What follows belongs to an exercise in optimizing a design on an open flow for small area; a production flow would make more cautious choices. At most, simulation tests tie the RTL to the original design; equivalence was not proved. Not every run is shown, and edits may drop behaviour that the tests do not exercise. Function not checked in runs 10 to 12: the RTL went through the layout flow alone. No activity file was given, so power comes from the tool's default toggle rates.

run_1/chip.png
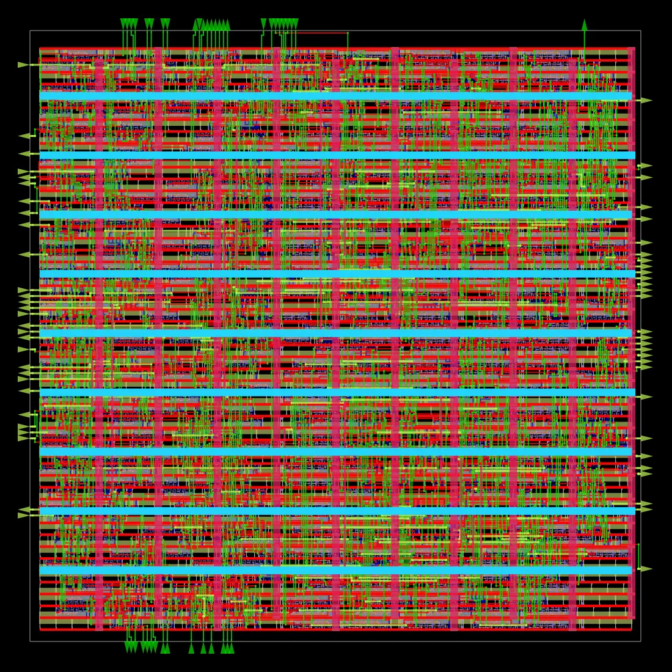
run_1/io_fan.png
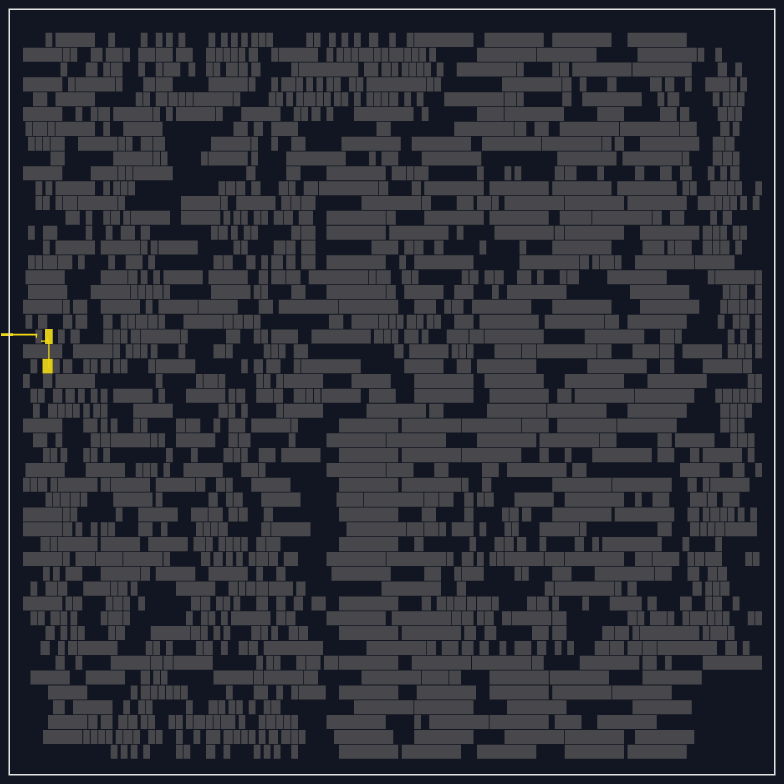
run_1/layer_met1.png
Supply wires on this layer in grey.
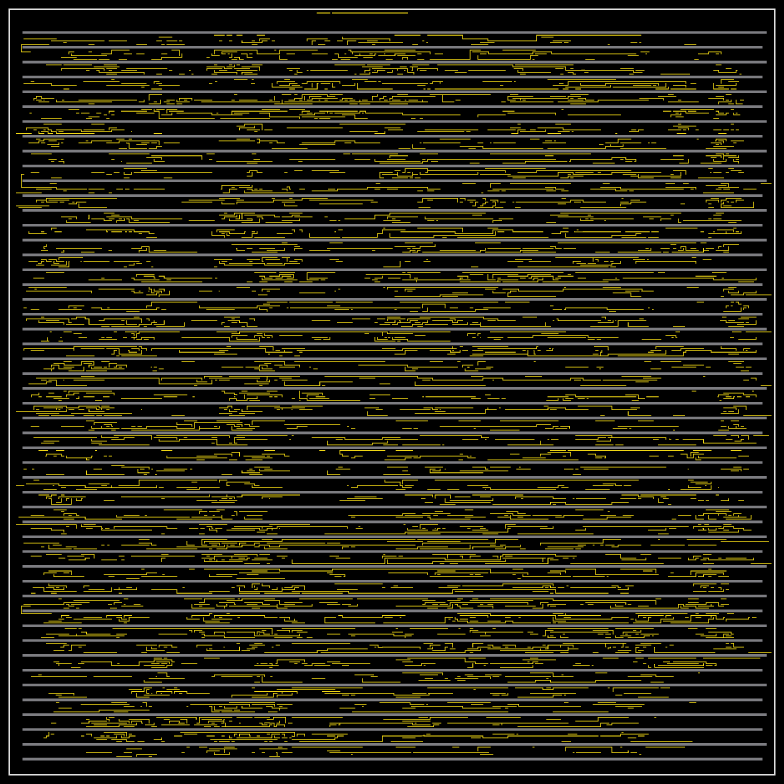
<file path="flow/design.v">
module scanner (address, data_out, start_scan, data_in, ready_second_buffer, start_second_buffer,
				ready_to_transfer, transfer, flush_signal, state, wr_en, read_inc, clk, rst);
	output reg [2:0] state;
	output wire [7:0] data_out;
	output reg [3:0] address;
	output wire ready_second_buffer, start_second_buffer, ready_to_transfer;
	input [7:0] data_in;
	input start_scan, transfer, flush_signal, clk, rst;
	input wr_en, read_inc;
	parameter lowPower = 3'b000, active = 3'b001, standby = 3'b010, idle = 3'b011, flush = 3'b100, transtage = 3'b101;
	reg [2:0] next;
	reg [1:0] level;
	assign ready_to_transfer = level[1] | level[0];
	assign ready_second_buffer = level[1];
	assign start_second_buffer = level[1] & level[0];
	reg [3:0] read_address;
	reg mem_rst, read_inc_delayed, read_inc_edge;
	reg wr_en_delayed, wr_en_edge;
	reg [7:0] m [0:9];
	wire go_to_standby = ready_second_buffer;
	wire rd_end = read_address[3] & read_address[1];
	wire [7:0] wdata = data_in & {8{mem_rst}};
	wire wr = wr_en_edge & wr_en;
	assign data_out = read_address[3] ? (read_address[1] ? 8'd0 : read_address[0] ? m[9] : m[8])
	                                  : m[read_address[2:0]];
	always @(posedge clk) begin
		if (~mem_rst) begin
			wr_en_delayed <= 1'b0;
			wr_en_edge <= 1'b0;
			address <= 4'd0;
		end else begin
			wr_en_delayed <= wr_en;
			wr_en_edge <= wr_en ^ wr_en_delayed;
			if (wr_en_edge & ~wr_en)
				address <= address + 1'd1;
		end
	end
	genvar g;
	generate for (g = 0; g < 10; g = g + 1) begin : mem
		always @(posedge clk)
			if (~mem_rst | (wr & (address == g)))
				m[g] <= wdata;
	end endgenerate
	always @(posedge clk) begin
		if (~rst) begin
			state <= lowPower;
			read_inc_delayed <= 1'b0;
			read_inc_edge <= 1'b0;
			mem_rst <= 1'b0;
		end else begin
			state <= next;
			read_inc_delayed <= read_inc;
			read_inc_edge <= read_inc ^ read_inc_delayed;
			mem_rst <= state[1] | state[0];
		end
	end
	wire st_low = ~state[2] & ~state[1] & ~state[0];
	wire st_active = ~state[2] & ~state[1] & state[0];
	wire st_standby = state[1] & ~state[0];
	wire st_idle = state[1] & state[0];
	wire st_flush = state[2] & ~state[1] & ~state[0];
	wire st_trans = state[2] & ~state[1] & state[0];
	always @(posedge clk) begin
		if (~rst) begin
			level <= 2'd0;
			read_address <= 4'b0;
			next <= lowPower;
		end else begin
			if (st_low) begin
				level <= 2'd0;
				read_address <= 4'b0;
				if (start_scan && transfer == 1'b0)
					next <= active;
				else if (go_to_standby)
					next <= standby;
				else
					next <= lowPower;
			end
			if (st_active) begin
				if (transfer)
					next <= transtage;
				else if (address == 4'd10)
					next <= idle;
				else
					next <= active;
				if (address >= 4'd8)
					level <= 2'd3;
				else if (address >= 4'd7 && level != 2'd3)
					level <= 2'd2;
			end
			if (st_standby) begin
				if (start_scan && transfer == 1'b0)
					next <= active;
				else
					next <= standby;
			end
			if (st_idle) begin
				level <= 2'd1;
				if (transfer)
					next <= transtage;
				else if (flush_signal)
					next <= flush;
				else
					next <= idle;
			end
			if (st_flush) begin
				if (address == 4'd0)
					next <= lowPower;
				else
					next <= flush;
			end
			if (st_trans) begin
				if (rd_end)
					next <= lowPower;
				else begin
					next <= transtage;
					if (read_inc_edge && read_inc)
						read_address <= read_address + 1'b1;
				end
			end
		end
	end
endmodule
module top (data_out1, data_out2, state, state2, ready_to_transfer, ready_to_transfer2,
			data_in1, data_in2, start_scan, transfer_input, wr_en1, read_inc1, wr_en2, read_inc2, clk, rst);
	output [2:0] state, state2;
	output ready_to_transfer, ready_to_transfer2;
	output wire [7:0] data_out1, data_out2;
	input [7:0] data_in1, data_in2;
	input start_scan, transfer_input, wr_en1, read_inc1, wr_en2, read_inc2, clk, rst;
	wire start_second_buffer, ready_second_buffer;
	wire start_first_buffer, ready_first_buffer;
	wire [3:0] address1, address2;
	reg flush_signal, flush_signal2, transfer, transfer2;
	scanner scan (address1, data_out1, start_scan | start_first_buffer, data_in1, ready_second_buffer, start_second_buffer, ready_to_transfer, transfer, flush_signal, state, wr_en1, read_inc1, clk, rst);
	scanner scan2 (address2, data_out2, start_second_buffer, data_in2, ready_first_buffer, start_first_buffer, ready_to_transfer2, transfer2, flush_signal2, state2, wr_en2, read_inc2, clk, rst);
	always @(posedge clk) begin
		if (~rst) begin
			transfer <= 1'b0;
			transfer2 <= 1'b0;
			flush_signal <= 1'b0;
			flush_signal2 <= 1'b0;
		end else begin
			if (ready_to_transfer && transfer_input) transfer <= 1'b1;
			else if (address1 == 4'b0) transfer <= 1'b0;
			if (ready_to_transfer2 && transfer_input) transfer2 <= 1'b1;
			else if (address2 == 4'b0) transfer2 <= 1'b0;
			flush_signal <= (address2 >= 4'd4) && (address1 >= 4'd9);
			flush_signal2 <= (address1 >= 4'd4) && (address2 >= 4'd9);
		end
	end
endmodule
module serial_out(bit_out, char_sent, trans_en, load, data_in, tick, shift_t, clk, rst);
	output reg bit_out;
	output wire char_sent;
	input trans_en, load, tick, shift_t, clk, rst;
	input [7:0] data_in;
	reg [3:0] BSC;
	reg [3:0] BIC;
	reg [9:0] bitShift;
	wire parity = ^data_in;
	wire sr_shift = shift_t & (BSC == 4'b1111);
	assign char_sent = BIC[3] & BIC[2];
	always @(posedge clk) begin
		if (~rst) begin
			BSC <= 4'b0;
			BIC <= 4'd0;
		end else if (tick) begin
			if (~trans_en) begin
				BSC <= 4'b0;
				BIC <= 4'd0;
			end else begin
				BSC <= BSC + 1'b1;
				if (BIC >= 4'd11)
					BIC <= 4'd12;
				else if (BSC == 4'b1111)
					BIC <= BIC + 4'd1;
			end
		end
	end
	always @(posedge clk) begin
		if (~rst) begin
			bitShift <= 10'h3ff;
			bit_out <= 1'b1;
		end else begin
			if (load)
				bitShift <= {parity, data_in, 1'b0};
			else if (sr_shift)
				bitShift <= {1'b1, bitShift[9:1]};
			if (sr_shift)
				bit_out <= bitShift[0];
		end
	end
endmodule
module serial_in(data_out, char_received, ser_data_in, tick, shift_t, clk, rst);
	output [7:0] data_out;
	output wire char_received;
	input ser_data_in, tick, shift_t, clk, rst;
	reg en;
	reg [3:0] BSC;
	reg [3:0] BIC;
	reg [10:1] bitShift;
	wire sr_shift = shift_t & (BSC == 4'b0111);
	assign char_received = BIC[3] & BIC[2];
	assign data_out = bitShift[8:1];
	always @(posedge clk) begin
		if (~rst)
			en <= 1'b0;
		else if (char_received)
			en <= 1'b0;
		else if (~ser_data_in)
			en <= 1'b1;
	end
	always @(posedge clk) begin
		if (~rst) begin
			BSC <= 4'b0;
			BIC <= 4'd0;
		end else if (tick) begin
			if (~en) begin
				BSC <= 4'b0;
				BIC <= 4'd0;
			end else begin
				BSC <= BSC + 1'b1;
				if (BIC >= 4'd11)
					BIC <= 4'd12;
				else if (BSC == 4'b1111)
					BIC <= BIC + 4'd1;
			end
		end
	end
	always @(posedge clk) begin
		if (~rst)
			bitShift <= 10'h3ff;
		else if (sr_shift)
			bitShift <= {ser_data_in, bitShift[10:2]};
	end
endmodule
module network_sys(ready_to_transfer_in_0, ready_to_transfer_in_1, cpu_data_in_0, cpu_data_in_1, char_received, char_sent, net_data_in,
		ser_data_out, state, state2, hex0, hex1, hex2, hex3,
		ser_data_in, scanner_rst, start_scanning, start_transfer, cpu_data_out_0, cpu_data_out_1, wr_en1, wr_en2, read_inc1, read_inc2,
		trans_en, load, net_data_out, clk, rst);
	output wire [2:0] state, state2;
	output ready_to_transfer_in_0, ready_to_transfer_in_1;
	output ser_data_out;
	output wire [7:0] cpu_data_in_0, cpu_data_in_1;
	output wire char_received, char_sent;
	output wire [7:0] net_data_in;
	output wire [6:0] hex0, hex1, hex2, hex3;
	input clk, rst, ser_data_in;
	input scanner_rst, start_scanning, start_transfer;
	input [7:0] cpu_data_out_0, cpu_data_out_1;
	input wr_en1, wr_en2, read_inc1, read_inc2;
	input trans_en, load;
	input [7:0] net_data_out;
	wire scan_rst = rst & scanner_rst;
	top top(
		.data_out1(cpu_data_in_0), .data_out2(cpu_data_in_1),
		.state(state), .state2(state2),
		.ready_to_transfer(ready_to_transfer_in_0), .ready_to_transfer2(ready_to_transfer_in_1),
		.data_in1(cpu_data_out_0), .data_in2(cpu_data_out_1),
		.start_scan(start_scanning), .transfer_input(start_transfer),
		.wr_en1(wr_en1), .read_inc1(read_inc1), .wr_en2(wr_en2), .read_inc2(read_inc2),
		.clk(clk), .rst(scan_rst));
	reg [7:0] tBase;
	always @(posedge clk)
		if (~rst) tBase <= 8'd0;
		else tBase <= tBase + 1'b1;
	wire tick = (tBase == 8'd127);
	wire shift_t = (tBase == 8'd129);
	serial_out ser_out (ser_data_out, char_sent, trans_en, load, net_data_out, tick, shift_t, clk, rst);
	serial_in ser_in (net_data_in, char_received, ser_data_in, tick, shift_t, clk, rst);
	function [3:0] digit;
		input [7:0] n;
		reg [2:0] r;
		begin
			r = n[7:1] % 7'd5;
			digit = {(r == 3'd2) | (r == 3'd3), (r == 3'd1) | (r == 3'd2),
				(r == 3'd1) | (r == 3'd2) | (r == 3'd4), n[0]};
		end
	endfunction
	function [6:0] seg;
		input [3:0] c;
		begin
			seg[0] = (~c[3] & ~c[1] & c[0]) | (c[3] & c[2] & ~c[0]);
			seg[1] = (c[3] & ~c[2] & ~c[0]) | (c[3] & c[2] & c[0]);
			seg[2] = (~c[3] & c[2] & ~c[0]);
			seg[3] = (c[3] & c[2] & ~c[0]) | (~c[2] & c[0]);
			seg[4] = (c[3] & c[2]) | c[0];
			seg[5] = (~c[3] & c[2]) | (~c[1] & c[0]);
			seg[6] = ~((c[3] & ~c[0]) | c[1]);
		end
	endfunction
	reg [3:0] d0, d1, d2, d3;
	always @(posedge clk) begin
		d0 <= digit(cpu_data_in_0);
		d1 <= digit(cpu_data_out_0);
		d2 <= digit(cpu_data_in_1);
		d3 <= digit(cpu_data_out_1);
	end
	assign hex0 = seg(d0);
	assign hex1 = seg(d1);
	assign hex2 = seg(d2);
	assign hex3 = seg(d3);
endmodule
</file>
<file path="flow/flow/run.sh">
#!/bin/bash
# Own layout flow: the standard flow, except
#  - synthesis maps the logic with flow/abc.script and without ORFS's adder cells
#    (registers come out exactly as in the standard synthesis);
#  - the port buffers are the smallest buffer, sky130_fd_sc_hd__buf_1.
# Each tool's output goes to its own log in this folder.
set -euo pipefail
export OWN_WORK=$(pwd)
export OWN_ABC_SCRIPT=$OWN_WORK/flow/abc.script
sed -e "s#SYNTH_SCRIPT=[^ ]*#SYNTH_SCRIPT=$OWN_WORK/flow/synth.tcl ADDER_MAP_FILE=#" standard.sh > own_synth.sh
bash own_synth.sh synth > synth.log 2>&1
export BUFFER_PORTS_ARGS="-buffer_cell sky130_fd_sc_hd__buf_1"
export CTS_ARGS="-sink_clustering_enable -repair_clock_nets -dont_use_dummy_load -buf_list {sky130_fd_sc_hd__clkbuf_4 sky130_fd_sc_hd__clkbuf_8} -sink_clustering_size 16 -sink_clustering_max_diameter 60"
bash standard.sh > layout.log 2>&1
</file>
<file path="flow/flow/abc.script">
&get -n
&deepsyn -T 120
&put
dch
map -a
topo
stime -c
buffer -c
upsize -c
dnsize -c
</file>
<file path="flow/flow/synth.tcl">
# Standard synthesis (synth_recipe.tcl), with the final ABC technology mapping
# run through our own area script (deepsyn) instead of ORFS's.
proc abc {args} {
  set i [lsearch -exact $args -script]
  if { $i >= 0 } {
    lset args [expr {$i + 1}] $::env(OWN_ABC_SCRIPT)
  }
  puts "own abc: $args"
  yosys abc {*}$args
}
source $::env(OWN_WORK)/synth_recipe.tcl
</file>
<file path="flow/standard.sh">
#!/bin/bash
# synth_recipe.tcl (not shown) runs the flow's synth.tcl, then flattens the netlist and writes it again
# the make line also repeats each setting of config.mk as NAME=value (left out here)
make -C /OpenROAD-flow-scripts/flow DESIGN_CONFIG=/design/flow/config.mk WORK_HOME=/design/flow/orfs CLKGATE_MAP_FILE= SYNTH_SCRIPT=/design/flow/synth_recipe.tcl "${@:-finish}"
</file>
<file path="flow/config.mk">
export PLATFORM = sky130hd
export DESIGN_NAME = network_sys
export DESIGN_NICKNAME = network_sys
export VERILOG_FILES = /design/flow/design.v
export SDC_FILE = /design/flow/constraint.sdc
export NUM_CORES = 4
export LEC_CHECK = 0
export ABC_AREA = 1
export CAP_MARGIN = 20
export CORE_MARGIN = 2
export CORE_UTILIZATION = 60
export CTS_BUF_LIST = sky130_fd_sc_hd__clkbuf_2 sky130_fd_sc_hd__clkbuf_4 sky130_fd_sc_hd__clkbuf_8
export PLACE_DENSITY = 0.7
export SLEW_MARGIN = 20
</file>
<file path="flow/constraint.sdc">
create_clock -name core_clock -period 10.0 [get_ports {clk}]
set_input_delay 2.0000 -clock core_clock [delete_from_list [all_inputs] [get_ports {clk}]]
set_output_delay 2.0000 -clock core_clock [all_outputs]
set_load 0.01 [all_outputs]
</file>
==> results.json, run 1 <==
{
  "status": "complete, no violations",
  "cts_setup_buffers": 0,
  "start_util_pct": 61.5,
  "clock_latency_ns": 0.52,
  "swShare_pct": 21.6,
  "multi_input_area_share_pct": 28.6,
  "p_switching_mw": 0.380,
  "power_sequential_mw": 1.18,
  "reg2reg_from": "top.scan2.read_address[1]",
  "p_comb_mw": 0.0829,
  "synth_cell_types": 55,
  "cts_tree": "done",
  "muxShareOfSynthArea_pct": 0,
  "combPwrFrac_pct": 4.7,
  "cpPeakStageDelay_ns": 0.64,
  "core_region_area_um2": 18100,
  "place_area_um2": 11800,
  "num-nonclk-buffers": 114,
  "clk_pin_slew_worst_paths_ns": 0.09,
  "ys_ff_latch": 268,
  "route.detailed.drc": 0,
  "design.die.area_um2": 19600,
  "setup_violations": 0,
  "synthTopCellsByArea": "edfxtp_1, dfxtp_1, nor2_1",
  "min_from": "top.scan.next[1]",
  "yosys.cell_count.top_type": "nor2_1",
  "p_int_mw": 1.38,
  "grt_remaining_overflow": 0,
  "topRoutingLayerUsed": "met4",
  "hold_path.class": "register to register",
  "final_cells": 1453,
  "fin_area_um2": 12100,
  "num_rows": 49,
  "first_pass_iters": 20,
  "cts.sinks": 268,
  "syn_nets": 1145,
  "clock_skew_ns": 0.0122,
  "relSlewSlack_pct": 33.0,
  "crit_fanout": 13,
  "clkbuf_count": 20,
  "critPathRequiredTime_ns": 8.00,
  "startpoint_type": "register",
  "grt_pass1_vias": 7802,
  "synth_area_leader_cell": "edfxtp_1",
  "critPathCapture": "cpu_data_in_1[1]",
  "yosys.area_share.adder_pct": 0,
  "clkPwrFrac_pct": 28.2,
  "post_route_cells_drive_above_1_share_pct": 6.45,
  "viasPerCell": 5.63,
  "cts_resized": 0,
  "postSynthAreaPerCell_um2": 10.0,
  "yosysTopAreaCellShare_pct": 43.2,
  "critPathLaunch": "top.scan2.read_address[1]",
  "cts_inserted_buffers": 20,
  "crit_family": "flip-flops",
  "cp_data_arrival_time_ns": 2.67,
  "grt_busiest_layer": "met2",
  "power.largest_group": "registers",
  "mostFrequentLayoutCells": "nor2_1, edfxtp_1, inv_1",
  "wl_per_cell_um": 16.1,
  "rsz0062_at_grt": "no",
  "hold_ws_ns": 0.407,
  "inverters": 156,
  "min_path_cells": 2,
  "n_antenna_cell": 0,
  "use_met2_pct": 40.2,
  "finalCritPeriodShare_pct": 46.7,
  "antenna_found_initial": 0,
  "wl_met1_um": 10500,
  "buf_share_pct": 4.05,
  "rr_worst_depth": 18,
  "largest_class": "flip-flops and latches",
  "synth_area_um2": 11100,
  "timing_worst_setup_path_type": "register to output port",
  "irDropWorstVdd_mv": 0.107,
  "synth_simple_gate_area_share_pct": 14.9,
  "area.sequential_um2": 6970,
  "met2_length_um": 11000,
  "seq_share_pct": 57.8,
  "nMultiInputCombCells": 666,
  "hold_violations": 0,
  "track_usage_pct": 24.0,
  "crit_path_top_delay_cell": "dfxtp_1",
  "dp.cells": 1433,
  "dp_slack_ns": 5.92
}
Back to the opening pictures, chip.png:
Util after Layout: 66.7%
Die Width: 140 um
total wire length: 23400 um
Die Ht: 140 um

Back to the opening pictures, io_fan.png:
ser_data_in: drawn in yellow, bits 1, direction input, edge left, end cells 2, buffers 1, wire 11.7 um.
I/O pins: 99
input/output buffers: 98

Back to the opening pictures, layer_met1.png:
The wires run mostly horizontal. The layer carries 10500 um of wire.
met1 GRT Util: 33.3%
DR vias: 8184

run_1/by_instance.png
Scale bar: 50 um.
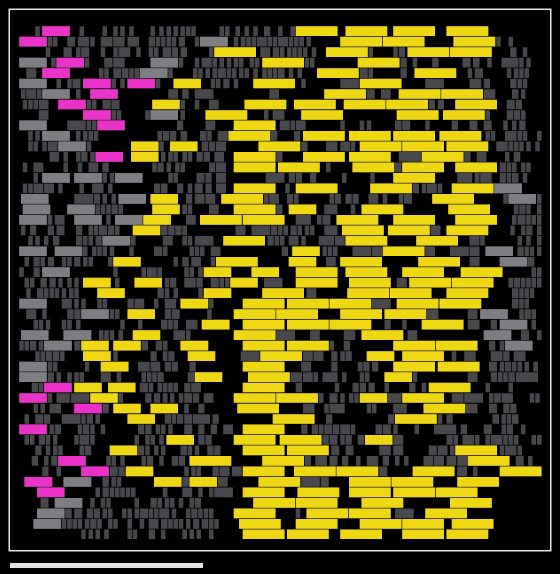

==> run 1 -> run 2 <==
==> flow/flow/abc.script (replaced) <==
&get -n
&deepsyn -T 120
&put
dch
amap
run_2/by_instance.png
Scale bar: 50 um.
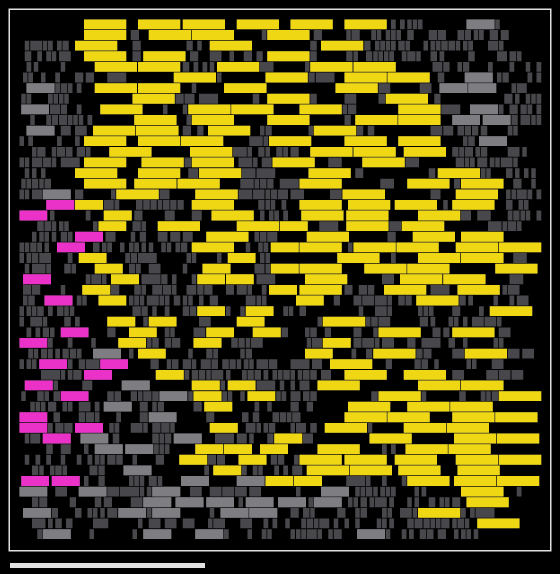
top: drawn in yellow, sequential cells 206, where widely spread. ser_out: drawn in magenta, sequential cells 19.
final cell count without fillers: 1371
die area: 19100 um2
Util after Layout: 66.0%

==> run 2 against run 1 <==
- hold slack better by 0.022 ns
- die area decreased by 2.5%
- maximum frequency down 17%
- core utilization is 0.67 points lower
- clock power hardly changed
- cell count decreased by 5.6%
- still clean on timing, DRC and antenna
- synthesized area down 2.6%
==> results.json, run 2 <==
{
  "leakagePower_nw": 4.25,
  "hold_ws_ns": 0.429,
  "cp.depth": 10,
  "setup_ws_ns": 4.37,
  "num_rows": 49,
  "p_int_mw": 1.38,
  "final_common_cell": "nor2_1",
  "reg_top3": "top.scan.m: 80 flops, top.scan2.m: 80 flops",
  "largest_class": "flip-flops and latches",
  "setup_violations": 0,
  "clock_area_share_pct": 2.34,
  "power.largest_group": "registers",
  "synth_cell_types": 45,
  "htree_levels": 1,
  "num-nonclk-buffers": 108,
  "status": "complete, no violations",
  "area.sequential_um2": 6970,
  "grt_remaining_overflow": 0,
  "max_cap_violations": 0,
  "path_cells": "clkinv_1 -> nor2_1 -> clkinv_1 -> nor2_1 -> clkinv_1 -> o32ai_1 -> a2111oi_0 -> a222oi_1 -> clkinv_1 -> buf_1",
  "dr.first_iter.drc_count": 783,
  "route.detailed.drc": 0,
  "cts_setup_buffers": 0,
  "grt_pass1_wl_um": 37500,
  "cpPeakStageDelay_ns": 0.49,
  "syn_inst": 1022,
  "synth_xor_area_share_pct": 0.162,
  "p_switching_mw": 0.375,
  "yosysTopAreaCellShare_pct": 44.4,
  "cts.sinks": 268,
  "nWellTaps": 229,
  "critPathLaunch": "top.scan2.read_address[1]",
  "startpoint_type": "register",
  "power_mw": 1.76,
  "yosys.area_share.adder_pct": 0,
  "synth_top_family_by_area": "simple AND/OR/NAND/NOR gates",
  "rr_worst_depth": 18,
  "critPathRequiredTime_ns": 8.00,
  "first_pass_iters": 8,
  "fin_area_um2": 11800,
  "setup-tns-final_ns": 0,
  "final_antenna_net_count": 0,
  "crit_top_cell": "clkinv_1",
  "finalCriticalPeriod_ns": 5.63,
  "cts_root_buf": "clkbuf_8",
  "n_antenna_cell": 0,
  "yosys.cell_count.top_type": "nor2_1",
  "track_usage_pct": 23.9,
  "power_sequential_mw": 1.18,
  "min_path_cells": 1,
  "muxShareOfSynthArea_pct": 0,
  "cp-end-kind": "output port",
  "io_pins": 99,
  "met2_length_um": 10800,
  "ys.flop_type": "edfxtp_1",
  "timing_worst_setup_path_type": "register to output port",
  "die_y_um": 138,
  "topRoutingLayerUsed": "met4",
  "min_from": "top.scan.wr_en_delayed",
  "wl_per_cell_um": 16.7,
  "seq_cells": 268,
  "reg2reg_from": "top.scan2.read_address[1]",
  "ys_seq_area_share_pct": 64.3,
  "portBuffers": 98,
  "antenna_found_initial": 0,
  "crit_fanout": 12,
  "rsz0062_at_grt": "no",
  "cts_inserted_buffers": 20,
  "synth_compound_area_share_pct": 15.5,
  "drv_slew": 0,
  "grt_busiest_layer": "met2",
  "p_seq_share_pct": 67.2,
  "synth_area_um2": 10800,
  "place_area_um2": 11500,
  "synth_area_leader_cell": "edfxtp_1",
  "synthArstFlopShare_pct": 0,
  "yosysWarnings": 6,
  "irDropWorstVdd_mv": 0.132,
  "pg_clk_mw": 0.496,
  "clock_skew_ns": 0.0205,
  "use_met3_pct": 3.43,
  "synth_simple_gate_area_share_pct": 15.6,
  "clock_latency_ns": 0.53,
  "wl_met3_um": 1570,
  "p_comb_mw": 0.0789,
  "hold_violations": 0,
  "clkPwrFrac_pct": 28.3,
  "yosys-top-cells-count": "nor2_1, edfxtp_1, clkinv_1",
  "nets": 1180,
  "wl_met1_um": 10100,
  "start_util_pct": 60.7,
  "nMultiInputCombCells": 637,
  "nFillCells": 1449,
  "seq_share_pct": 59.2,
  "buf_share_pct": 3.76,
  "inverters": 109,
  "worst_slew_pin_slew_ns": 1.01,
  "hold_path.class": "register to register",
  "cts_resized": 0,
  "dp_slack_ns": 4.97,
  "worstReg2RegEnd": "d2[2]",
  "dp.cells": 1351,
  "clock.fmax_mhz": 178,
  "die_x_um": 138,
  "core_region_area_um2": 17800,
  "synthTopCellsByArea": "edfxtp_1, dfxtp_1, nor2_1",
  "cp_num_buf_inv": 5,
  "post_route_cells_drive_above_1_share_pct": 2.71,
  "relSlewSlack_pct": 31.8,
  "dp_hpwl_um": 16600,
  "regToRegSetupSlack_ns": 5.50,
  "use_met2_pct": 39.8,
  "ys_ff_latch": 268,
  "cts_tree": "done",
  "cts_buffer_depth": 3,
  "cp_data_arrival_time_ns": 3.63,
  "mostFrequentLayoutCells": "nor2_1, edfxtp_1, clkinv_1",
  "swShare_pct": 21.4,
  "postSynthAreaPerCell_um2": 10.6,
  "min_to": "top.scan.wr_en_edge",
  "synth_edf_count": 160,
  "syn_to_final_growth_pct": 8.77,
  "finalCritPeriodShare_pct": 56.3,
  "crit_path_top_delay_cell": "dfxtp_1",
  "cts_hold_buf": 0,
  "clkbuf_count": 20,
  "clk_pin_slew_worst_paths_ns": 0.10,
  "combPwrFrac_pct": 4.5,
  "powerDensity_nw_per_um2": 149,
  "grt_max_degree": 20,
  "crit_family": "buffers and inverters",
  "critPathCapture": "cpu_data_in_1[5]",
  "multi_input_area_share_pct": 28.8,
  "viasPerCell": 5.80,
  "syn_nets": 1058,
  "multi_input_area_um2": 3400,
  "grt_pass1_vias": 7495,
  "gp_congestion": 0.914
}
run_2/layer_met1.png
Supply wires on this layer in grey.
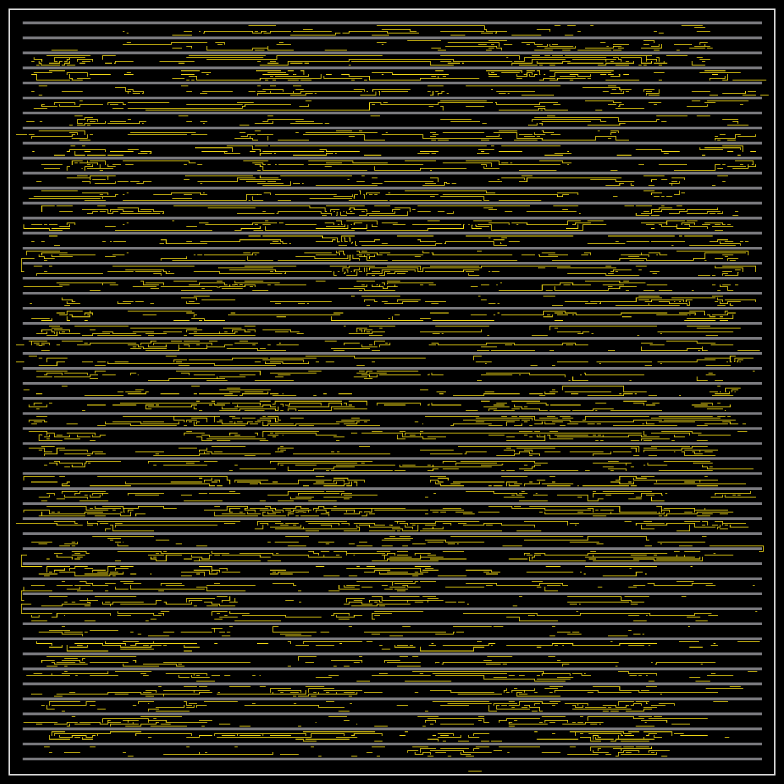
The layer carries 10100 um of wire. 1103 nets have wire on it. The wires run mostly horizontal. The longest straight run is 42.8 um. The layer holds 44% of the routed length.
met1 GRT Util: 33.6%
total wire length: 22900 um
DR vias: 7951

run_2/io_fan.png
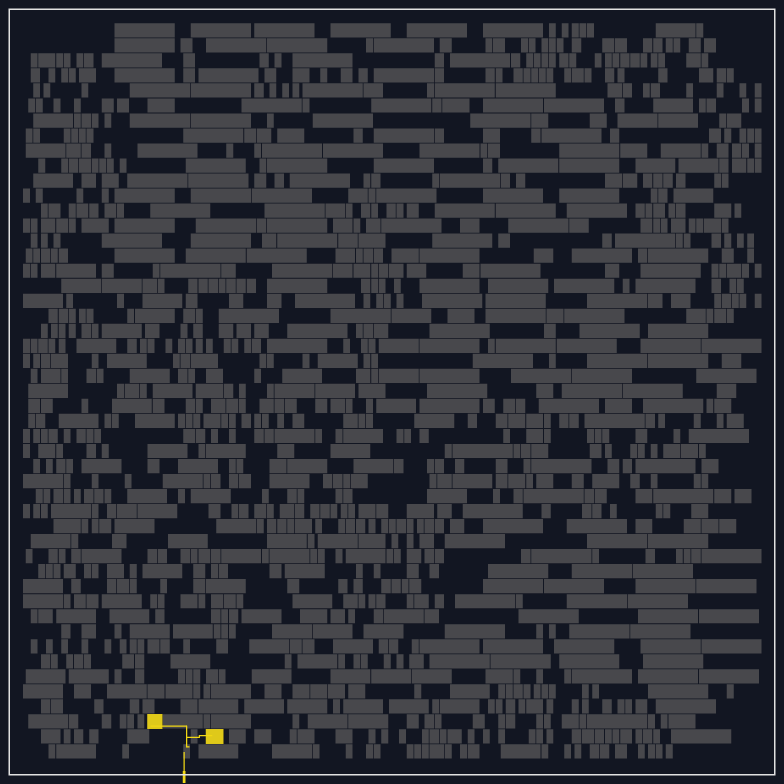

==> run 2 -> run 3 <==
--- a/flow/flow/run.sh
+++ b/flow/flow/run.sh
@@ -12,3 +12,3 @@
 export BUFFER_PORTS_ARGS="-buffer_cell sky130_fd_sc_hd__buf_1"
-export CTS_ARGS="-sink_clustering_enable -repair_clock_nets -dont_use_dummy_load -buf_list {sky130_fd_sc_hd__clkbuf_4 sky130_fd_sc_hd__clkbuf_8} -sink_clustering_size 16 -sink_clustering_max_diameter 60"
+export CTS_ARGS="-sink_clustering_enable -repair_clock_nets -dont_use_dummy_load -buf_list {sky130_fd_sc_hd__clkbuf_8 sky130_fd_sc_hd__clkbuf_16} -sink_clustering_size 25 -sink_clustering_max_diameter 80"
 bash standard.sh > layout.log 2>&1
==> flow/flow/abc.script (replaced) <==
&get -n
&deepsyn -T 120
&put
dch
map -a
topo
stime -c
buffer -c
upsize -c
dnsize -c
run_3/io_fan.png
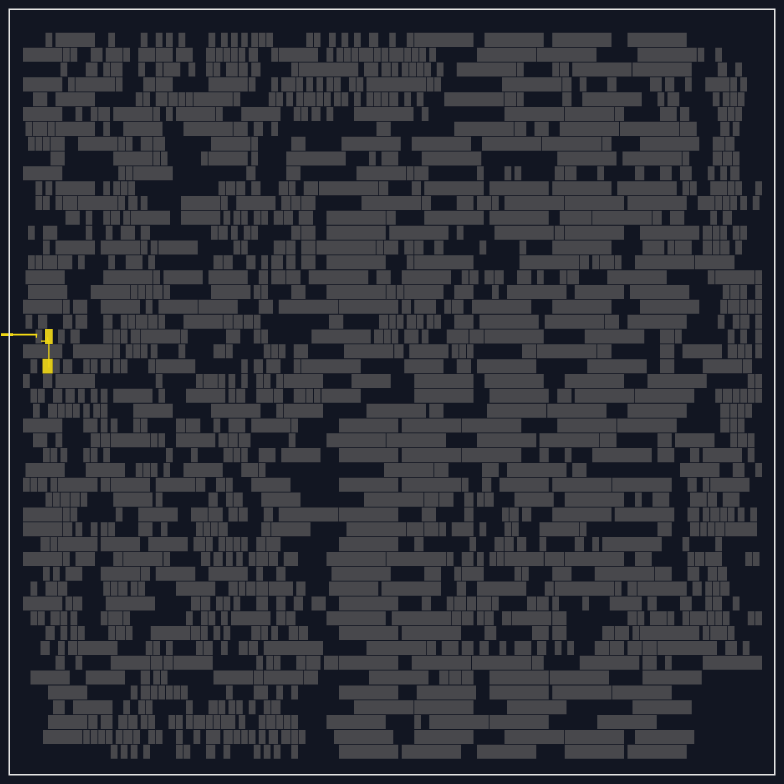
ser_data_in: drawn in yellow, bits 1, direction input, edge left, end cells 2, buffers 1, wire 11.7 um.

run_3/layer_met1.png
Supply wires on this layer in grey.
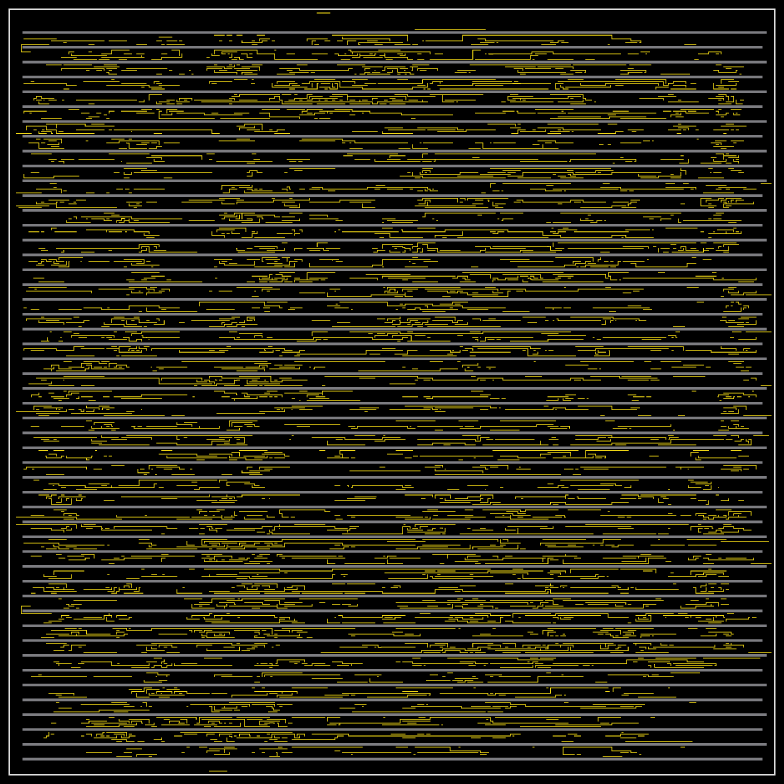
The wires run mostly horizontal. The layer holds 45% of the routed length. The longest straight run is 29.7 um. The layer carries 10600 um of wire. 1186 nets have wire on it.
total wire length: 23500 um
DR vias: 8207
met1 GRT Util: 33.2%

==> run 3 against run 2 <==
- still clean on timing, DRC and antenna
- via count up 3.2%
- synthesized cell count up 8.5%
- flip-flop and latch count unchanged
- cell count up 5.5%
- highest routed layer unchanged
- clock-buffer cell count down 6
- largest cell class unchanged
- power up 4.3%
- die area up 2.6%
- non-clock buffer count up 6
- critical path type unchanged
==> results.json, run 3 <==
{
  "wl_met3_um": 1430,
  "leakagePower_nw": 4.92,
  "p_switching_mw": 0.379,
  "nWellTaps": 229,
  "yosysTopAreaCellShare_pct": 43.2,
  "dp_hpwl_um": 17200,
  "met2_length_um": 11100,
  "crit_fanout": 13,
  "clock_latency_ns": 0.48,
  "wl_per_cell_um": 16.2,
  "timing_worst_setup_path_type": "register to output port",
  "final_common_cell": "nor2_1",
  "topRoutingLayerUsed": "met4",
  "startpoint_type": "register",
  "syn_to_final_growth_pct": 9.15,
  "post_route_cells_drive_above_1_share_pct": 5.99,
  "synthArstFlopShare_pct": 0,
  "buf_share_pct": 4.02,
  "grt_remaining_overflow": 0,
  "postSynthAreaPerCell_um2": 10.0,
  "cts_setup_buffers": 0,
  "route.detailed.drc": 0,
  "finalCritPeriodShare_pct": 46.2,
  "nFillCells": 1485,
  "power_sequential_mw": 1.18,
  "powerDensity_nw_per_um2": 151,
  "yosys.cell_count.top_type": "nor2_1",
  "cp.depth": 9,
  "rr_worst_depth": 18,
  "nMultiInputCombCells": 666,
  "dr.first_iter.drc_count": 656,
  "swShare_pct": 20.7,
  "crit_top_cell": "inv_2",
  "clock.fmax_mhz": 217,
  "htree_levels": 1,
  "ys_seq_area_share_pct": 62.7,
  "crit_path_top_delay_cell": "dfxtp_1",
  "reg_top3": "top.scan.m: 80 flops, top.scan2.m: 80 flops",
  "core_region_area_um2": 18100,
  "muxShareOfSynthArea_pct": 0,
  "min_from": "top.scan2.next[1]",
  "p_seq_share_pct": 64.5,
  "rsz0062_at_grt": "no",
  "n_antenna_cell": 0,
  "clock_area_share_pct": 2.89,
  "synth_xor_area_share_pct": 0.788,
  "ys.flop_type": "edfxtp_1",
  "worstReg2RegEnd": "d2[2]",
  "worst_slew_pin_slew_ns": 1.01,
  "relSlewSlack_pct": 32.5,
  "reg2reg_from": "top.scan2.read_address[1]",
  "gp_congestion": 0.931,
  "die_y_um": 140,
  "num_rows": 49,
  "design.die.area_um2": 19600,
  "cp_data_arrival_time_ns": 2.62,
  "power_mw": 1.83,
  "synth_top_family_by_area": "compound AO/OA/AOI/OAI gates",
  "grt_busiest_layer": "met2",
  "multi_input_area_um2": 3450,
  "cts_root_buf": "clkbuf_16",
  "ys_ff_latch": 268,
  "seq_cells": 268,
  "cp-end-kind": "output port",
  "combPwrFrac_pct": 4.5,
  "clock_skew_ns": 0.0217,
  "wl_met1_um": 10600,
  "synth_cell_types": 55,
  "setup_violations": 0,
  "mostFrequentLayoutCells": "nor2_1, edfxtp_1, inv_1",
  "path_cells": "inv_2 -> nor2_4 -> inv_2 -> nor2_1 -> a22oi_1 -> a31oi_1 -> a221oi_1 -> inv_1 -> buf_1",
  "p_comb_mw": 0.0828,
  "final_antenna_net_count": 0,
  "status": "complete, no violations",
  "cp_num_buf_inv": 4,
  "portBuffers": 98,
  "hold_path.class": "register to register",
  "use_met3_pct": 3.69,
  "clk_pin_slew_worst_paths_ns": 0.09,
  "min_path_cells": 2,
  "multi_input_area_share_pct": 28.5,
  "cpPeakStageDelay_ns": 0.63,
  "setup-tns-final_ns": 0,
  "p_int_mw": 1.45,
  "cts_buffer_depth": 3,
  "synth_compound_area_share_pct": 15.3,
  "area.sequential_um2": 6970,
  "min_to": "top.scan2.state[1]",
  "clkbuf_count": 14,
  "synth_simple_gate_area_share_pct": 14.9,
  "synth_area_leader_cell": "edfxtp_1",
  "place_area_um2": 11800,
  "cts_resized": 0,
  "dp_slack_ns": 5.92,
  "first_pass_iters": 20,
  "grt_max_degree": 26,
  "critPathCapture": "cpu_data_in_1[1]",
  "fin_area_um2": 12100,
  "nets": 1256,
  "crit_family": "flip-flops",
  "grt_pass1_wl_um": 38200,
  "finalCriticalPeriod_ns": 4.62,
  "regToRegSetupSlack_ns": 6.80,
  "yosys-top-cells-count": "nor2_1, edfxtp_1, inv_1",
  "cts_tree": "done",
  "use_met2_pct": 40.9,
  "grt_pass1_vias": 7805,
  "yosys.area_share.adder_pct": 0,
  "hold_ws_ns": 0.404,
  "io_pins": 99,
  "drv_slew": 0,
  "syn_nets": 1145,
  "power.largest_group": "registers",
  "hold_violations": 0,
  "synth_edf_count": 160,
  "synthTopCellsByArea": "edfxtp_1, dfxtp_1, nor2_1",
  "max_cap_violations": 0,
  "antenna_found_initial": 0,
  "synth_area_um2": 11100,
  "final_cells": 1447,
  "syn_inst": 1109,
  "cts.sinks": 268,
  "setup_ws_ns": 5.38,
  "irDropWorstVdd_mv": 0.115,
  "clkPwrFrac_pct": 31.0,
  "dp.cells": 1433,
  "die_x_um": 140,
  "cts_hold_buf": 0,
  "num-nonclk-buffers": 114,
  "final_core_util_pct": 67.1,
  "inverters": 156,
  "critPathLaunch": "top.scan2.read_address[1]",
  "yosysWarnings": 6,
  "pg_clk_mw": 0.567,
  "seq_share_pct": 57.4,
  "start_util_pct": 61.5,
  "critPathRequiredTime_ns": 8.00,
  "largest_class": "flip-flops and latches",
  "track_usage_pct": 24.0,
  "viasPerCell": 5.67,
  "cts_inserted_buffers": 14
}
run_3/by_instance.png
Scale bar: 50 um.
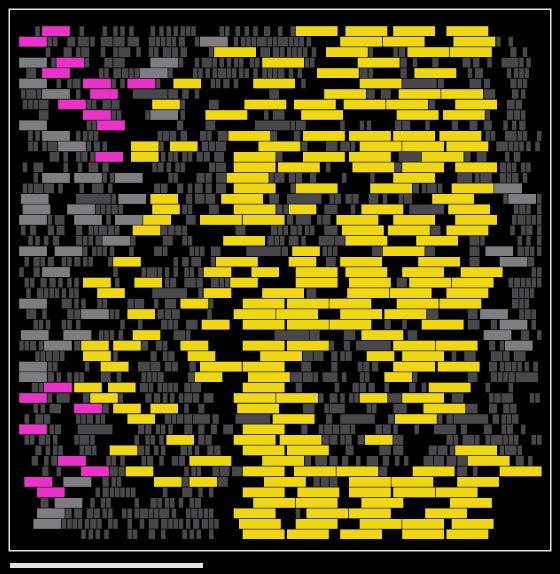

==> run 3 -> run 4 <==
--- a/flow/design.v
+++ b/flow/design.v
@@ -46,4 +46,2 @@
 			state <= lowPower;
-			read_inc_delayed <= 1'b0;
-			read_inc_edge <= 1'b0;
 			mem_rst <= 1'b0;
@@ -51,4 +49,2 @@
 			state <= next;
-			read_inc_delayed <= read_inc;
-			read_inc_edge <= read_inc ^ read_inc_delayed;
 			mem_rst <= state[1] | state[0];
@@ -56,2 +52,6 @@
 	end
+	always @(posedge clk) begin
+		read_inc_delayed <= read_inc;
+		read_inc_edge <= read_inc ^ read_inc_delayed;
+	end
 	wire st_low = ~state[2] & ~state[1] & ~state[0];
--- a/flow/flow/run.sh
+++ b/flow/flow/run.sh
@@ -12,3 +12,3 @@
 export BUFFER_PORTS_ARGS="-buffer_cell sky130_fd_sc_hd__buf_1"
-export CTS_ARGS="-sink_clustering_enable -repair_clock_nets -dont_use_dummy_load -buf_list {sky130_fd_sc_hd__clkbuf_8 sky130_fd_sc_hd__clkbuf_16} -sink_clustering_size 25 -sink_clustering_max_diameter 80"
+export CTS_ARGS="-sink_clustering_enable -repair_clock_nets -dont_use_dummy_load -buf_list {sky130_fd_sc_hd__clkbuf_4} -sink_clustering_size 10 -sink_clustering_max_diameter 40"
 bash standard.sh > layout.log 2>&1
==> flow/flow/abc.script (replaced) <==
&get -n
&deepsyn -T 120
&put
dch
amap
run_4/by_instance.png
Scale bar: 50 um.
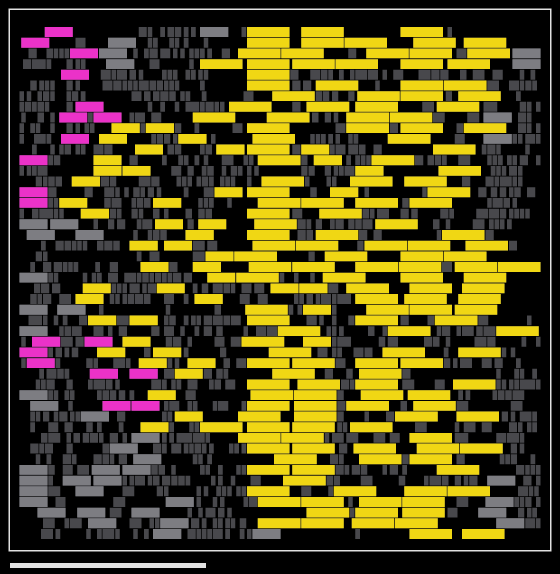
top: drawn in yellow, sequential cells 206. ser_out: drawn in magenta, sequential cells 19.
final cell count without fillers: 1362
Util after Layout: 67.0%
die area: 18900 um2

run_4/chip.png
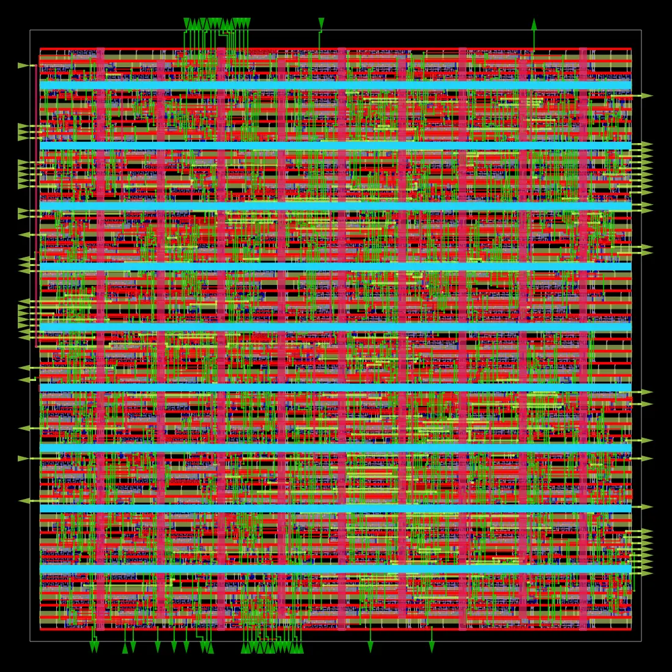
Die Ht: 138 um
Die Width: 138 um
total wire length: 22700 um
Rows: 48
Finished Cell Area: 11600 um2

==> run 4 against run 3 <==
- die area down 3.7%
- synthesized cell count down 9.6%
- core utilization fell by 0.078 points
- setup slack worse by 0.43 ns
- power shrank 4.2%
- wire length shrank 3.3%
- largest cell class unchanged
- largest power group unchanged
- highest routed layer unchanged
==> results.json, run 4 <==
{
  "cpPeakStageDelay_ns": 0.88,
  "clock_latency_ns": 0.64,
  "clock.fmax_mhz": 198,
  "first_pass_iters": 6,
  "finalCriticalPeriod_ns": 5.05,
  "postSynthAreaPerCell_um2": 10.7,
  "dp.cells": 1324,
  "gp_congestion": 0.843,
  "yosysWarnings": 6,
  "mostFrequentLayoutCells": "nor2_1, edfxtp_1, dfxtp_1",
  "cts_resized": 0,
  "dr.first_iter.drc_count": 587,
  "inverters": 96,
  "nMultiInputCombCells": 630,
  "synthTopCellsByArea": "edfxtp_1, dfxtp_1, nor2_1",
  "p_seq_share_pct": 67.4,
  "min_to": "top.scan.wr_en_edge",
  "cts_tree": "done",
  "num-nonclk-buffers": 105,
  "drv_slew": 0,
  "cp.depth": 7,
  "min_path_cells": 1,
  "syn_nets": 1038,
  "power_sequential_mw": 1.18,
  "startpoint_type": "register",
  "nFillCells": 1371,
  "p_int_mw": 1.37,
  "grt_max_degree": 18,
  "use_met3_pct": 4.56,
  "topRoutingLayerUsed": "met4",
  "crit_path_top_delay_cell": "a2111oi_0",
  "crit_top_cell": "clkinv_1",
  "irDropWorstVdd_mv": 0.107,
  "p_switching_mw": 0.383,
  "relSlewSlack_pct": 29.3,
  "ys.flop_type": "edfxtp_1",
  "crit_fanout": 16,
  "power.largest_group": "registers",
  "final_common_cell": "nor2_1",
  "muxShareOfSynthArea_pct": 0,
  "synth_cell_types": 46,
  "start_util_pct": 61.6,
  "clkbuf_count": 37,
  "yosys.cell_count.top_type": "nor2_1",
  "syn_to_final_growth_pct": 8.71,
  "power_mw": 1.75,
  "synth_top_family_by_area": "simple AND/OR/NAND/NOR gates",
  "clock_skew_ns": 0.0747,
  "critPathLaunch": "top.scan.read_address[2]",
  "regToRegSetupSlack_ns": 6.19,
  "cts_root_buf": "clkbuf_4",
  "area.sequential_um2": 6970,
  "clkPwrFrac_pct": 28.3,
  "ys_seq_area_share_pct": 65.1,
  "synth_edf_count": 160,
  "portBuffers": 98,
  "rsz0062_at_grt": "no",
  "cts_hold_buf": 0,
  "reg2reg_from": "top.scan2.read_address[1]",
  "critPathRequiredTime_ns": 8.00,
  "hold_violations": 0,
  "status": "complete, no violations",
  "cp_num_buf_inv": 3,
  "setup-tns-final_ns": 0,
  "cp_data_arrival_time_ns": 3.05,
  "route.detailed.drc": 0,
  "buf_share_pct": 3.61,
  "clock_area_share_pct": 2.39,
  "use_met2_pct": 37.4,
  "io_pins": 99,
  "cts.sinks": 268,
  "grt_busiest_layer": "met2",
  "wl_met3_um": 1730,
  "place_area_um2": 11400,
  "n_antenna_cell": 1,
  "worstReg2RegEnd": "d2[2]",
  "setup_ws_ns": 4.95,
  "post_route_cells_drive_above_1_share_pct": 4.05,
  "wl_per_cell_um": 16.7,
  "htree_levels": 2,
  "reg_top3": "top.scan.m: 80 flops, top.scan2.m: 80 flops"
}
run_4/layer_met1.png
Supply wires on this layer in grey.
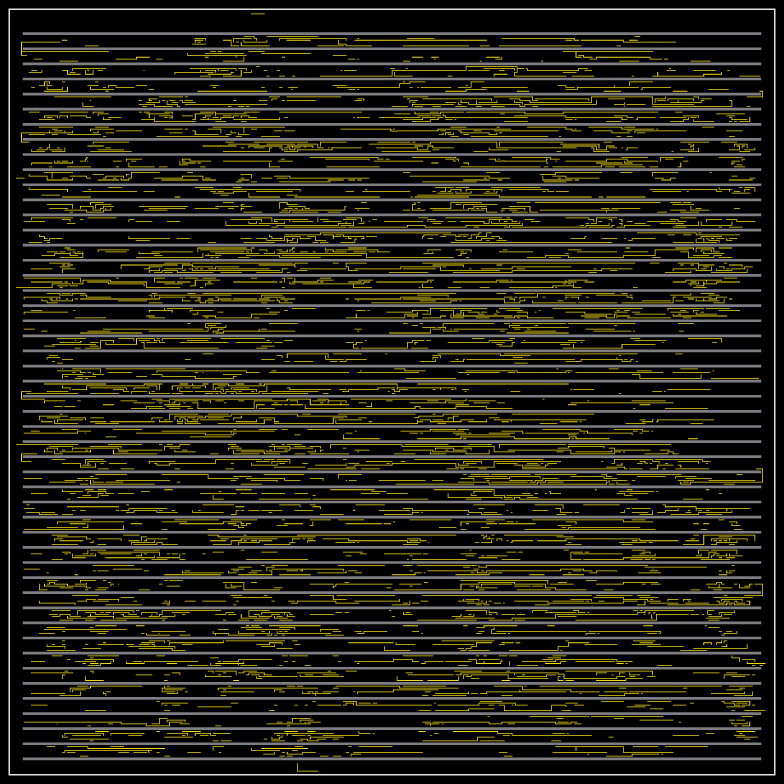

==> run 4 -> run 5 <==
--- a/flow/flow/run.sh
+++ b/flow/flow/run.sh
@@ -12,3 +12,3 @@
 export BUFFER_PORTS_ARGS="-buffer_cell sky130_fd_sc_hd__buf_1"
-export CTS_ARGS="-sink_clustering_enable -repair_clock_nets -dont_use_dummy_load -buf_list {sky130_fd_sc_hd__clkbuf_4} -sink_clustering_size 10 -sink_clustering_max_diameter 40"
+export CTS_ARGS="-sink_clustering_enable -repair_clock_nets -dont_use_dummy_load -buf_list {sky130_fd_sc_hd__clkbuf_4} -sink_clustering_size 10 -sink_clustering_max_diameter 60"
 bash standard.sh > layout.log 2>&1
run_5/layer_met1.png
Supply wires on this layer in grey.
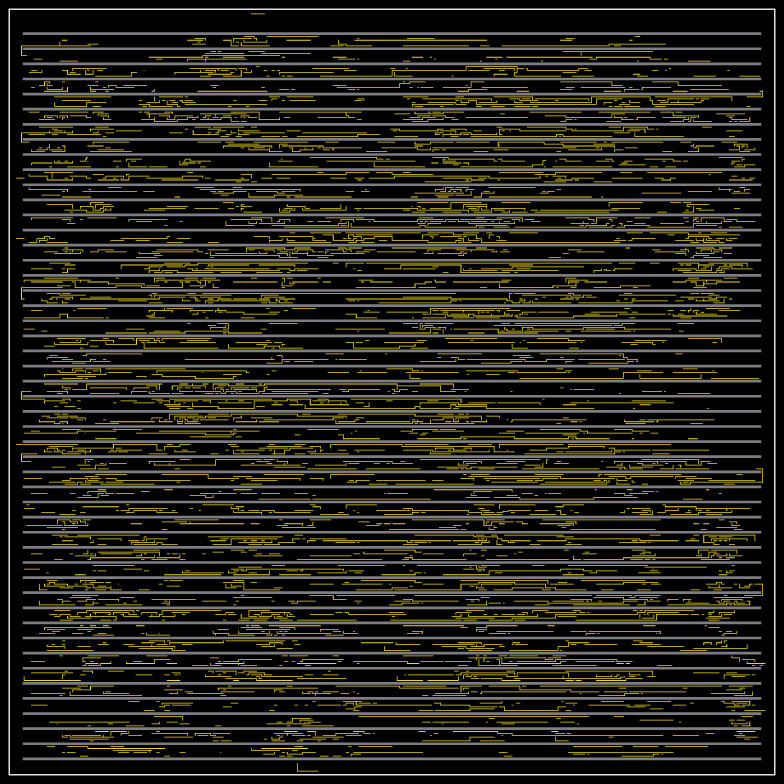
The layer holds 47% of the routed length. The layer carries 10600 um of wire. The wires run mostly horizontal. The longest straight run is 45.5 um.
total wire length: 22700 um
DR vias: 7947
met1 GRT Util: 36.4%

==> run 5 against run 4 <==
- maximum frequency down 0.91%
- clock skew down 0.046 ns
- sequential power about the same
- synthesized area unchanged
- via count up 0.26%
- critical endpoint unchanged
- largest cell class unchanged
- largest power group unchanged
==> results.json, run 5 <==
{
  "multi_input_area_share_pct": 28.7,
  "crit_fanout": 16,
  "synth_compound_area_share_pct": 15.1,
  "muxShareOfSynthArea_pct": 0,
  "synth_simple_gate_area_share_pct": 15.8,
  "n_antenna_cell": 1,
  "inverters": 96,
  "clock.fmax_mhz": 196,
  "synth_area_um2": 10700,
  "swShare_pct": 21.8,
  "cp-end-kind": "output port",
  "worstReg2RegEnd": "d2[2]",
  "nMultiInputCombCells": 630,
  "dp.cells": 1324,
  "design.die.area_um2": 18900,
  "antenna_found_initial": 1,
  "ys_ff_latch": 268,
  "fin_area_um2": 11600,
  "regToRegSetupSlack_ns": 6.17,
  "cpPeakStageDelay_ns": 0.88,
  "grt_pass1_vias": 7262,
  "synthArstFlopShare_pct": 0,
  "yosysTopAreaCellShare_pct": 44.9,
  "min_from": "top.scan.wr_en_delayed",
  "use_met3_pct": 3.68,
  "cp.depth": 6,
  "p_seq_share_pct": 69.0,
  "die_x_um": 138,
  "met2_length_um": 10000,
  "seq_cells": 268,
  "wl_met1_um": 10600,
  "area.sequential_um2": 6970,
  "wl_per_cell_um": 16.7,
  "viasPerCell": 5.86,
  "clkbuf_count": 30,
  "synth_top_family_by_area": "simple AND/OR/NAND/NOR gates",
  "synth_xor_area_share_pct": 0.0819,
  "p_comb_mw": 0.0766,
  "syn_nets": 1038,
  "die_y_um": 138,
  "multi_input_area_um2": 3320,
  "grt_busiest_layer": "met2",
  "ys_seq_area_share_pct": 65.1,
  "relSlewSlack_pct": 29.4,
  "num-nonclk-buffers": 105,
  "yosys.area_share.adder_pct": 0,
  "cts_tree": "done",
  "clock_area_share_pct": 1.95,
  "power.largest_group": "registers",
  "portBuffers": 98,
  "finalCriticalPeriod_ns": 5.09,
  "io_pins": 99,
  "cts_hold_buf": 0,
  "clkPwrFrac_pct": 26.5,
  "rr_worst_depth": 16,
  "grt_max_degree": 18,
  "status": "complete, no violations",
  "ys.flop_type": "edfxtp_1",
  "grt_pass1_wl_um": 35900,
  "max_cap_violations": 0,
  "min_path_cells": 1,
  "synth_area_leader_cell": "edfxtp_1",
  "clk_pin_slew_worst_paths_ns": 0.11,
  "crit_path_top_delay_cell": "a2111oi_0",
  "buf_share_pct": 3.63,
  "min_to": "top.scan.wr_en_edge",
  "final_cells": 1355,
  "drv_slew": 0,
  "p_int_mw": 1.34,
  "hold_violations": 0,
  "syn_inst": 1002,
  "critPathLaunch": "top.scan.read_address[0]",
  "path_cells": "nand2_1 -> o21ai_0 -> nor3_1 -> a2111oi_0 -> clkinv_1 -> buf_1",
  "dr.first_iter.drc_count": 654,
  "timing_worst_setup_path_type": "register to output port",
  "htree_levels": 1,
  "finalCritPeriodShare_pct": 50.9,
  "nWellTaps": 225,
  "seq_share_pct": 60.2,
  "syn_to_final_growth_pct": 8.22,
  "rsz0062_at_grt": "no",
  "cts_resized": 0,
  "use_met2_pct": 37.4,
  "reg_top3": "top.scan.m: 80 flops, top.scan2.m: 80 flops",
  "dp_hpwl_um": 16100,
  "wl_met3_um": 1700,
  "yosysWarnings": 6,
  "setup_violations": 0,
  "cts_inserted_buffers": 30,
  "nFillCells": 1386,
  "yosys.cell_count.top_type": "nor2_1",
  "setup-tns-final_ns": 0,
  "critPathCapture": "cpu_data_in_0[6]",
  "startpoint_type": "register",
  "post_route_cells_drive_above_1_share_pct": 3.45,
  "final_common_cell": "nor2_1",
  "p_switching_mw": 0.373,
  "powerDensity_nw_per_um2": 148,
  "hold_ws_ns": 0.439
}
run_5/clk_routes.png
Scale bar: 50 um.
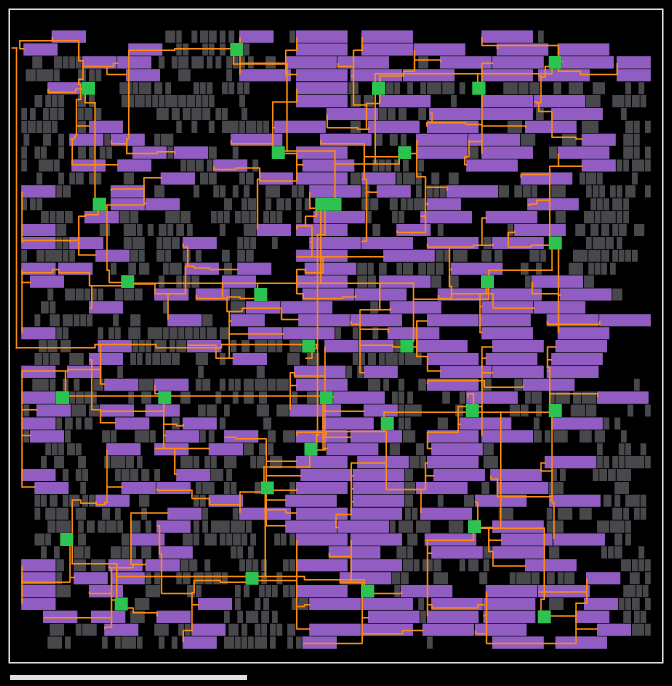
clock drivers: drawn in green, count 30. flip-flops: drawn in purple, count 268. clock wires: drawn in orange, length 2780 um.
There are 31 routed clock nets.
worst-skew pair later-pin latency: 0.67 ns
clock group power: 0.453 mW
final clock skew: 0.0284 ns

run_5/io_fan.png
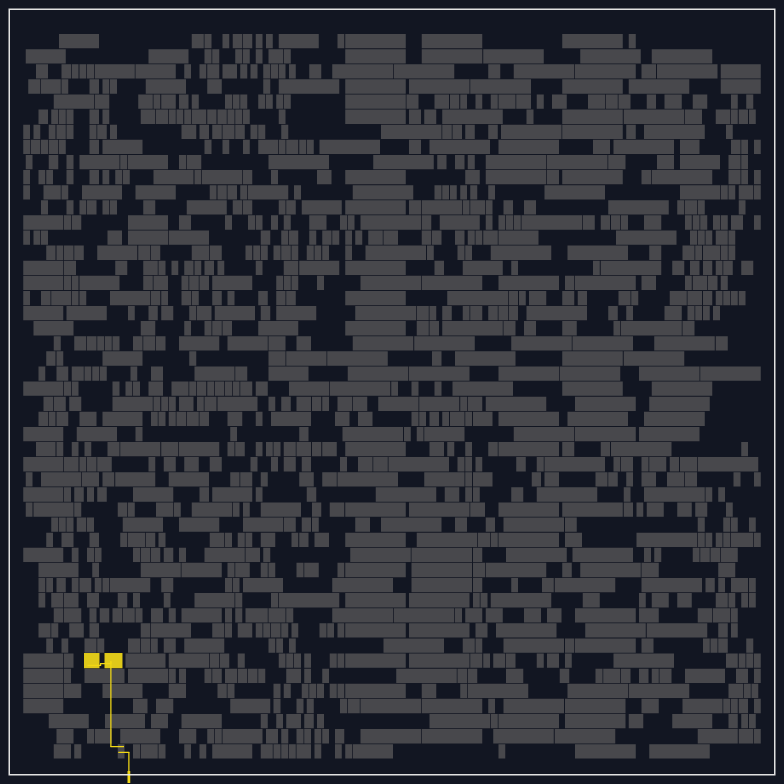

==> run 5 -> run 6 <==
--- a/flow/config.mk
+++ b/flow/config.mk
@@ -12,2 +12,3 @@
 export CTS_BUF_LIST = sky130_fd_sc_hd__clkbuf_2 sky130_fd_sc_hd__clkbuf_4 sky130_fd_sc_hd__clkbuf_8
+export GPL_TIMING_DRIVEN = 0
 export PLACE_DENSITY = 0.7
run_6/io_fan.png
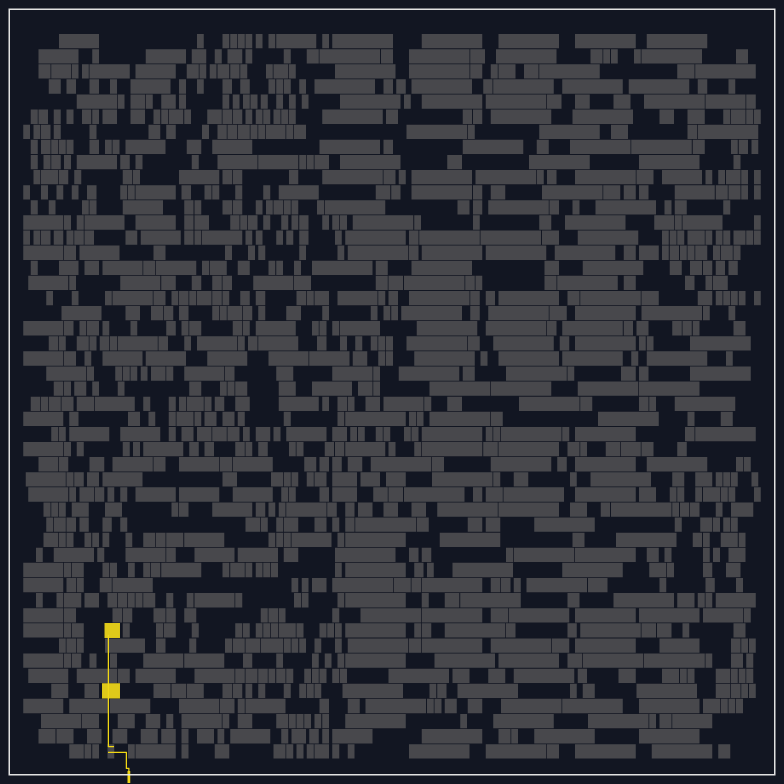
ser_data_in: drawn in yellow, bits 1, direction input, edge bottom, end cells 2, buffers 1, wire 28.2 um.

run_6/layer_met1.png
Supply wires on this layer in grey.
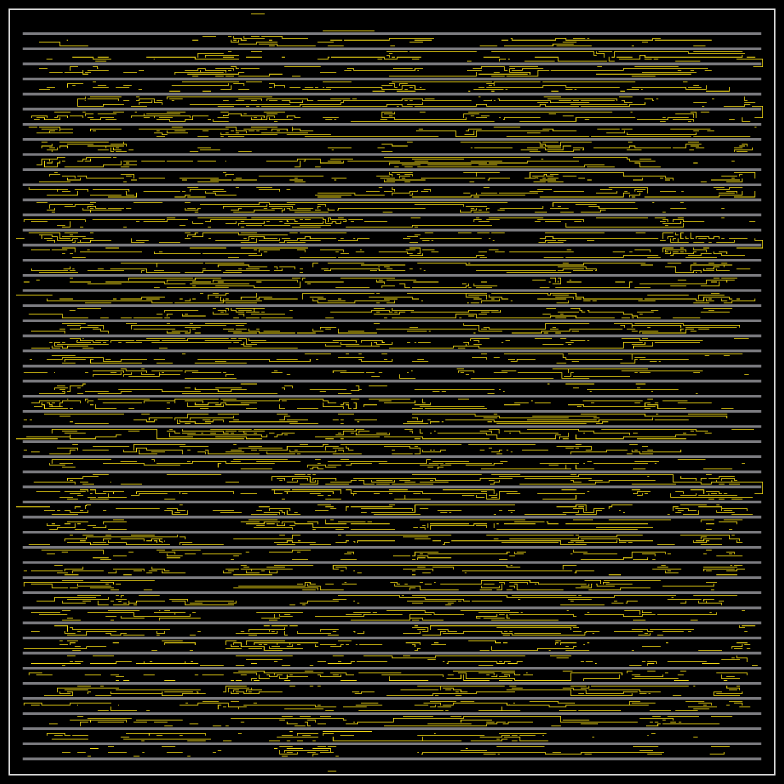
The layer carries 10600 um of wire. The layer holds 47% of the routed length. The longest straight run is 39.6 um. 1093 nets have wire on it. The wires run mostly horizontal.
DR vias: 7935
met1 GRT Util: 35.9%
total wire length: 22700 um

==> run 6 against run 5 <==
- highest routed layer unchanged
- largest power group unchanged
- maximum frequency is 2.8% lower
- wire length grew 0.11%
- global-route usage is 0.16 points lower
- synthesized area is the same
- clock skew grew 0.0075 ns
==> results.json, run 6 <==
{
  "status": "complete, no violations",
  "num-nonclk-buffers": 112,
  "cts.sinks": 268,
  "yosys.area_share.adder_pct": 0,
  "cp_data_arrival_time_ns": 3.24,
  "multi_input_area_um2": 3330,
  "timing_worst_setup_path_type": "register to output port",
  "viasPerCell": 5.83,
  "seq_share_pct": 59.8,
  "die_y_um": 138,
  "cts_inserted_buffers": 30,
  "critPathLaunch": "top.scan2.read_address[1]",
  "wl_met3_um": 1590,
  "cp_num_buf_inv": 3,
  "synth_cell_types": 46,
  "reg_top3": "top.scan.m: 80 flops, top.scan2.m: 80 flops",
  "min_to": "top.scan2.read_inc_edge",
  "htree_levels": 1,
  "multi_input_area_share_pct": 28.6,
  "post_route_cells_drive_above_1_share_pct": 4.23,
  "min_from": "top.scan2.read_inc_delayed",
  "use_met2_pct": 36.8,
  "power.largest_group": "registers",
  "leakagePower_nw": 4.27,
  "clkbuf_count": 30,
  "ys_ff_latch": 268,
  "worstReg2RegEnd": "d0[2]",
  "powerDensity_nw_per_um2": 147,
  "synth_compound_area_share_pct": 15.1,
  "synth_area_leader_cell": "edfxtp_1",
  "dp.cells": 1330,
  "ys.flop_type": "edfxtp_1",
  "path_cells": "clkinv_1 -> nand2_1 -> o22ai_1 -> nor3_1 -> a2111oi_0 -> clkinv_1 -> buf_1",
  "yosys-top-cells-count": "nor2_1, edfxtp_1, dfxtp_1",
  "mostFrequentLayoutCells": "nor2_1, edfxtp_1, dfxtp_1",
  "rr_worst_depth": 17,
  "critPathRequiredTime_ns": 8.00,
  "power_sequential_mw": 1.18,
  "cts_setup_buffers": 0,
  "wl_met1_um": 10600,
  "swShare_pct": 22.1,
  "yosysTopAreaCellShare_pct": 44.9,
  "final_cells": 1362,
  "p_comb_mw": 0.0767,
  "critPathCapture": "cpu_data_in_1[6]",
  "final_core_util_pct": 67.1,
  "combPwrFrac_pct": 4.5,
  "use_met3_pct": 3.79,
  "cts_hold_buf": 0,
  "topRoutingLayerUsed": "met4",
  "core_region_area_um2": 17400,
  "crit_family": "compound AO/OA/AOI/OAI gates",
  "clock_latency_ns": 0.70,
  "p_switching_mw": 0.380,
  "postSynthAreaPerCell_um2": 10.7,
  "synth_area_um2": 10700,
  "crit_top_cell": "clkinv_1",
  "irDropWorstVdd_mv": 0.0908,
  "inverters": 96,
  "reg2reg_from": "top.scan.read_address[1]",
  "clk_pin_slew_worst_paths_ns": 0.10,
  "cp-end-kind": "output port",
  "clock_area_share_pct": 1.93,
  "n_antenna_cell": 1,
  "largest_class": "flip-flops and latches",
  "cp.depth": 7,
  "crit_fanout": 16,
  "nMultiInputCombCells": 630,
  "num_rows": 48,
  "grt_remaining_overflow": 0,
  "clock_skew_ns": 0.0360,
  "synthArstFlopShare_pct": 0,
  "io_pins": 99,
  "synth_top_family_by_area": "simple AND/OR/NAND/NOR gates",
  "synth_xor_area_share_pct": 0.0819,
  "crit_path_top_delay_cell": "a2111oi_0",
  "nWellTaps": 225,
  "seq_cells": 268,
  "final_antenna_net_count": 0,
  "cts_tree": "done",
  "syn_nets": 1038,
  "synthTopCellsByArea": "edfxtp_1, dfxtp_1, nor2_1",
  "area.sequential_um2": 6970,
  "place_area_um2": 11400,
  "met2_length_um": 10000,
  "startpoint_type": "register",
  "wl_per_cell_um": 16.7
}
run_6/clk_routes.png
Scale bar: 50 um.
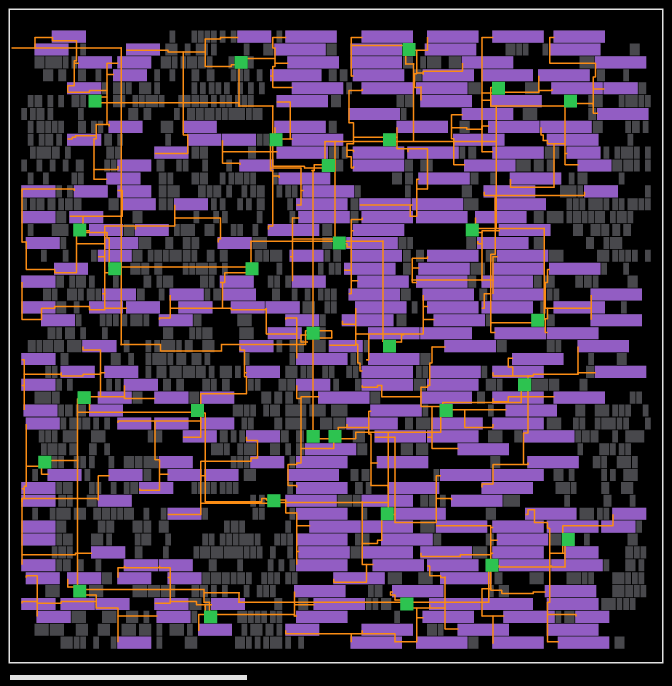

==> run 6 -> run 7 <==
==> flow/flow/abc.script (replaced) <==
&get -n
&deepsyn -T 120
&put
dch -f
amap -F 3 -A 10
--- a/flow/config.mk
+++ b/flow/config.mk
@@ -12,3 +12,2 @@
 export CTS_BUF_LIST = sky130_fd_sc_hd__clkbuf_2 sky130_fd_sc_hd__clkbuf_4 sky130_fd_sc_hd__clkbuf_8
-export GPL_TIMING_DRIVEN = 0
 export PLACE_DENSITY = 0.7
run_7/clk_routes.png
Scale bar: 50 um.
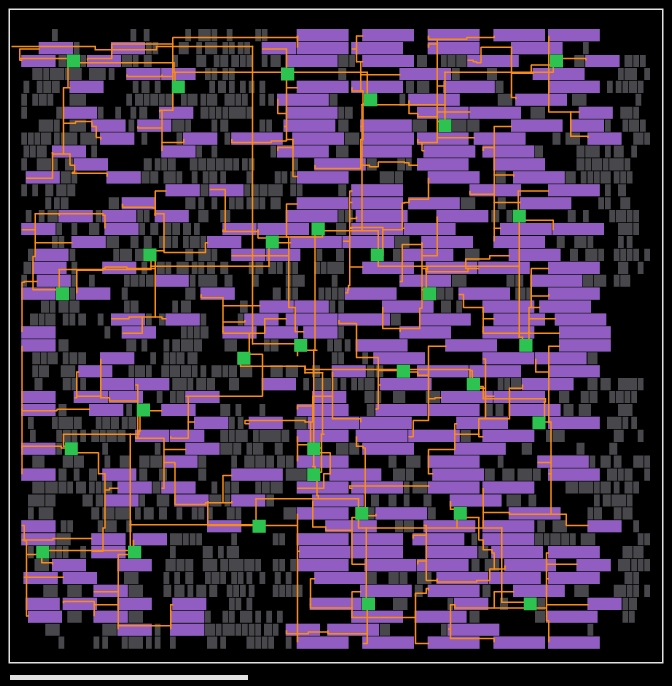
flip-flops: drawn in purple, count 268. clock drivers: drawn in green, count 30. clock wires: drawn in orange, length 2780 um.
Position of the flops: widely spread.
worst-skew pair later-pin latency: 0.66 ns
clock group power: 0.454 mW
final clock skew: 0.0261 ns

==> run 7 against run 6 <==
- still clean on timing, DRC and antenna
- sequential share of layout area grew 0.59 points
- hold slack is essentially flat
- cell count shrank 2.4%
- largest power group unchanged
==> results.json, run 7 <==
{
  "p_comb_mw": 0.0769,
  "route.detailed.drc": 0,
  "cts_setup_buffers": 0,
  "relSlewSlack_pct": 28.9,
  "path_cells": "clkinv_1 -> or2_0 -> nor2_1 -> nor3_1 -> a221oi_1 -> o21ai_0 -> buf_1",
  "hold_path.class": "register to register",
  "synth_cell_types": 42,
  "nets": 1141,
  "rr_worst_depth": 16,
  "yosysWarnings": 6,
  "finalCriticalPeriod_ns": 4.88,
  "crit_fanout": 16,
  "clkbuf_count": 30,
  "wl_met3_um": 1690,
  "grt_max_degree": 18,
  "cp_data_arrival_time_ns": 2.88,
  "finalCritPeriodShare_pct": 48.8,
  "area.sequential_um2": 6970,
  "irDropWorstVdd_mv": 0.115,
  "setup-tns-final_ns": 0,
  "use_met3_pct": 4.23,
  "n_antenna_cell": 1,
  "power.largest_group": "registers",
  "nWellTaps": 225,
  "seq_cells": 268,
  "startpoint_type": "register",
  "wl_met1_um": 10400,
  "start_util_pct": 61.6,
  "leakagePower_nw": 4.19,
  "wl_per_cell_um": 17.1,
  "core_region_area_um2": 17300,
  "critPathRequiredTime_ns": 8.00,
  "inverters": 108,
  "cpPeakStageDelay_ns": 0.61,
  "clkPwrFrac_pct": 26.5,
  "nMultiInputCombCells": 593,
  "cts_buffer_depth": 3,
  "syn_nets": 1013,
  "worst_slew_pin_slew_ns": 1.07,
  "synth_xor_area_share_pct": 0.164,
  "grt_pass1_vias": 7188,
  "worstReg2RegEnd": "d0[2]",
  "powerDensity_nw_per_um2": 148,
  "synthTopCellsByArea": "edfxtp_1, dfxtp_1, nor2_1",
  "gp_congestion": 0.835,
  "multi_input_area_um2": 3240,
  "cts.sinks": 268,
  "synth_simple_gate_area_share_pct": 12.8,
  "num_rows": 48,
  "final_cells": 1329,
  "ys.flop_type": "edfxtp_1",
  "final_common_cell": "edfxtp_1",
  "clock.fmax_mhz": 205,
  "grt_pass1_wl_um": 35700,
  "min_to": "top.scan.state[0]",
  "final_antenna_net_count": 0,
  "combPwrFrac_pct": 4.5,
  "synth_top_family_by_area": "compound AO/OA/AOI/OAI gates",
  "dp.cells": 1298,
  "synth_compound_area_share_pct": 17.3,
  "synth_edf_count": 160,
  "status": "complete, no violations",
  "cts_inserted_buffers": 30,
  "dr.first_iter.drc_count": 713,
  "drv_slew": 0,
  "yosys.cell_count.top_type": "edfxtp_1",
  "rsz0062_at_grt": "no",
  "cp-end-kind": "output port",
  "buf_share_pct": 3.58,
  "dp_hpwl_um": 15600,
  "num-nonclk-buffers": 104,
  "mostFrequentLayoutCells": "edfxtp_1, nor2_1, clkinv_1, dfxtp_1, buf_1",
  "yosysTopAreaCellShare_pct": 45.1,
  "ys_ff_latch": 268
}
run_7/layer_met1.png
Supply wires on this layer in grey.
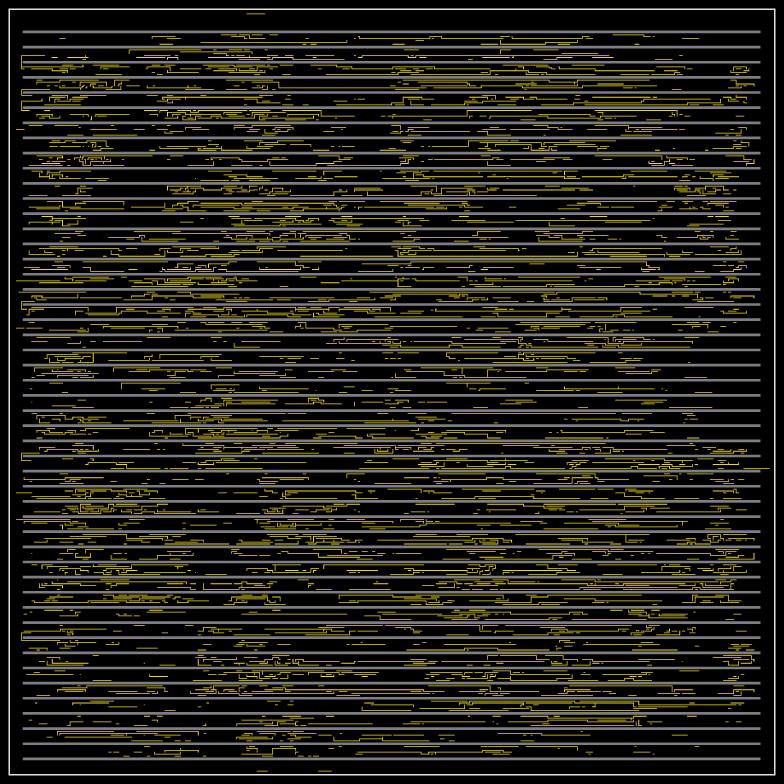
The layer holds 45% of the routed length. The longest straight run is 42.3 um. The wires run mostly horizontal. The layer carries 10400 um of wire. 1061 nets have wire on it.
DR vias: 7864
total wire length: 22800 um
met1 GRT Util: 35.3%

run_7/chip.png
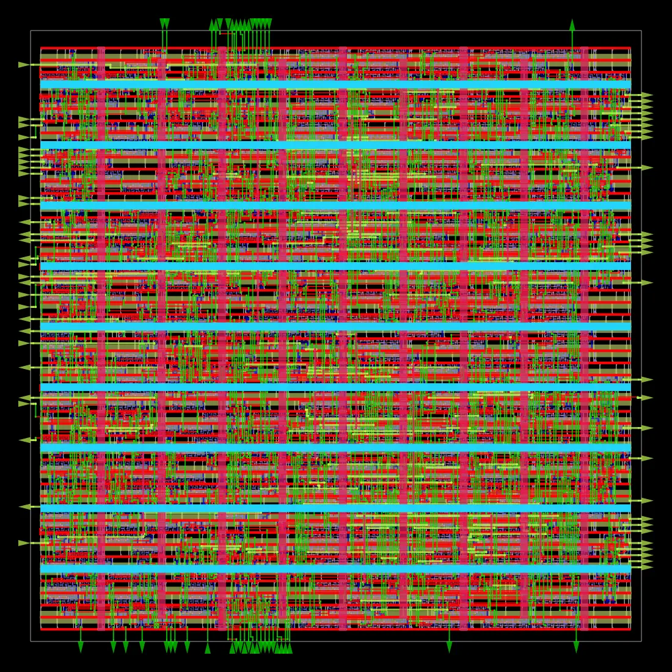

==> run 7 -> run 8 <==
--- a/flow/flow/synth.tcl
+++ b/flow/flow/synth.tcl
@@ -1,3 +1,5 @@
 # Standard synthesis (synth_recipe.tcl), with the final ABC technology mapping
-# run through our own area script (deepsyn) instead of ORFS's.
+# run through our own area script (deepsyn) instead of ORFS's. The weakest
+# (_0) versions of cells whose _1 version has the same area are left out of
+# the mapping, so high-fanout nets are not driven by them.
 proc abc {args} {
@@ -7,2 +9,5 @@
   }
+  foreach c {a21boi_0 and2_0 o21ai_0 o311ai_0 or2_0} {
+    lappend args -dont_use sky130_fd_sc_hd__$c
+  }
   puts "own abc: $args"
run_8/chip.png
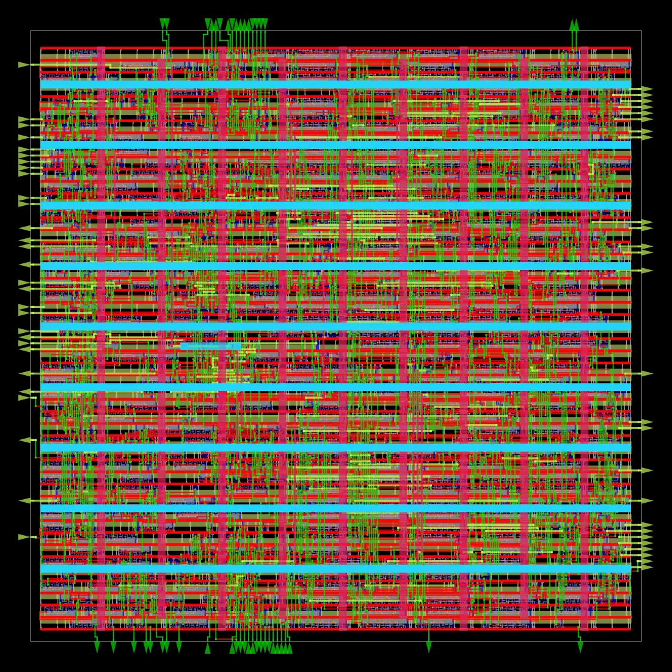
final cell count without fillers: 1326
total wire length: 22300 um
die area: 18800 um2
Finished Cell Area: 11500 um2

==> run 8 against run 7 <==
- die area did not move
- sequential share of layout area hardly changed
- core utilization fell by 0.051 points
- largest cell class unchanged
- first-iteration DRC count is 14% lower
- clock power down 0.9%
==> results.json, run 8 <==
{
  "cts.sinks": 268,
  "synth_compound_area_share_pct": 17.3,
  "clock_area_share_pct": 1.95,
  "dp_slack_ns": 5.80,
  "synth_area_leader_cell": "edfxtp_1",
  "irDropWorstVdd_mv": 0.0918,
  "clock.fmax_mhz": 209,
  "grt_max_degree": 18,
  "max_cap_violations": 0,
  "first_pass_iters": 5,
  "met2_length_um": 9840,
  "crit_family": "simple AND/OR/NAND/NOR gates",
  "cp.depth": 7,
  "wl_per_cell_um": 16.8,
  "cts_inserted_buffers": 30,
  "nFillCells": 1373,
  "min_path_cells": 1,
  "cts_setup_buffers": 0,
  "synth_edf_count": 160,
  "num-nonclk-buffers": 101,
  "powerDensity_nw_per_um2": 148,
  "yosys-top-cells-count": "edfxtp_1, nor2_1, clkinv_1, dfxtp_1, o21ai_1",
  "vias": 7857,
  "dr.first_iter.drc_count": 613,
  "rsz0062_at_grt": "no",
  "synthArstFlopShare_pct": 0,
  "p_int_mw": 1.34,
  "yosys.cell_count.top_type": "edfxtp_1",
  "crit_fanout": 16,
  "nets": 1138,
  "die_y_um": 137,
  "yosys.area_share.adder_pct": 0,
  "cts_hold_buf": 0,
  "final_antenna_net_count": 0,
  "grt_pass1_wl_um": 34700,
  "seq_share_pct": 60.5,
  "hold_violations": 0,
  "final_common_cell": "edfxtp_1",
  "dp.cells": 1294,
  "rr_worst_depth": 17,
  "nWellTaps": 225,
  "regToRegSetupSlack_ns": 6.24,
  "route.detailed.drc": 0,
  "cpPeakStageDelay_ns": 0.58,
  "num_rows": 48,
  "cp-end-kind": "output port",
  "yosysTopAreaCellShare_pct": 45.1,
  "cp_num_buf_inv": 2,
  "multi_input_area_share_pct": 28.2,
  "track_usage_pct": 23.8,
  "ys.flop_type": "edfxtp_1",
  "cts_buffer_depth": 3,
  "status": "complete, no violations",
  "synthTopCellsByArea": "edfxtp_1, dfxtp_1, nor2_1",
  "synth_area_um2": 10600,
  "min_from": "top.scan.read_inc_delayed",
  "setup-tns-final_ns": 0,
  "p_switching_mw": 0.371,
  "cp_data_arrival_time_ns": 2.78,
  "p_comb_mw": 0.0779,
  "path_cells": "clkinv_1 -> nand2_1 -> o22ai_1 -> nor3_1 -> a221oi_1 -> o31ai_1 -> buf_1",
  "muxShareOfSynthArea_pct": 0,
  "inverters": 108,
  "clk_pin_slew_worst_paths_ns": 0.10,
  "critPathRequiredTime_ns": 8.00,
  "seq_cells": 268,
  "reg_top3": "top.scan.m: 80 flops, top.scan2.m: 80 flops",
  "io_pins": 99,
  "wl_met1_um": 10200,
  "grt_remaining_overflow": 0,
  "critPathCapture": "cpu_data_in_1[4]",
  "cts_tree": "done",
  "buf_share_pct": 3.39,
  "swShare_pct": 21.7,
  "cts_resized": 0,
  "setup_violations": 0,
  "finalCriticalPeriod_ns": 4.78,
  "hold_ws_ns": 0.434,
  "nMultiInputCombCells": 593,
  "post_route_cells_drive_above_1_share_pct": 3.64,
  "worst_slew_pin_slew_ns": 1.01,
  "final_core_util_pct": 66.6,
  "grtUsageMet1_pct": 34.2,
  "power.largest_group": "registers",
  "topRoutingLayerUsed": "met5",
  "wl_met3_um": 1750,
  "viasPerCell": 5.93,
  "gp_congestion": 0.841,
  "critPathLaunch": "top.scan2.read_address[1]",
  "synth_cell_types": 42,
  "ys_ff_latch": 268,
  "portBuffers": 98
}
run_8/clk_routes.png
Scale bar: 50 um.
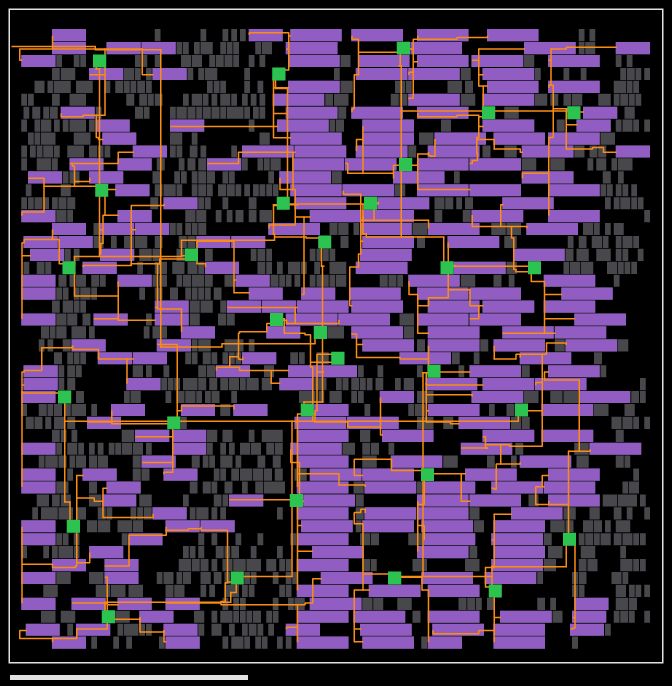
clock wires: drawn in orange, length 2710 um. flip-flops: drawn in purple, count 268. clock drivers: drawn in green, count 30.
Position of the flops: widely spread.
worst-skew pair later-pin latency: 0.67 ns
Clock power frac: 26.4%
final clock skew: 0.0421 ns
clock group power: 0.450 mW

run_8/io_fan.png
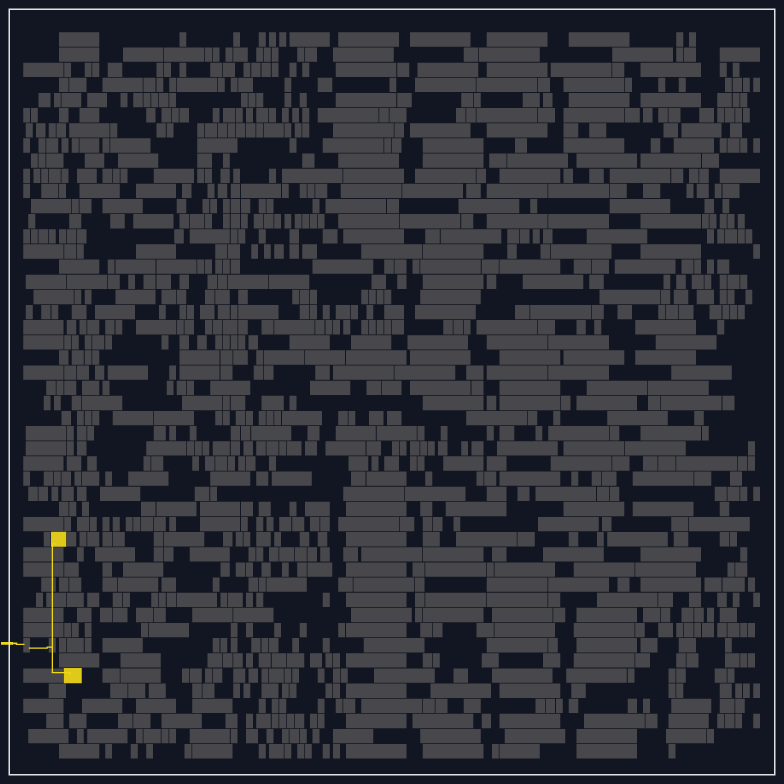

==> run 8 -> run 9 <==
--- a/flow/flow/run.sh
+++ b/flow/flow/run.sh
@@ -12,3 +12,3 @@
 export BUFFER_PORTS_ARGS="-buffer_cell sky130_fd_sc_hd__buf_1"
-export CTS_ARGS="-sink_clustering_enable -repair_clock_nets -dont_use_dummy_load -buf_list {sky130_fd_sc_hd__clkbuf_4} -sink_clustering_size 10 -sink_clustering_max_diameter 60"
+export CTS_ARGS="-sink_clustering_enable -repair_clock_nets -dont_use_dummy_load -buf_list {sky130_fd_sc_hd__clkbuf_4 sky130_fd_sc_hd__clkbuf_8} -sink_clustering_size 12 -sink_clustering_max_diameter 50"
 bash standard.sh > layout.log 2>&1
==> flow/flow/abc.script (replaced) <==
&get -n
&deepsyn -T 120
&put
dch
amap
==> flow/flow/synth.tcl (replaced) <==
# Standard synthesis (synth_recipe.tcl), with the final ABC technology mapping
# run through our own area script (deepsyn) instead of ORFS's.
proc abc {args} {
  set i [lsearch -exact $args -script]
  if { $i >= 0 } {
    lset args [expr {$i + 1}] $::env(OWN_ABC_SCRIPT)
  }
  puts "own abc: $args"
  yosys abc {*}$args
}
source $::env(OWN_WORK)/synth_recipe.tcl
run_9/io_fan.png
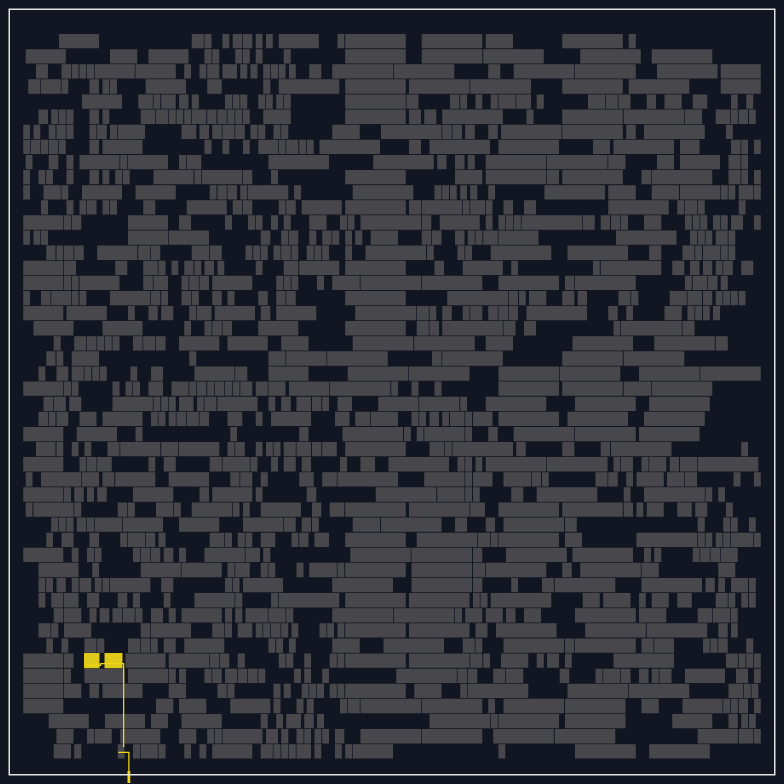
ser_data_in: drawn in yellow, bits 1, direction input, edge bottom, end cells 2, buffers 1, wire 27.5 um.

==> run 9 against run 8 <==
- wire length increased by 3.1%
- power increased by 8.4%
- synthesized area is 0.47% higher
- via count is essentially flat
- non-clock buffer count up 4
- die area increased by 0.46%
- critical path type unchanged
- critical endpoint is now cpu_data_in_0[6]
- largest power group unchanged
==> results.json, run 9 <==
{
  "status": "complete, no violations",
  "grt_remaining_overflow": 0,
  "cts.sinks": 268,
  "powerDensity_nw_per_um2": 158,
  "p_comb_mw": 0.0766,
  "cts_inserted_buffers": 29,
  "cp-end-kind": "output port",
  "nMultiInputCombCells": 630,
  "p_switching_mw": 0.394,
  "route.detailed.drc": 0,
  "critPathRequiredTime_ns": 8.00,
  "antenna_found_initial": 0,
  "startpoint_type": "register",
  "die_x_um": 138,
  "power_sequential_mw": 1.18,
  "cp_data_arrival_time_ns": 2.98,
  "clkPwrFrac_pct": 32.0,
  "dp_slack_ns": 5.64,
  "cts_root_buf": "clkbuf_8",
  "cts_setup_buffers": 0,
  "buf_share_pct": 3.58,
  "synthArstFlopShare_pct": 0,
  "synth_compound_area_share_pct": 15.1,
  "timing_worst_setup_path_type": "register to output port",
  "mostFrequentLayoutCells": "nor2_1, edfxtp_1, dfxtp_1",
  "io_pins": 99,
  "clk_pin_slew_worst_paths_ns": 0.08,
  "regToRegSetupSlack_ns": 6.13,
  "gp_congestion": 0.843,
  "crit_path_top_delay_cell": "a2111oi_0",
  "rr_worst_depth": 16,
  "p_seq_share_pct": 63.8,
  "swShare_pct": 21.3,
  "clock_area_share_pct": 3.40,
  "inverters": 96,
  "multi_input_area_um2": 3320,
  "dp_hpwl_um": 16100,
  "synth_simple_gate_area_share_pct": 15.8,
  "cts_tree": "done",
  "crit_family": "compound AO/OA/AOI/OAI gates",
  "fin_area_um2": 11800,
  "grt_pass1_wl_um": 36100,
  "postSynthAreaPerCell_um2": 10.7,
  "leakagePower_nw": 4.31,
  "finalCriticalPeriod_ns": 4.98,
  "use_met3_pct": 3.61,
  "dr.first_iter.drc_count": 600,
  "num_rows": 48,
  "area.sequential_um2": 6970,
  "min_from": "top.scan2.next[0]",
  "dp.cells": 1324,
  "ys.flop_type": "edfxtp_1",
  "worstReg2RegEnd": "d2[2]",
  "synth_area_um2": 10700,
  "finalCritPeriodShare_pct": 49.8,
  "worst_slew_pin_slew_ns": 1.08,
  "reg2reg_from": "top.scan2.read_address[1]",
  "portBuffers": 98,
  "wl_per_cell_um": 17.0,
  "setup_ws_ns": 5.02,
  "irDropWorstVdd_mv": 0.0963,
  "die_y_um": 138,
  "clock_skew_ns": 0.0240,
  "design.die.area_um2": 18900,
  "combPwrFrac_pct": 4.1,
  "syn_inst": 1002,
  "clock_latency_ns": 0.55,
  "hold_ws_ns": 0.433,
  "cp_num_buf_inv": 2,
  "ys_ff_latch": 268,
  "synth_xor_area_share_pct": 0.0819,
  "place_area_um2": 11400,
  "met2_length_um": 10300,
  "core_region_area_um2": 17400,
  "rsz0062_at_grt": "no",
  "final_common_cell": "nor2_1",
  "multi_input_area_share_pct": 28.3,
  "seq_share_pct": 59.3,
  "setup_violations": 0,
  "clock.fmax_mhz": 201,
  "clkbuf_count": 29,
  "muxShareOfSynthArea_pct": 0,
  "crit_fanout": 16,
  "htree_levels": 1,
  "critPathCapture": "cpu_data_in_0[6]",
  "yosys-top-cells-count": "nor2_1, edfxtp_1, dfxtp_1",
  "track_usage_pct": 24.5,
  "synth_top_family_by_area": "simple AND/OR/NAND/NOR gates",
  "yosys.cell_count.top_type": "nor2_1",
  "cts_hold_buf": 0,
  "drv_slew": 0,
  "cpPeakStageDelay_ns": 0.88,
  "use_met2_pct": 37.7,
  "cp.depth": 6,
  "min_path_cells": 1,
  "relSlewSlack_pct": 28.2,
  "pg_clk_mw": 0.593,
  "viasPerCell": 5.81,
  "post_route_cells_drive_above_1_share_pct": 3.37,
  "hold_violations": 0,
  "yosysTopAreaCellShare_pct": 44.9,
  "synthTopCellsByArea": "edfxtp_1, dfxtp_1, nor2_1",
  "critPathLaunch": "top.scan.read_address[0]",
  "grt_pass1_vias": 7227
}
run_9/layer_met1.png
Supply wires on this layer in grey.
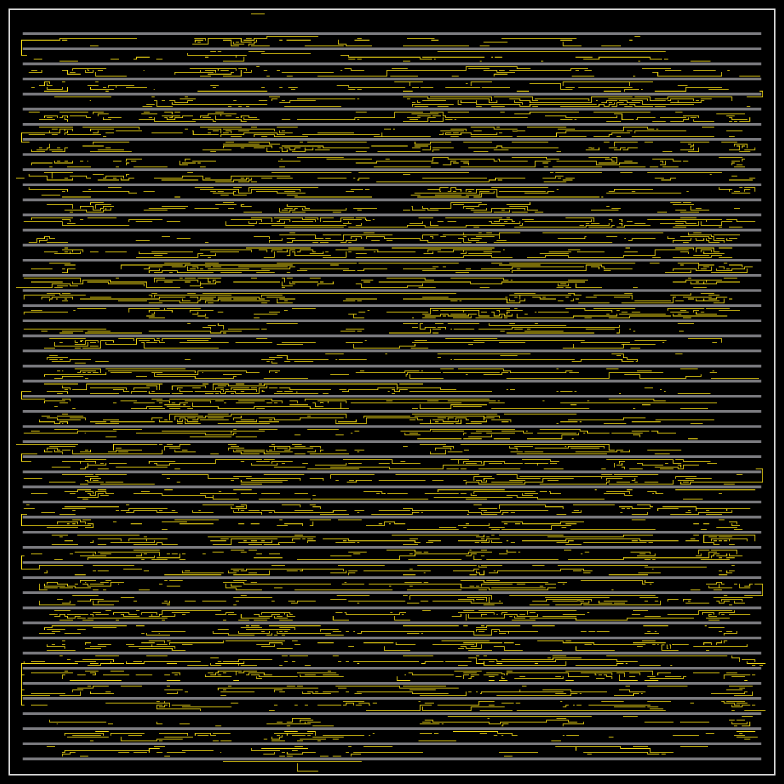
The longest straight run is 45.5 um. The layer holds 46% of the routed length.
total wire length: 22900 um
DR vias: 7863
met1 GRT Util: 36.8%

run_9/chip.png
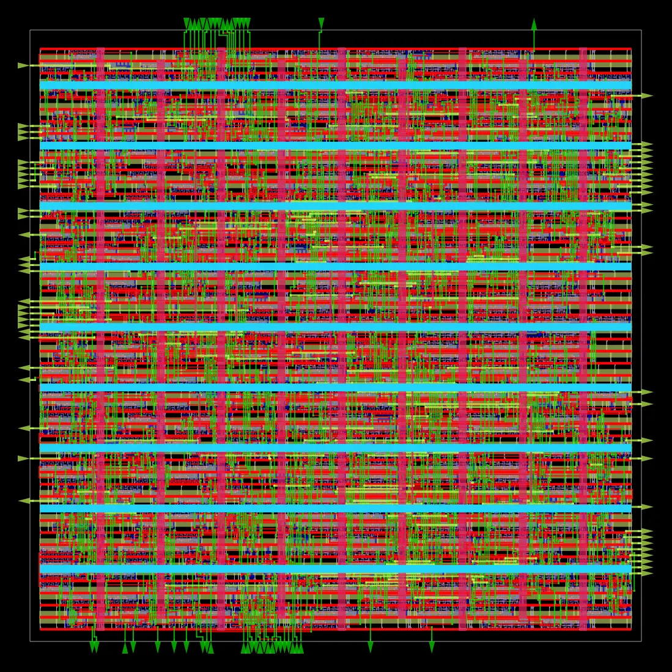

==> run 9 -> run 10 <==
--- a/flow/design.v
+++ b/flow/design.v
@@ -5,3 +5,3 @@
 	output reg [3:0] address;
-	output wire ready_second_buffer, start_second_buffer, ready_to_transfer;
+	output reg ready_second_buffer, start_second_buffer, ready_to_transfer;
 	input [7:0] data_in;
@@ -11,6 +11,2 @@
 	reg [2:0] next;
-	reg [1:0] level;
-	assign ready_to_transfer = level[1] | level[0];
-	assign ready_second_buffer = level[1];
-	assign start_second_buffer = level[1] & level[0];
 	reg [3:0] read_address;
@@ -20,7 +16,6 @@
 	wire go_to_standby = ready_second_buffer;
-	wire rd_end = read_address[3] & read_address[1];
+	wire rd_end = (read_address > 4'd9);
 	wire [7:0] wdata = data_in & {8{mem_rst}};
 	wire wr = wr_en_edge & wr_en;
-	assign data_out = read_address[3] ? (read_address[1] ? 8'd0 : read_address[0] ? m[9] : m[8])
-	                                  : m[read_address[2:0]];
+	assign data_out = rd_end ? 8'd0 : m[read_address];
 	always @(posedge clk) begin
@@ -46,2 +41,4 @@
 			state <= lowPower;
+			read_inc_delayed <= 1'b0;
+			read_inc_edge <= 1'b0;
 			mem_rst <= 1'b0;
@@ -49,2 +46,4 @@
 			state <= next;
+			read_inc_delayed <= read_inc;
+			read_inc_edge <= read_inc ^ read_inc_delayed;
 			mem_rst <= state[1] | state[0];
@@ -53,70 +52,70 @@
 	always @(posedge clk) begin
-		read_inc_delayed <= read_inc;
-		read_inc_edge <= read_inc ^ read_inc_delayed;
-	end
-	wire st_low = ~state[2] & ~state[1] & ~state[0];
-	wire st_active = ~state[2] & ~state[1] & state[0];
-	wire st_standby = state[1] & ~state[0];
-	wire st_idle = state[1] & state[0];
-	wire st_flush = state[2] & ~state[1] & ~state[0];
-	wire st_trans = state[2] & ~state[1] & state[0];
-	always @(posedge clk) begin
 		if (~rst) begin
-			level <= 2'd0;
+			ready_to_transfer <= 1'b0;
+			ready_second_buffer <= 1'b0;
+			start_second_buffer <= 1'b0;
 			read_address <= 4'b0;
 			next <= lowPower;
-		end else begin
-			if (st_low) begin
-				level <= 2'd0;
-				read_address <= 4'b0;
-				if (start_scan && transfer == 1'b0)
-					next <= active;
-				else if (go_to_standby)
-					next <= standby;
-				else
-					next <= lowPower;
-			end
-			if (st_active) begin
-				if (transfer)
-					next <= transtage;
-				else if (address == 4'd10)
-					next <= idle;
-				else
-					next <= active;
-				if (address >= 4'd8)
-					level <= 2'd3;
-				else if (address >= 4'd7 && level != 2'd3)
-					level <= 2'd2;
-			end
-			if (st_standby) begin
-				if (start_scan && transfer == 1'b0)
-					next <= active;
-				else
-					next <= standby;
-			end
-			if (st_idle) begin
-				level <= 2'd1;
-				if (transfer)
-					next <= transtage;
-				else if (flush_signal)
-					next <= flush;
-				else
-					next <= idle;
-			end
-			if (st_flush) begin
-				if (address == 4'd0)
-					next <= lowPower;
-				else
-					next <= flush;
-			end
-			if (st_trans) begin
-				if (rd_end)
-					next <= lowPower;
-				else begin
-					next <= transtage;
-					if (read_inc_edge && read_inc)
-						read_address <= read_address + 1'b1;
-				end
-			end
-		end
+		end else
+		case (state)
+			lowPower: 	begin
+							ready_to_transfer <= 1'b0;
+							ready_second_buffer <= 1'b0;
+							start_second_buffer <= 1'b0;
+							read_address <= 4'b0;
+							if (start_scan && transfer == 1'b0)
+								next <= active;
+							else if (go_to_standby)
+								next <= standby;
+							else
+								next <= lowPower;
+						end
+			active:		begin
+							if (transfer)
+								next <= transtage;
+							else if (address == 4'd10)
+								next <= idle;
+							else
+								next <= active;
+							if (address >= 4'd7) begin
+								ready_to_transfer <= 1'b1;
+								ready_second_buffer <= 1'b1;
+							end
+							if (address >= 4'd8)
+								start_second_buffer <= 1'b1;
+						end
+			standby: 	begin
+							if (start_scan && transfer == 1'b0)
+								next <= active;
+							else
+								next <= standby;
+						end
+			idle: 		begin
+							ready_second_buffer <= 1'b0;
+							start_second_buffer <= 1'b0;
+							ready_to_transfer <= 1'b1;
+							if (transfer)
+								next <= transtage;
+							else if (flush_signal)
+								next <= flush;
+							else
+								next <= idle;
+						end
+			flush: 		begin
+							if (address == 4'd0)
+								next <= lowPower;
+							else
+								next <= flush;
+						end
+			transtage : begin
+							if (rd_end)
+								next <= lowPower;
+							else begin
+								next <= transtage;
+								if (read_inc_edge && read_inc)
+									read_address <= read_address + 1'b1;
+							end
+						end
+			default: ;
+		endcase
 	end
--- a/flow/flow/run.sh
+++ b/flow/flow/run.sh
@@ -12,3 +12,2 @@
 export BUFFER_PORTS_ARGS="-buffer_cell sky130_fd_sc_hd__buf_1"
-export CTS_ARGS="-sink_clustering_enable -repair_clock_nets -dont_use_dummy_load -buf_list {sky130_fd_sc_hd__clkbuf_4 sky130_fd_sc_hd__clkbuf_8} -sink_clustering_size 12 -sink_clustering_max_diameter 50"
 bash standard.sh > layout.log 2>&1
==> flow/flow/abc.script (replaced) <==
&get -n
&deepsyn -T 120
&put
dch
map -a
topo
stime -c
buffer -c
upsize -c
dnsize -c
run_10/chip.png
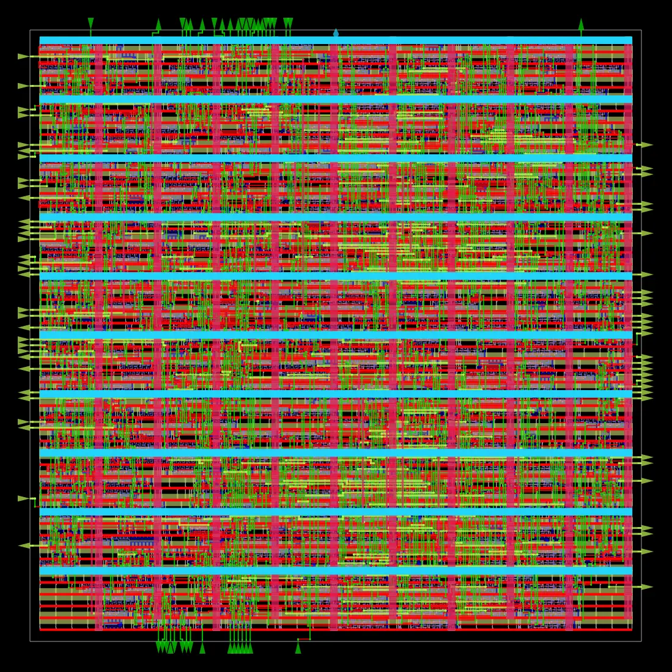
Die Ht: 141 um
Finished Cell Area: 12700 um2
total wire length: 25800 um

==> run 10 against run 9 <==
- wire length rose by 13%
- register-to-register slack improved by 0.81 ns
- die area rose by 5.2%
- global-route usage rose by 1.7 points
- critical endpoint is now cpu_data_in_1[6]
==> results.json, run 10 <==
{
  "status": "complete, no violations",
  "clock_skew_ns": 0.0160,
  "powerDensity_nw_per_um2": 171,
  "cp.depth": 7,
  "grt_busiest_layer": "met2",
  "min_to": "top.scan.state[0]",
  "clkPwrFrac_pct": 41.7,
  "ys_seq_area_share_pct": 62.1,
  "crit_fanout": 9,
  "syn_inst": 1142,
  "setup_violations": 0,
  "start_util_pct": 60.7,
  "multi_input_area_share_pct": 27.5,
  "nWellTaps": 234,
  "cpPeakStageDelay_ns": 0.36,
  "timing_worst_setup_path_type": "register to output port",
  "use_met3_pct": 7.20,
  "synth_xor_area_share_pct": 0.699,
  "nMultiInputCombCells": 674,
  "inverters": 180,
  "dp.cells": 1463,
  "gp_congestion": 0.926,
  "finalCriticalPeriod_ns": 4.43,
  "dp_slack_ns": 6.07,
  "route.detailed.drc": 0,
  "multi_input_area_um2": 3500,
  "synth_area_leader_cell": "edfxtp_1",
  "hold_ws_ns": 0.418,
  "seq_cells": 270,
  "cts_inserted_buffers": 42,
  "crit_family": "compound AO/OA/AOI/OAI gates",
  "synth_edf_count": 160,
  "num-nonclk-buffers": 106,
  "irDropWorstVdd_mv": 0.0985,
  "syn_nets": 1178,
  "clock_area_share_pct": 6.47,
  "seq_share_pct": 55.1,
  "cts_root_buf": "clkbuf_8",
  "wl_per_cell_um": 16.7,
  "cts_buffer_depth": 3,
  "mostFrequentLayoutCells": "nor2_1, inv_1, edfxtp_1",
  "drv_slew": 0,
  "path_cells": "nor2_1 -> inv_2 -> nor2_2 -> inv_2 -> o2111a_1 -> o211ai_2 -> buf_1",
  "yosysTopAreaCellShare_pct": 42.6,
  "cp_num_buf_inv": 3,
  "regToRegSetupSlack_ns": 6.94,
  "finalCritPeriodShare_pct": 44.3,
  "relSlewSlack_pct": 31.6,
  "met2_length_um": 11500,
  "hold_path.class": "register to register",
  "post_route_cells_drive_above_1_share_pct": 8.49,
  "cp-end-kind": "output port",
  "wl_met3_um": 2390,
  "leakagePower_nw": 5.27,
  "dr.first_iter.drc_count": 748,
  "muxShareOfSynthArea_pct": 0,
  "portBuffers": 98,
  "critPathLaunch": "top.scan2.read_address[1]",
  "design.die.area_um2": 19900,
  "cp_data_arrival_time_ns": 2.43,
  "combPwrFrac_pct": 3.7,
  "max_cap_violations": 0,
  "yosys-top-cells-count": "nor2_1, inv_1, edfxtp_1",
  "clk_pin_slew_worst_paths_ns": 0.06,
  "critPathRequiredTime_ns": 8.00,
  "clock_latency_ns": 0.56,
  "final_cells": 1542,
  "rsz0062_at_grt": "no",
  "swShare_pct": 22.1,
  "hold_violations": 0,
  "ys_ff_latch": 270,
  "grt_pass1_wl_um": 40700,
  "yosysWarnings": 6,
  "final_antenna_net_count": 0,
  "crit_top_cell": "inv_2",
  "rr_worst_depth": 17,
  "synthTopCellsByArea": "edfxtp_1, dfxtp_1, nor2_1",
  "cts_tree": "done",
  "p_seq_share_pct": 54.6,
  "synthArstFlopShare_pct": 0,
  "buf_share_pct": 3.34,
  "cts_setup_buffers": 0,
  "reg_top3": "top.scan.m: 80 flops, top.scan2.m: 80 flops",
  "crit_path_top_delay_cell": "dfxtp_1",
  "io_pins": 99,
  "area.sequential_um2": 7010,
  "dp_hpwl_um": 18200,
  "reg2reg_from": "top.scan.read_address[0]",
  "n_antenna_cell": 0,
  "antenna_found_initial": 0,
  "htree_levels": 2,
  "grt_pass1_vias": 7970,
  "postSynthAreaPerCell_um2": 9.87,
  "first_pass_iters": 5,
  "setup-tns-final_ns": 0,
  "final_core_util_pct": 68.5,
  "synth_top_family_by_area": "simple AND/OR/NAND/NOR gates",
  "final_common_cell": "nor2_1",
  "p_comb_mw": 0.0807,
  "clock.fmax_mhz": 226,
  "cts.sinks": 270,
  "p_switching_mw": 0.481,
  "yosys.area_share.adder_pct": 0
}
run_10/layer_met1.png
Supply wires on this layer in grey.
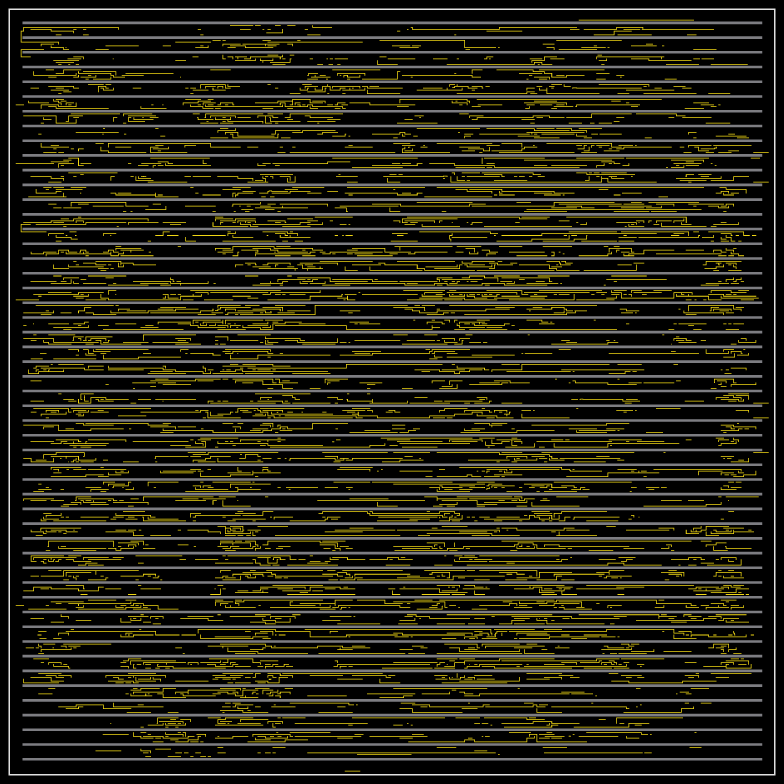
The layer carries 11400 um of wire. The longest straight run is 49.2 um. The wires run mostly horizontal.
DR vias: 8628
met1 GRT Util: 37.0%

==> run 10 -> run 11 <==
--- a/flow/design.v
+++ b/flow/design.v
@@ -270,22 +270,21 @@
 	serial_in ser_in (net_data_in, char_received, ser_data_in, tick, shift_t, clk, rst);
-	function [3:0] digit;
+	function [3:0] ones;
 		input [7:0] n;
-		reg [2:0] r;
-		begin
-			r = n[7:1] % 7'd5;
-			digit = {(r == 3'd2) | (r == 3'd3), (r == 3'd1) | (r == 3'd2),
-				(r == 3'd1) | (r == 3'd2) | (r == 3'd4), n[0]};
-		end
+		ones = {n[7:1] % 7'd5, n[0]};
 	endfunction
 	function [6:0] seg;
-		input [3:0] c;
-		begin
-			seg[0] = (~c[3] & ~c[1] & c[0]) | (c[3] & c[2] & ~c[0]);
-			seg[1] = (c[3] & ~c[2] & ~c[0]) | (c[3] & c[2] & c[0]);
-			seg[2] = (~c[3] & c[2] & ~c[0]);
-			seg[3] = (c[3] & c[2] & ~c[0]) | (~c[2] & c[0]);
-			seg[4] = (c[3] & c[2]) | c[0];
-			seg[5] = (~c[3] & c[2]) | (~c[1] & c[0]);
-			seg[6] = ~((c[3] & ~c[0]) | c[1]);
-		end
+		input [3:0] d;
+		case (d)
+			4'd0: seg = 7'b1000000;
+			4'd1: seg = 7'b1111001;
+			4'd2: seg = 7'b0100100;
+			4'd3: seg = 7'b0110000;
+			4'd4: seg = 7'b0011001;
+			4'd5: seg = 7'b0010010;
+			4'd6: seg = 7'b0000010;
+			4'd7: seg = 7'b1111000;
+			4'd8: seg = 7'b0000000;
+			4'd9: seg = 7'b0011000;
+			default: seg = 7'b1111111;
+		endcase
 	endfunction
@@ -293,6 +292,6 @@
 	always @(posedge clk) begin
-		d0 <= digit(cpu_data_in_0);
-		d1 <= digit(cpu_data_out_0);
-		d2 <= digit(cpu_data_in_1);
-		d3 <= digit(cpu_data_out_1);
+		d0 <= ones(cpu_data_in_0);
+		d1 <= ones(cpu_data_out_0);
+		d2 <= ones(cpu_data_in_1);
+		d3 <= ones(cpu_data_out_1);
 	end
--- a/flow/flow/synth.tcl
+++ b/flow/flow/synth.tcl
@@ -2,2 +2,3 @@
 # run through our own area script (deepsyn) instead of ORFS's.
+rename abc __orfs_abc
 proc abc {args} {
@@ -8,3 +9,3 @@
   puts "own abc: $args"
-  yosys abc {*}$args
+  __orfs_abc {*}$args
 }
==> run 11 against run 10 <==
- the run now fails in 1_2_yosys
==> results.json, run 11 <==
{
  "status": "aborted with a tool error",
  "failing_step": "1_2_yosys",
  "firstError": "ERROR: TCL interpreter returned an error: can't rename \"abc\": command doesn't exist",
  "yosysWarnings": 6
}
==> run 11 -> run 12 <==
--- a/flow/flow/synth.tcl
+++ b/flow/flow/synth.tcl
@@ -2,3 +2,2 @@
 # run through our own area script (deepsyn) instead of ORFS's.
-rename abc __orfs_abc
 proc abc {args} {
@@ -9,3 +8,3 @@
   puts "own abc: $args"
-  __orfs_abc {*}$args
+  yosys abc {*}$args
 }
run_12/layer_met1.png
Supply wires on this layer in grey.
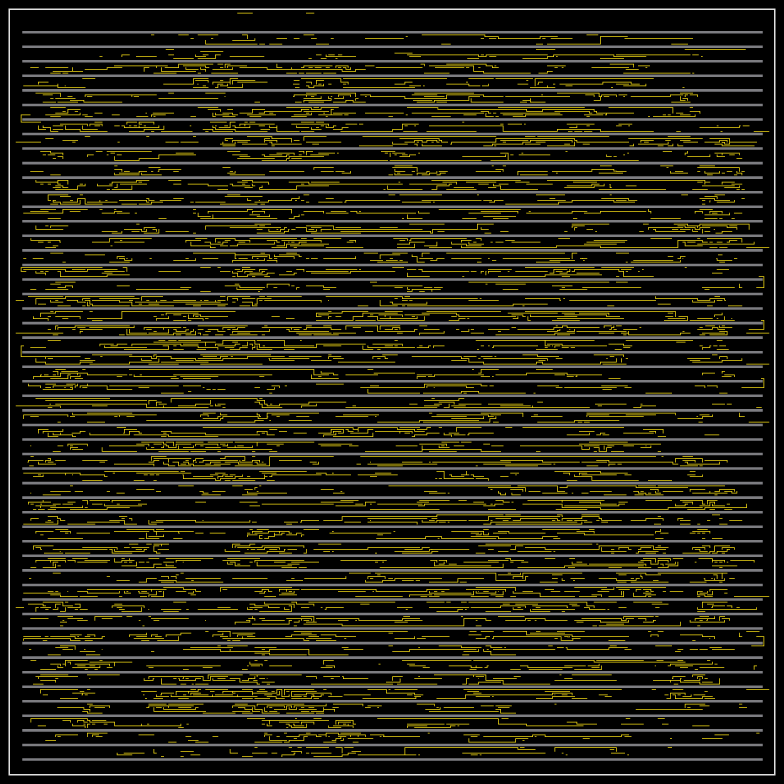
The layer carries 11200 um of wire. The wires run mostly horizontal. The longest straight run is 55.2 um. The layer holds 44% of the routed length.
total wire length: 25200 um
met1 GRT Util: 34.7%
DR vias: 8587

run_12/by_instance.png
Scale bar: 50 um.
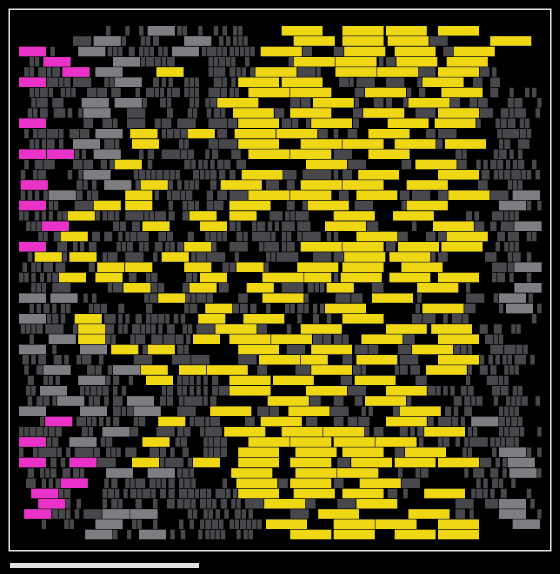
top: drawn in yellow, sequential cells 208. ser_out: drawn in magenta, sequential cells 19.
Another 55 sequential cells are not coloured.
final cell count without fillers: 1564
Util after Layout: 69.4%
die area: 20400 um2

==> run 12 against run 11 <==
- now clean on timing, DRC and antenna
==> results.json, run 12 <==
{
  "yosys.area_share.adder_pct": 0,
  "dr.first_iter.drc_count": 578,
  "largest_class": "flip-flops and latches",
  "wl_met3_um": 2040,
  "critPathCapture": "cpu_data_in_0[1]",
  "power_mw": 2.28,
  "synth_area_leader_cell": "edfxtp_1",
  "ys.flop_type": "edfxtp_1",
  "cp-end-kind": "output port",
  "viasPerCell": 5.49,
  "max_cap_violations": 0,
  "seq_share_pct": 55.4,
  "portBuffers": 98,
  "synth_edf_count": 160,
  "reg2reg_from": "top.scan.read_address[3]",
  "topRoutingLayerUsed": "met4",
  "drv_slew": 0,
  "cts_setup_buffers": 0,
  "timing_worst_setup_path_type": "register to output port",
  "die_y_um": 143,
  "synth_compound_area_share_pct": 13.8,
  "fin_area_um2": 13100,
  "multi_input_area_share_pct": 27.5,
  "multi_input_area_um2": 3600,
  "nFillCells": 1475,
  "finalCriticalPeriod_ns": 4.69,
  "met2_length_um": 11600,
  "post_route_cells_drive_above_1_share_pct": 10.7,
  "yosysWarnings": 6,
  "cpPeakStageDelay_ns": 0.72,
  "ys_seq_area_share_pct": 62.6,
  "core_region_area_um2": 18800,
  "clkPwrFrac_pct": 42.1,
  "grt_pass1_vias": 7980,
  "irDropWorstVdd_mv": 0.129,
  "cts.sinks": 282,
  "min_path_cells": 2,
  "dp_slack_ns": 5.75,
  "setup_ws_ns": 5.31,
  "min_from": "top.scan.next[0]",
  "ys_ff_latch": 282,
  "seq_cells": 282,
  "synth_simple_gate_area_share_pct": 16.6,
  "buf_share_pct": 3.22,
  "startpoint_type": "register",
  "critPathRequiredTime_ns": 8.00,
  "hold_path.class": "register to register",
  "track_usage_pct": 25.1,
  "swShare_pct": 21.4,
  "postSynthAreaPerCell_um2": 10.1,
  "nMultiInputCombCells": 679,
  "regToRegSetupSlack_ns": 6.38,
  "syn_nets": 1180,
  "combPwrFrac_pct": 3.5,
  "use_met2_pct": 40.0,
  "cts_inserted_buffers": 45,
  "cts_root_buf": "clkbuf_8",
  "synthTopCellsByArea": "edfxtp_1, dfxtp_1, nor2_1",
  "grt_pass1_wl_um": 39900,
  "setup_violations": 0,
  "first_pass_iters": 5,
  "crit_fanout": 16,
  "power.largest_group": "registers",
  "io_pins": 99,
  "route.detailed.drc": 0,
  "final_antenna_net_count": 0,
  "crit_family": "flip-flops",
  "n_antenna_cell": 0,
  "cp.depth": 6,
  "crit_path_top_delay_cell": "dfxtp_1",
  "power_sequential_mw": 1.24,
  "num_rows": 50,
  "synth_top_family_by_area": "simple AND/OR/NAND/NOR gates",
  "nets": 1308,
  "path_cells": "inv_1 -> nor2_1 -> a21oi_1 -> o22ai_1 -> inv_1 -> buf_1",
  "p_switching_mw": 0.488,
  "clk_pin_slew_worst_paths_ns": 0.06,
  "cts_tree": "done",
  "muxShareOfSynthArea_pct": 0,
  "cp_num_buf_inv": 3,
  "p_comb_mw": 0.0804,
  "clock_area_share_pct": 6.78,
  "yosys.cell_count.top_type": "nor2_1",
  "yosysTopAreaCellShare_pct": 41.5,
  "antenna_found_initial": 0,
  "min_to": "top.scan.state[0]",
  "place_area_um2": 12200,
  "wl_met1_um": 11200,
  "p_int_mw": 1.79,
  "num-nonclk-buffers": 105,
  "inverters": 159,
  "cts_buffer_depth": 3,
  "synth_xor_area_share_pct": 0.606,
  "syn_inst": 1144,
  "leakagePower_nw": 5.27,
  "hold_violations": 0,
  "htree_levels": 2,
  "use_met3_pct": 6.07,
  "synth_area_um2": 11600,
  "syn_to_final_growth_pct": 13.0,
  "relSlewSlack_pct": 27.8,
  "p_seq_share_pct": 54.4,
  "nWellTaps": 260,
  "clock.fmax_mhz": 213,
  "status": "complete, no violations",
  "pg_clk_mw": 0.959,
  "cts_resized": 0,
  "rr_worst_depth": 20,
  "setup-tns-final_ns": 0,
  "gp_congestion": 0.908,
  "grt_max_degree": 24,
  "final_common_cell": "nor2_1",
  "worst_slew_pin_slew_ns": 1.08,
  "cts_hold_buf": 0,
  "clock_latency_ns": 0.55,
  "yosys-top-cells-count": "nor2_1, edfxtp_1, inv_1",
  "hold_ws_ns": 0.419,
  "synth_cell_types": 53,
  "grt_busiest_layer": "met2",
  "crit_top_cell": "inv_1",
  "die_x_um": 143,
  "wl_per_cell_um": 16.1,
  "reg_top3": "top.scan.m: 80 flops, top.scan2.m: 80 flops",
  "area.sequential_um2": 7250,
  "dp.cells": 1485,
  "worstReg2RegEnd": "hex0[3]",
  "start_util_pct": 61.4,
  "dp_hpwl_um": 17500,
  "clkbuf_count": 67,
  "clock_skew_ns": 0.0267,
  "powerDensity_nw_per_um2": 174,
  "rsz0062_at_grt": "no",
  "mostFrequentLayoutCells": "nor2_1, edfxtp_1, inv_1",
  "finalCritPeriodShare_pct": 46.9,
  "grt_remaining_overflow": 0,
  "critPathLaunch": "top.scan.read_address[3]",
  "cp_data_arrival_time_ns": 2.69,
  "synthArstFlopShare_pct": 0
}

## Gallery

Finished layout with every layer on.
(a)
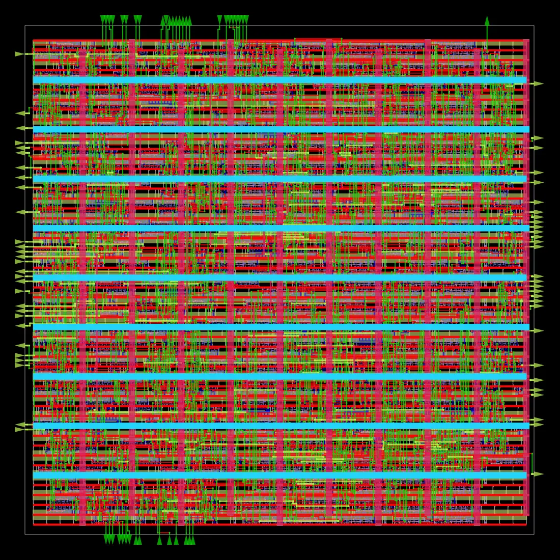
(b)
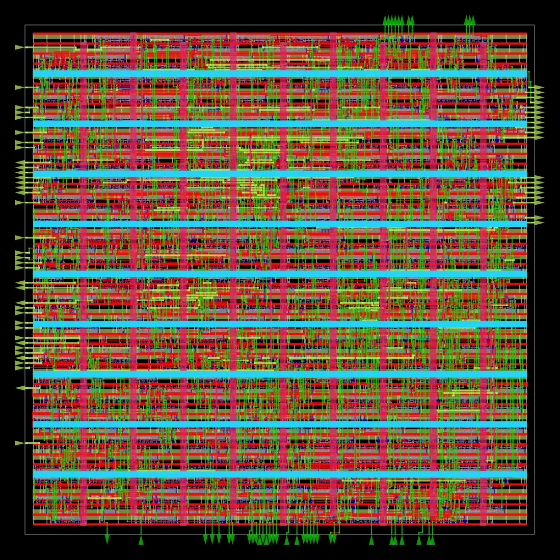
(c)
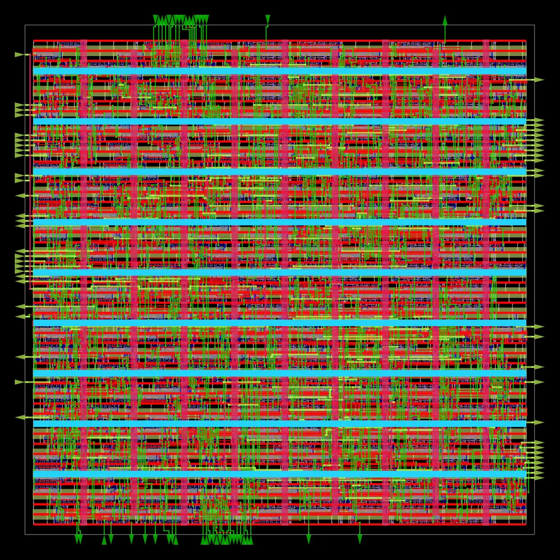
(d)
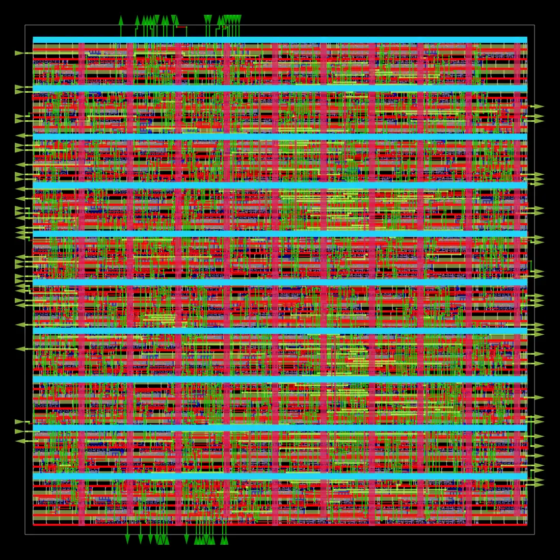
Run 12 is (d).
Run 2 is (b).
Run 3 is (a).
Run 5 is (c).

==> separate check: timing with driven ports <==
No port has a modelled driver above. Below, the same layouts with a new extraction and two added sets of constraints.
Step 1 assumes that a clkbuf_16 drives the clock port and a buf_2 every other input.
Step 2 also shifts input and output timing later by t, the mid clock arrival at the registers, as if the neighbouring blocks saw the same clock.
Slacks: ideal ports / drivers / drivers and shift; pairs: ideal ports / drivers.
run | t, ns | setup WS [ns] | slew at the worst register clock pin (ns)
run 1 | 0.552 | 5.330 / 5.288 / 5.840 | 0.10 / 0.10
run 2 | 0.563 | 4.369 / 4.327 / 4.890 | 0.11 / 0.11
run 3 | 0.508 | 5.383 / 5.340 / 5.848 | 0.09 / 0.09
run 4 | 0.640 | 4.952 / 4.914 / 5.554 | 0.10 / 0.10
run 5 | 0.692 | 4.906 / 4.868 / 5.559 | 0.11 / 0.11
run 6 | 0.720 | 4.758 / 4.719 / 5.439 | 0.11 / 0.11
run 7 | 0.689 | 5.119 / 5.081 / 5.769 | 0.11 / 0.11
run 8 | 0.691 | 5.218 / 5.178 / 5.869 | 0.11 / 0.11
run 9 | 0.579 | 5.018 / 4.977 / 5.556 | 0.08 / 0.08
run 10 | 0.589 | 5.575 / 5.535 / 6.124 | 0.06 / 0.06
run 12 | 0.576 | 5.312 / 5.276 / 5.690 | 0.06 / 0.06
After both steps setup and hold are still met in every run listed.
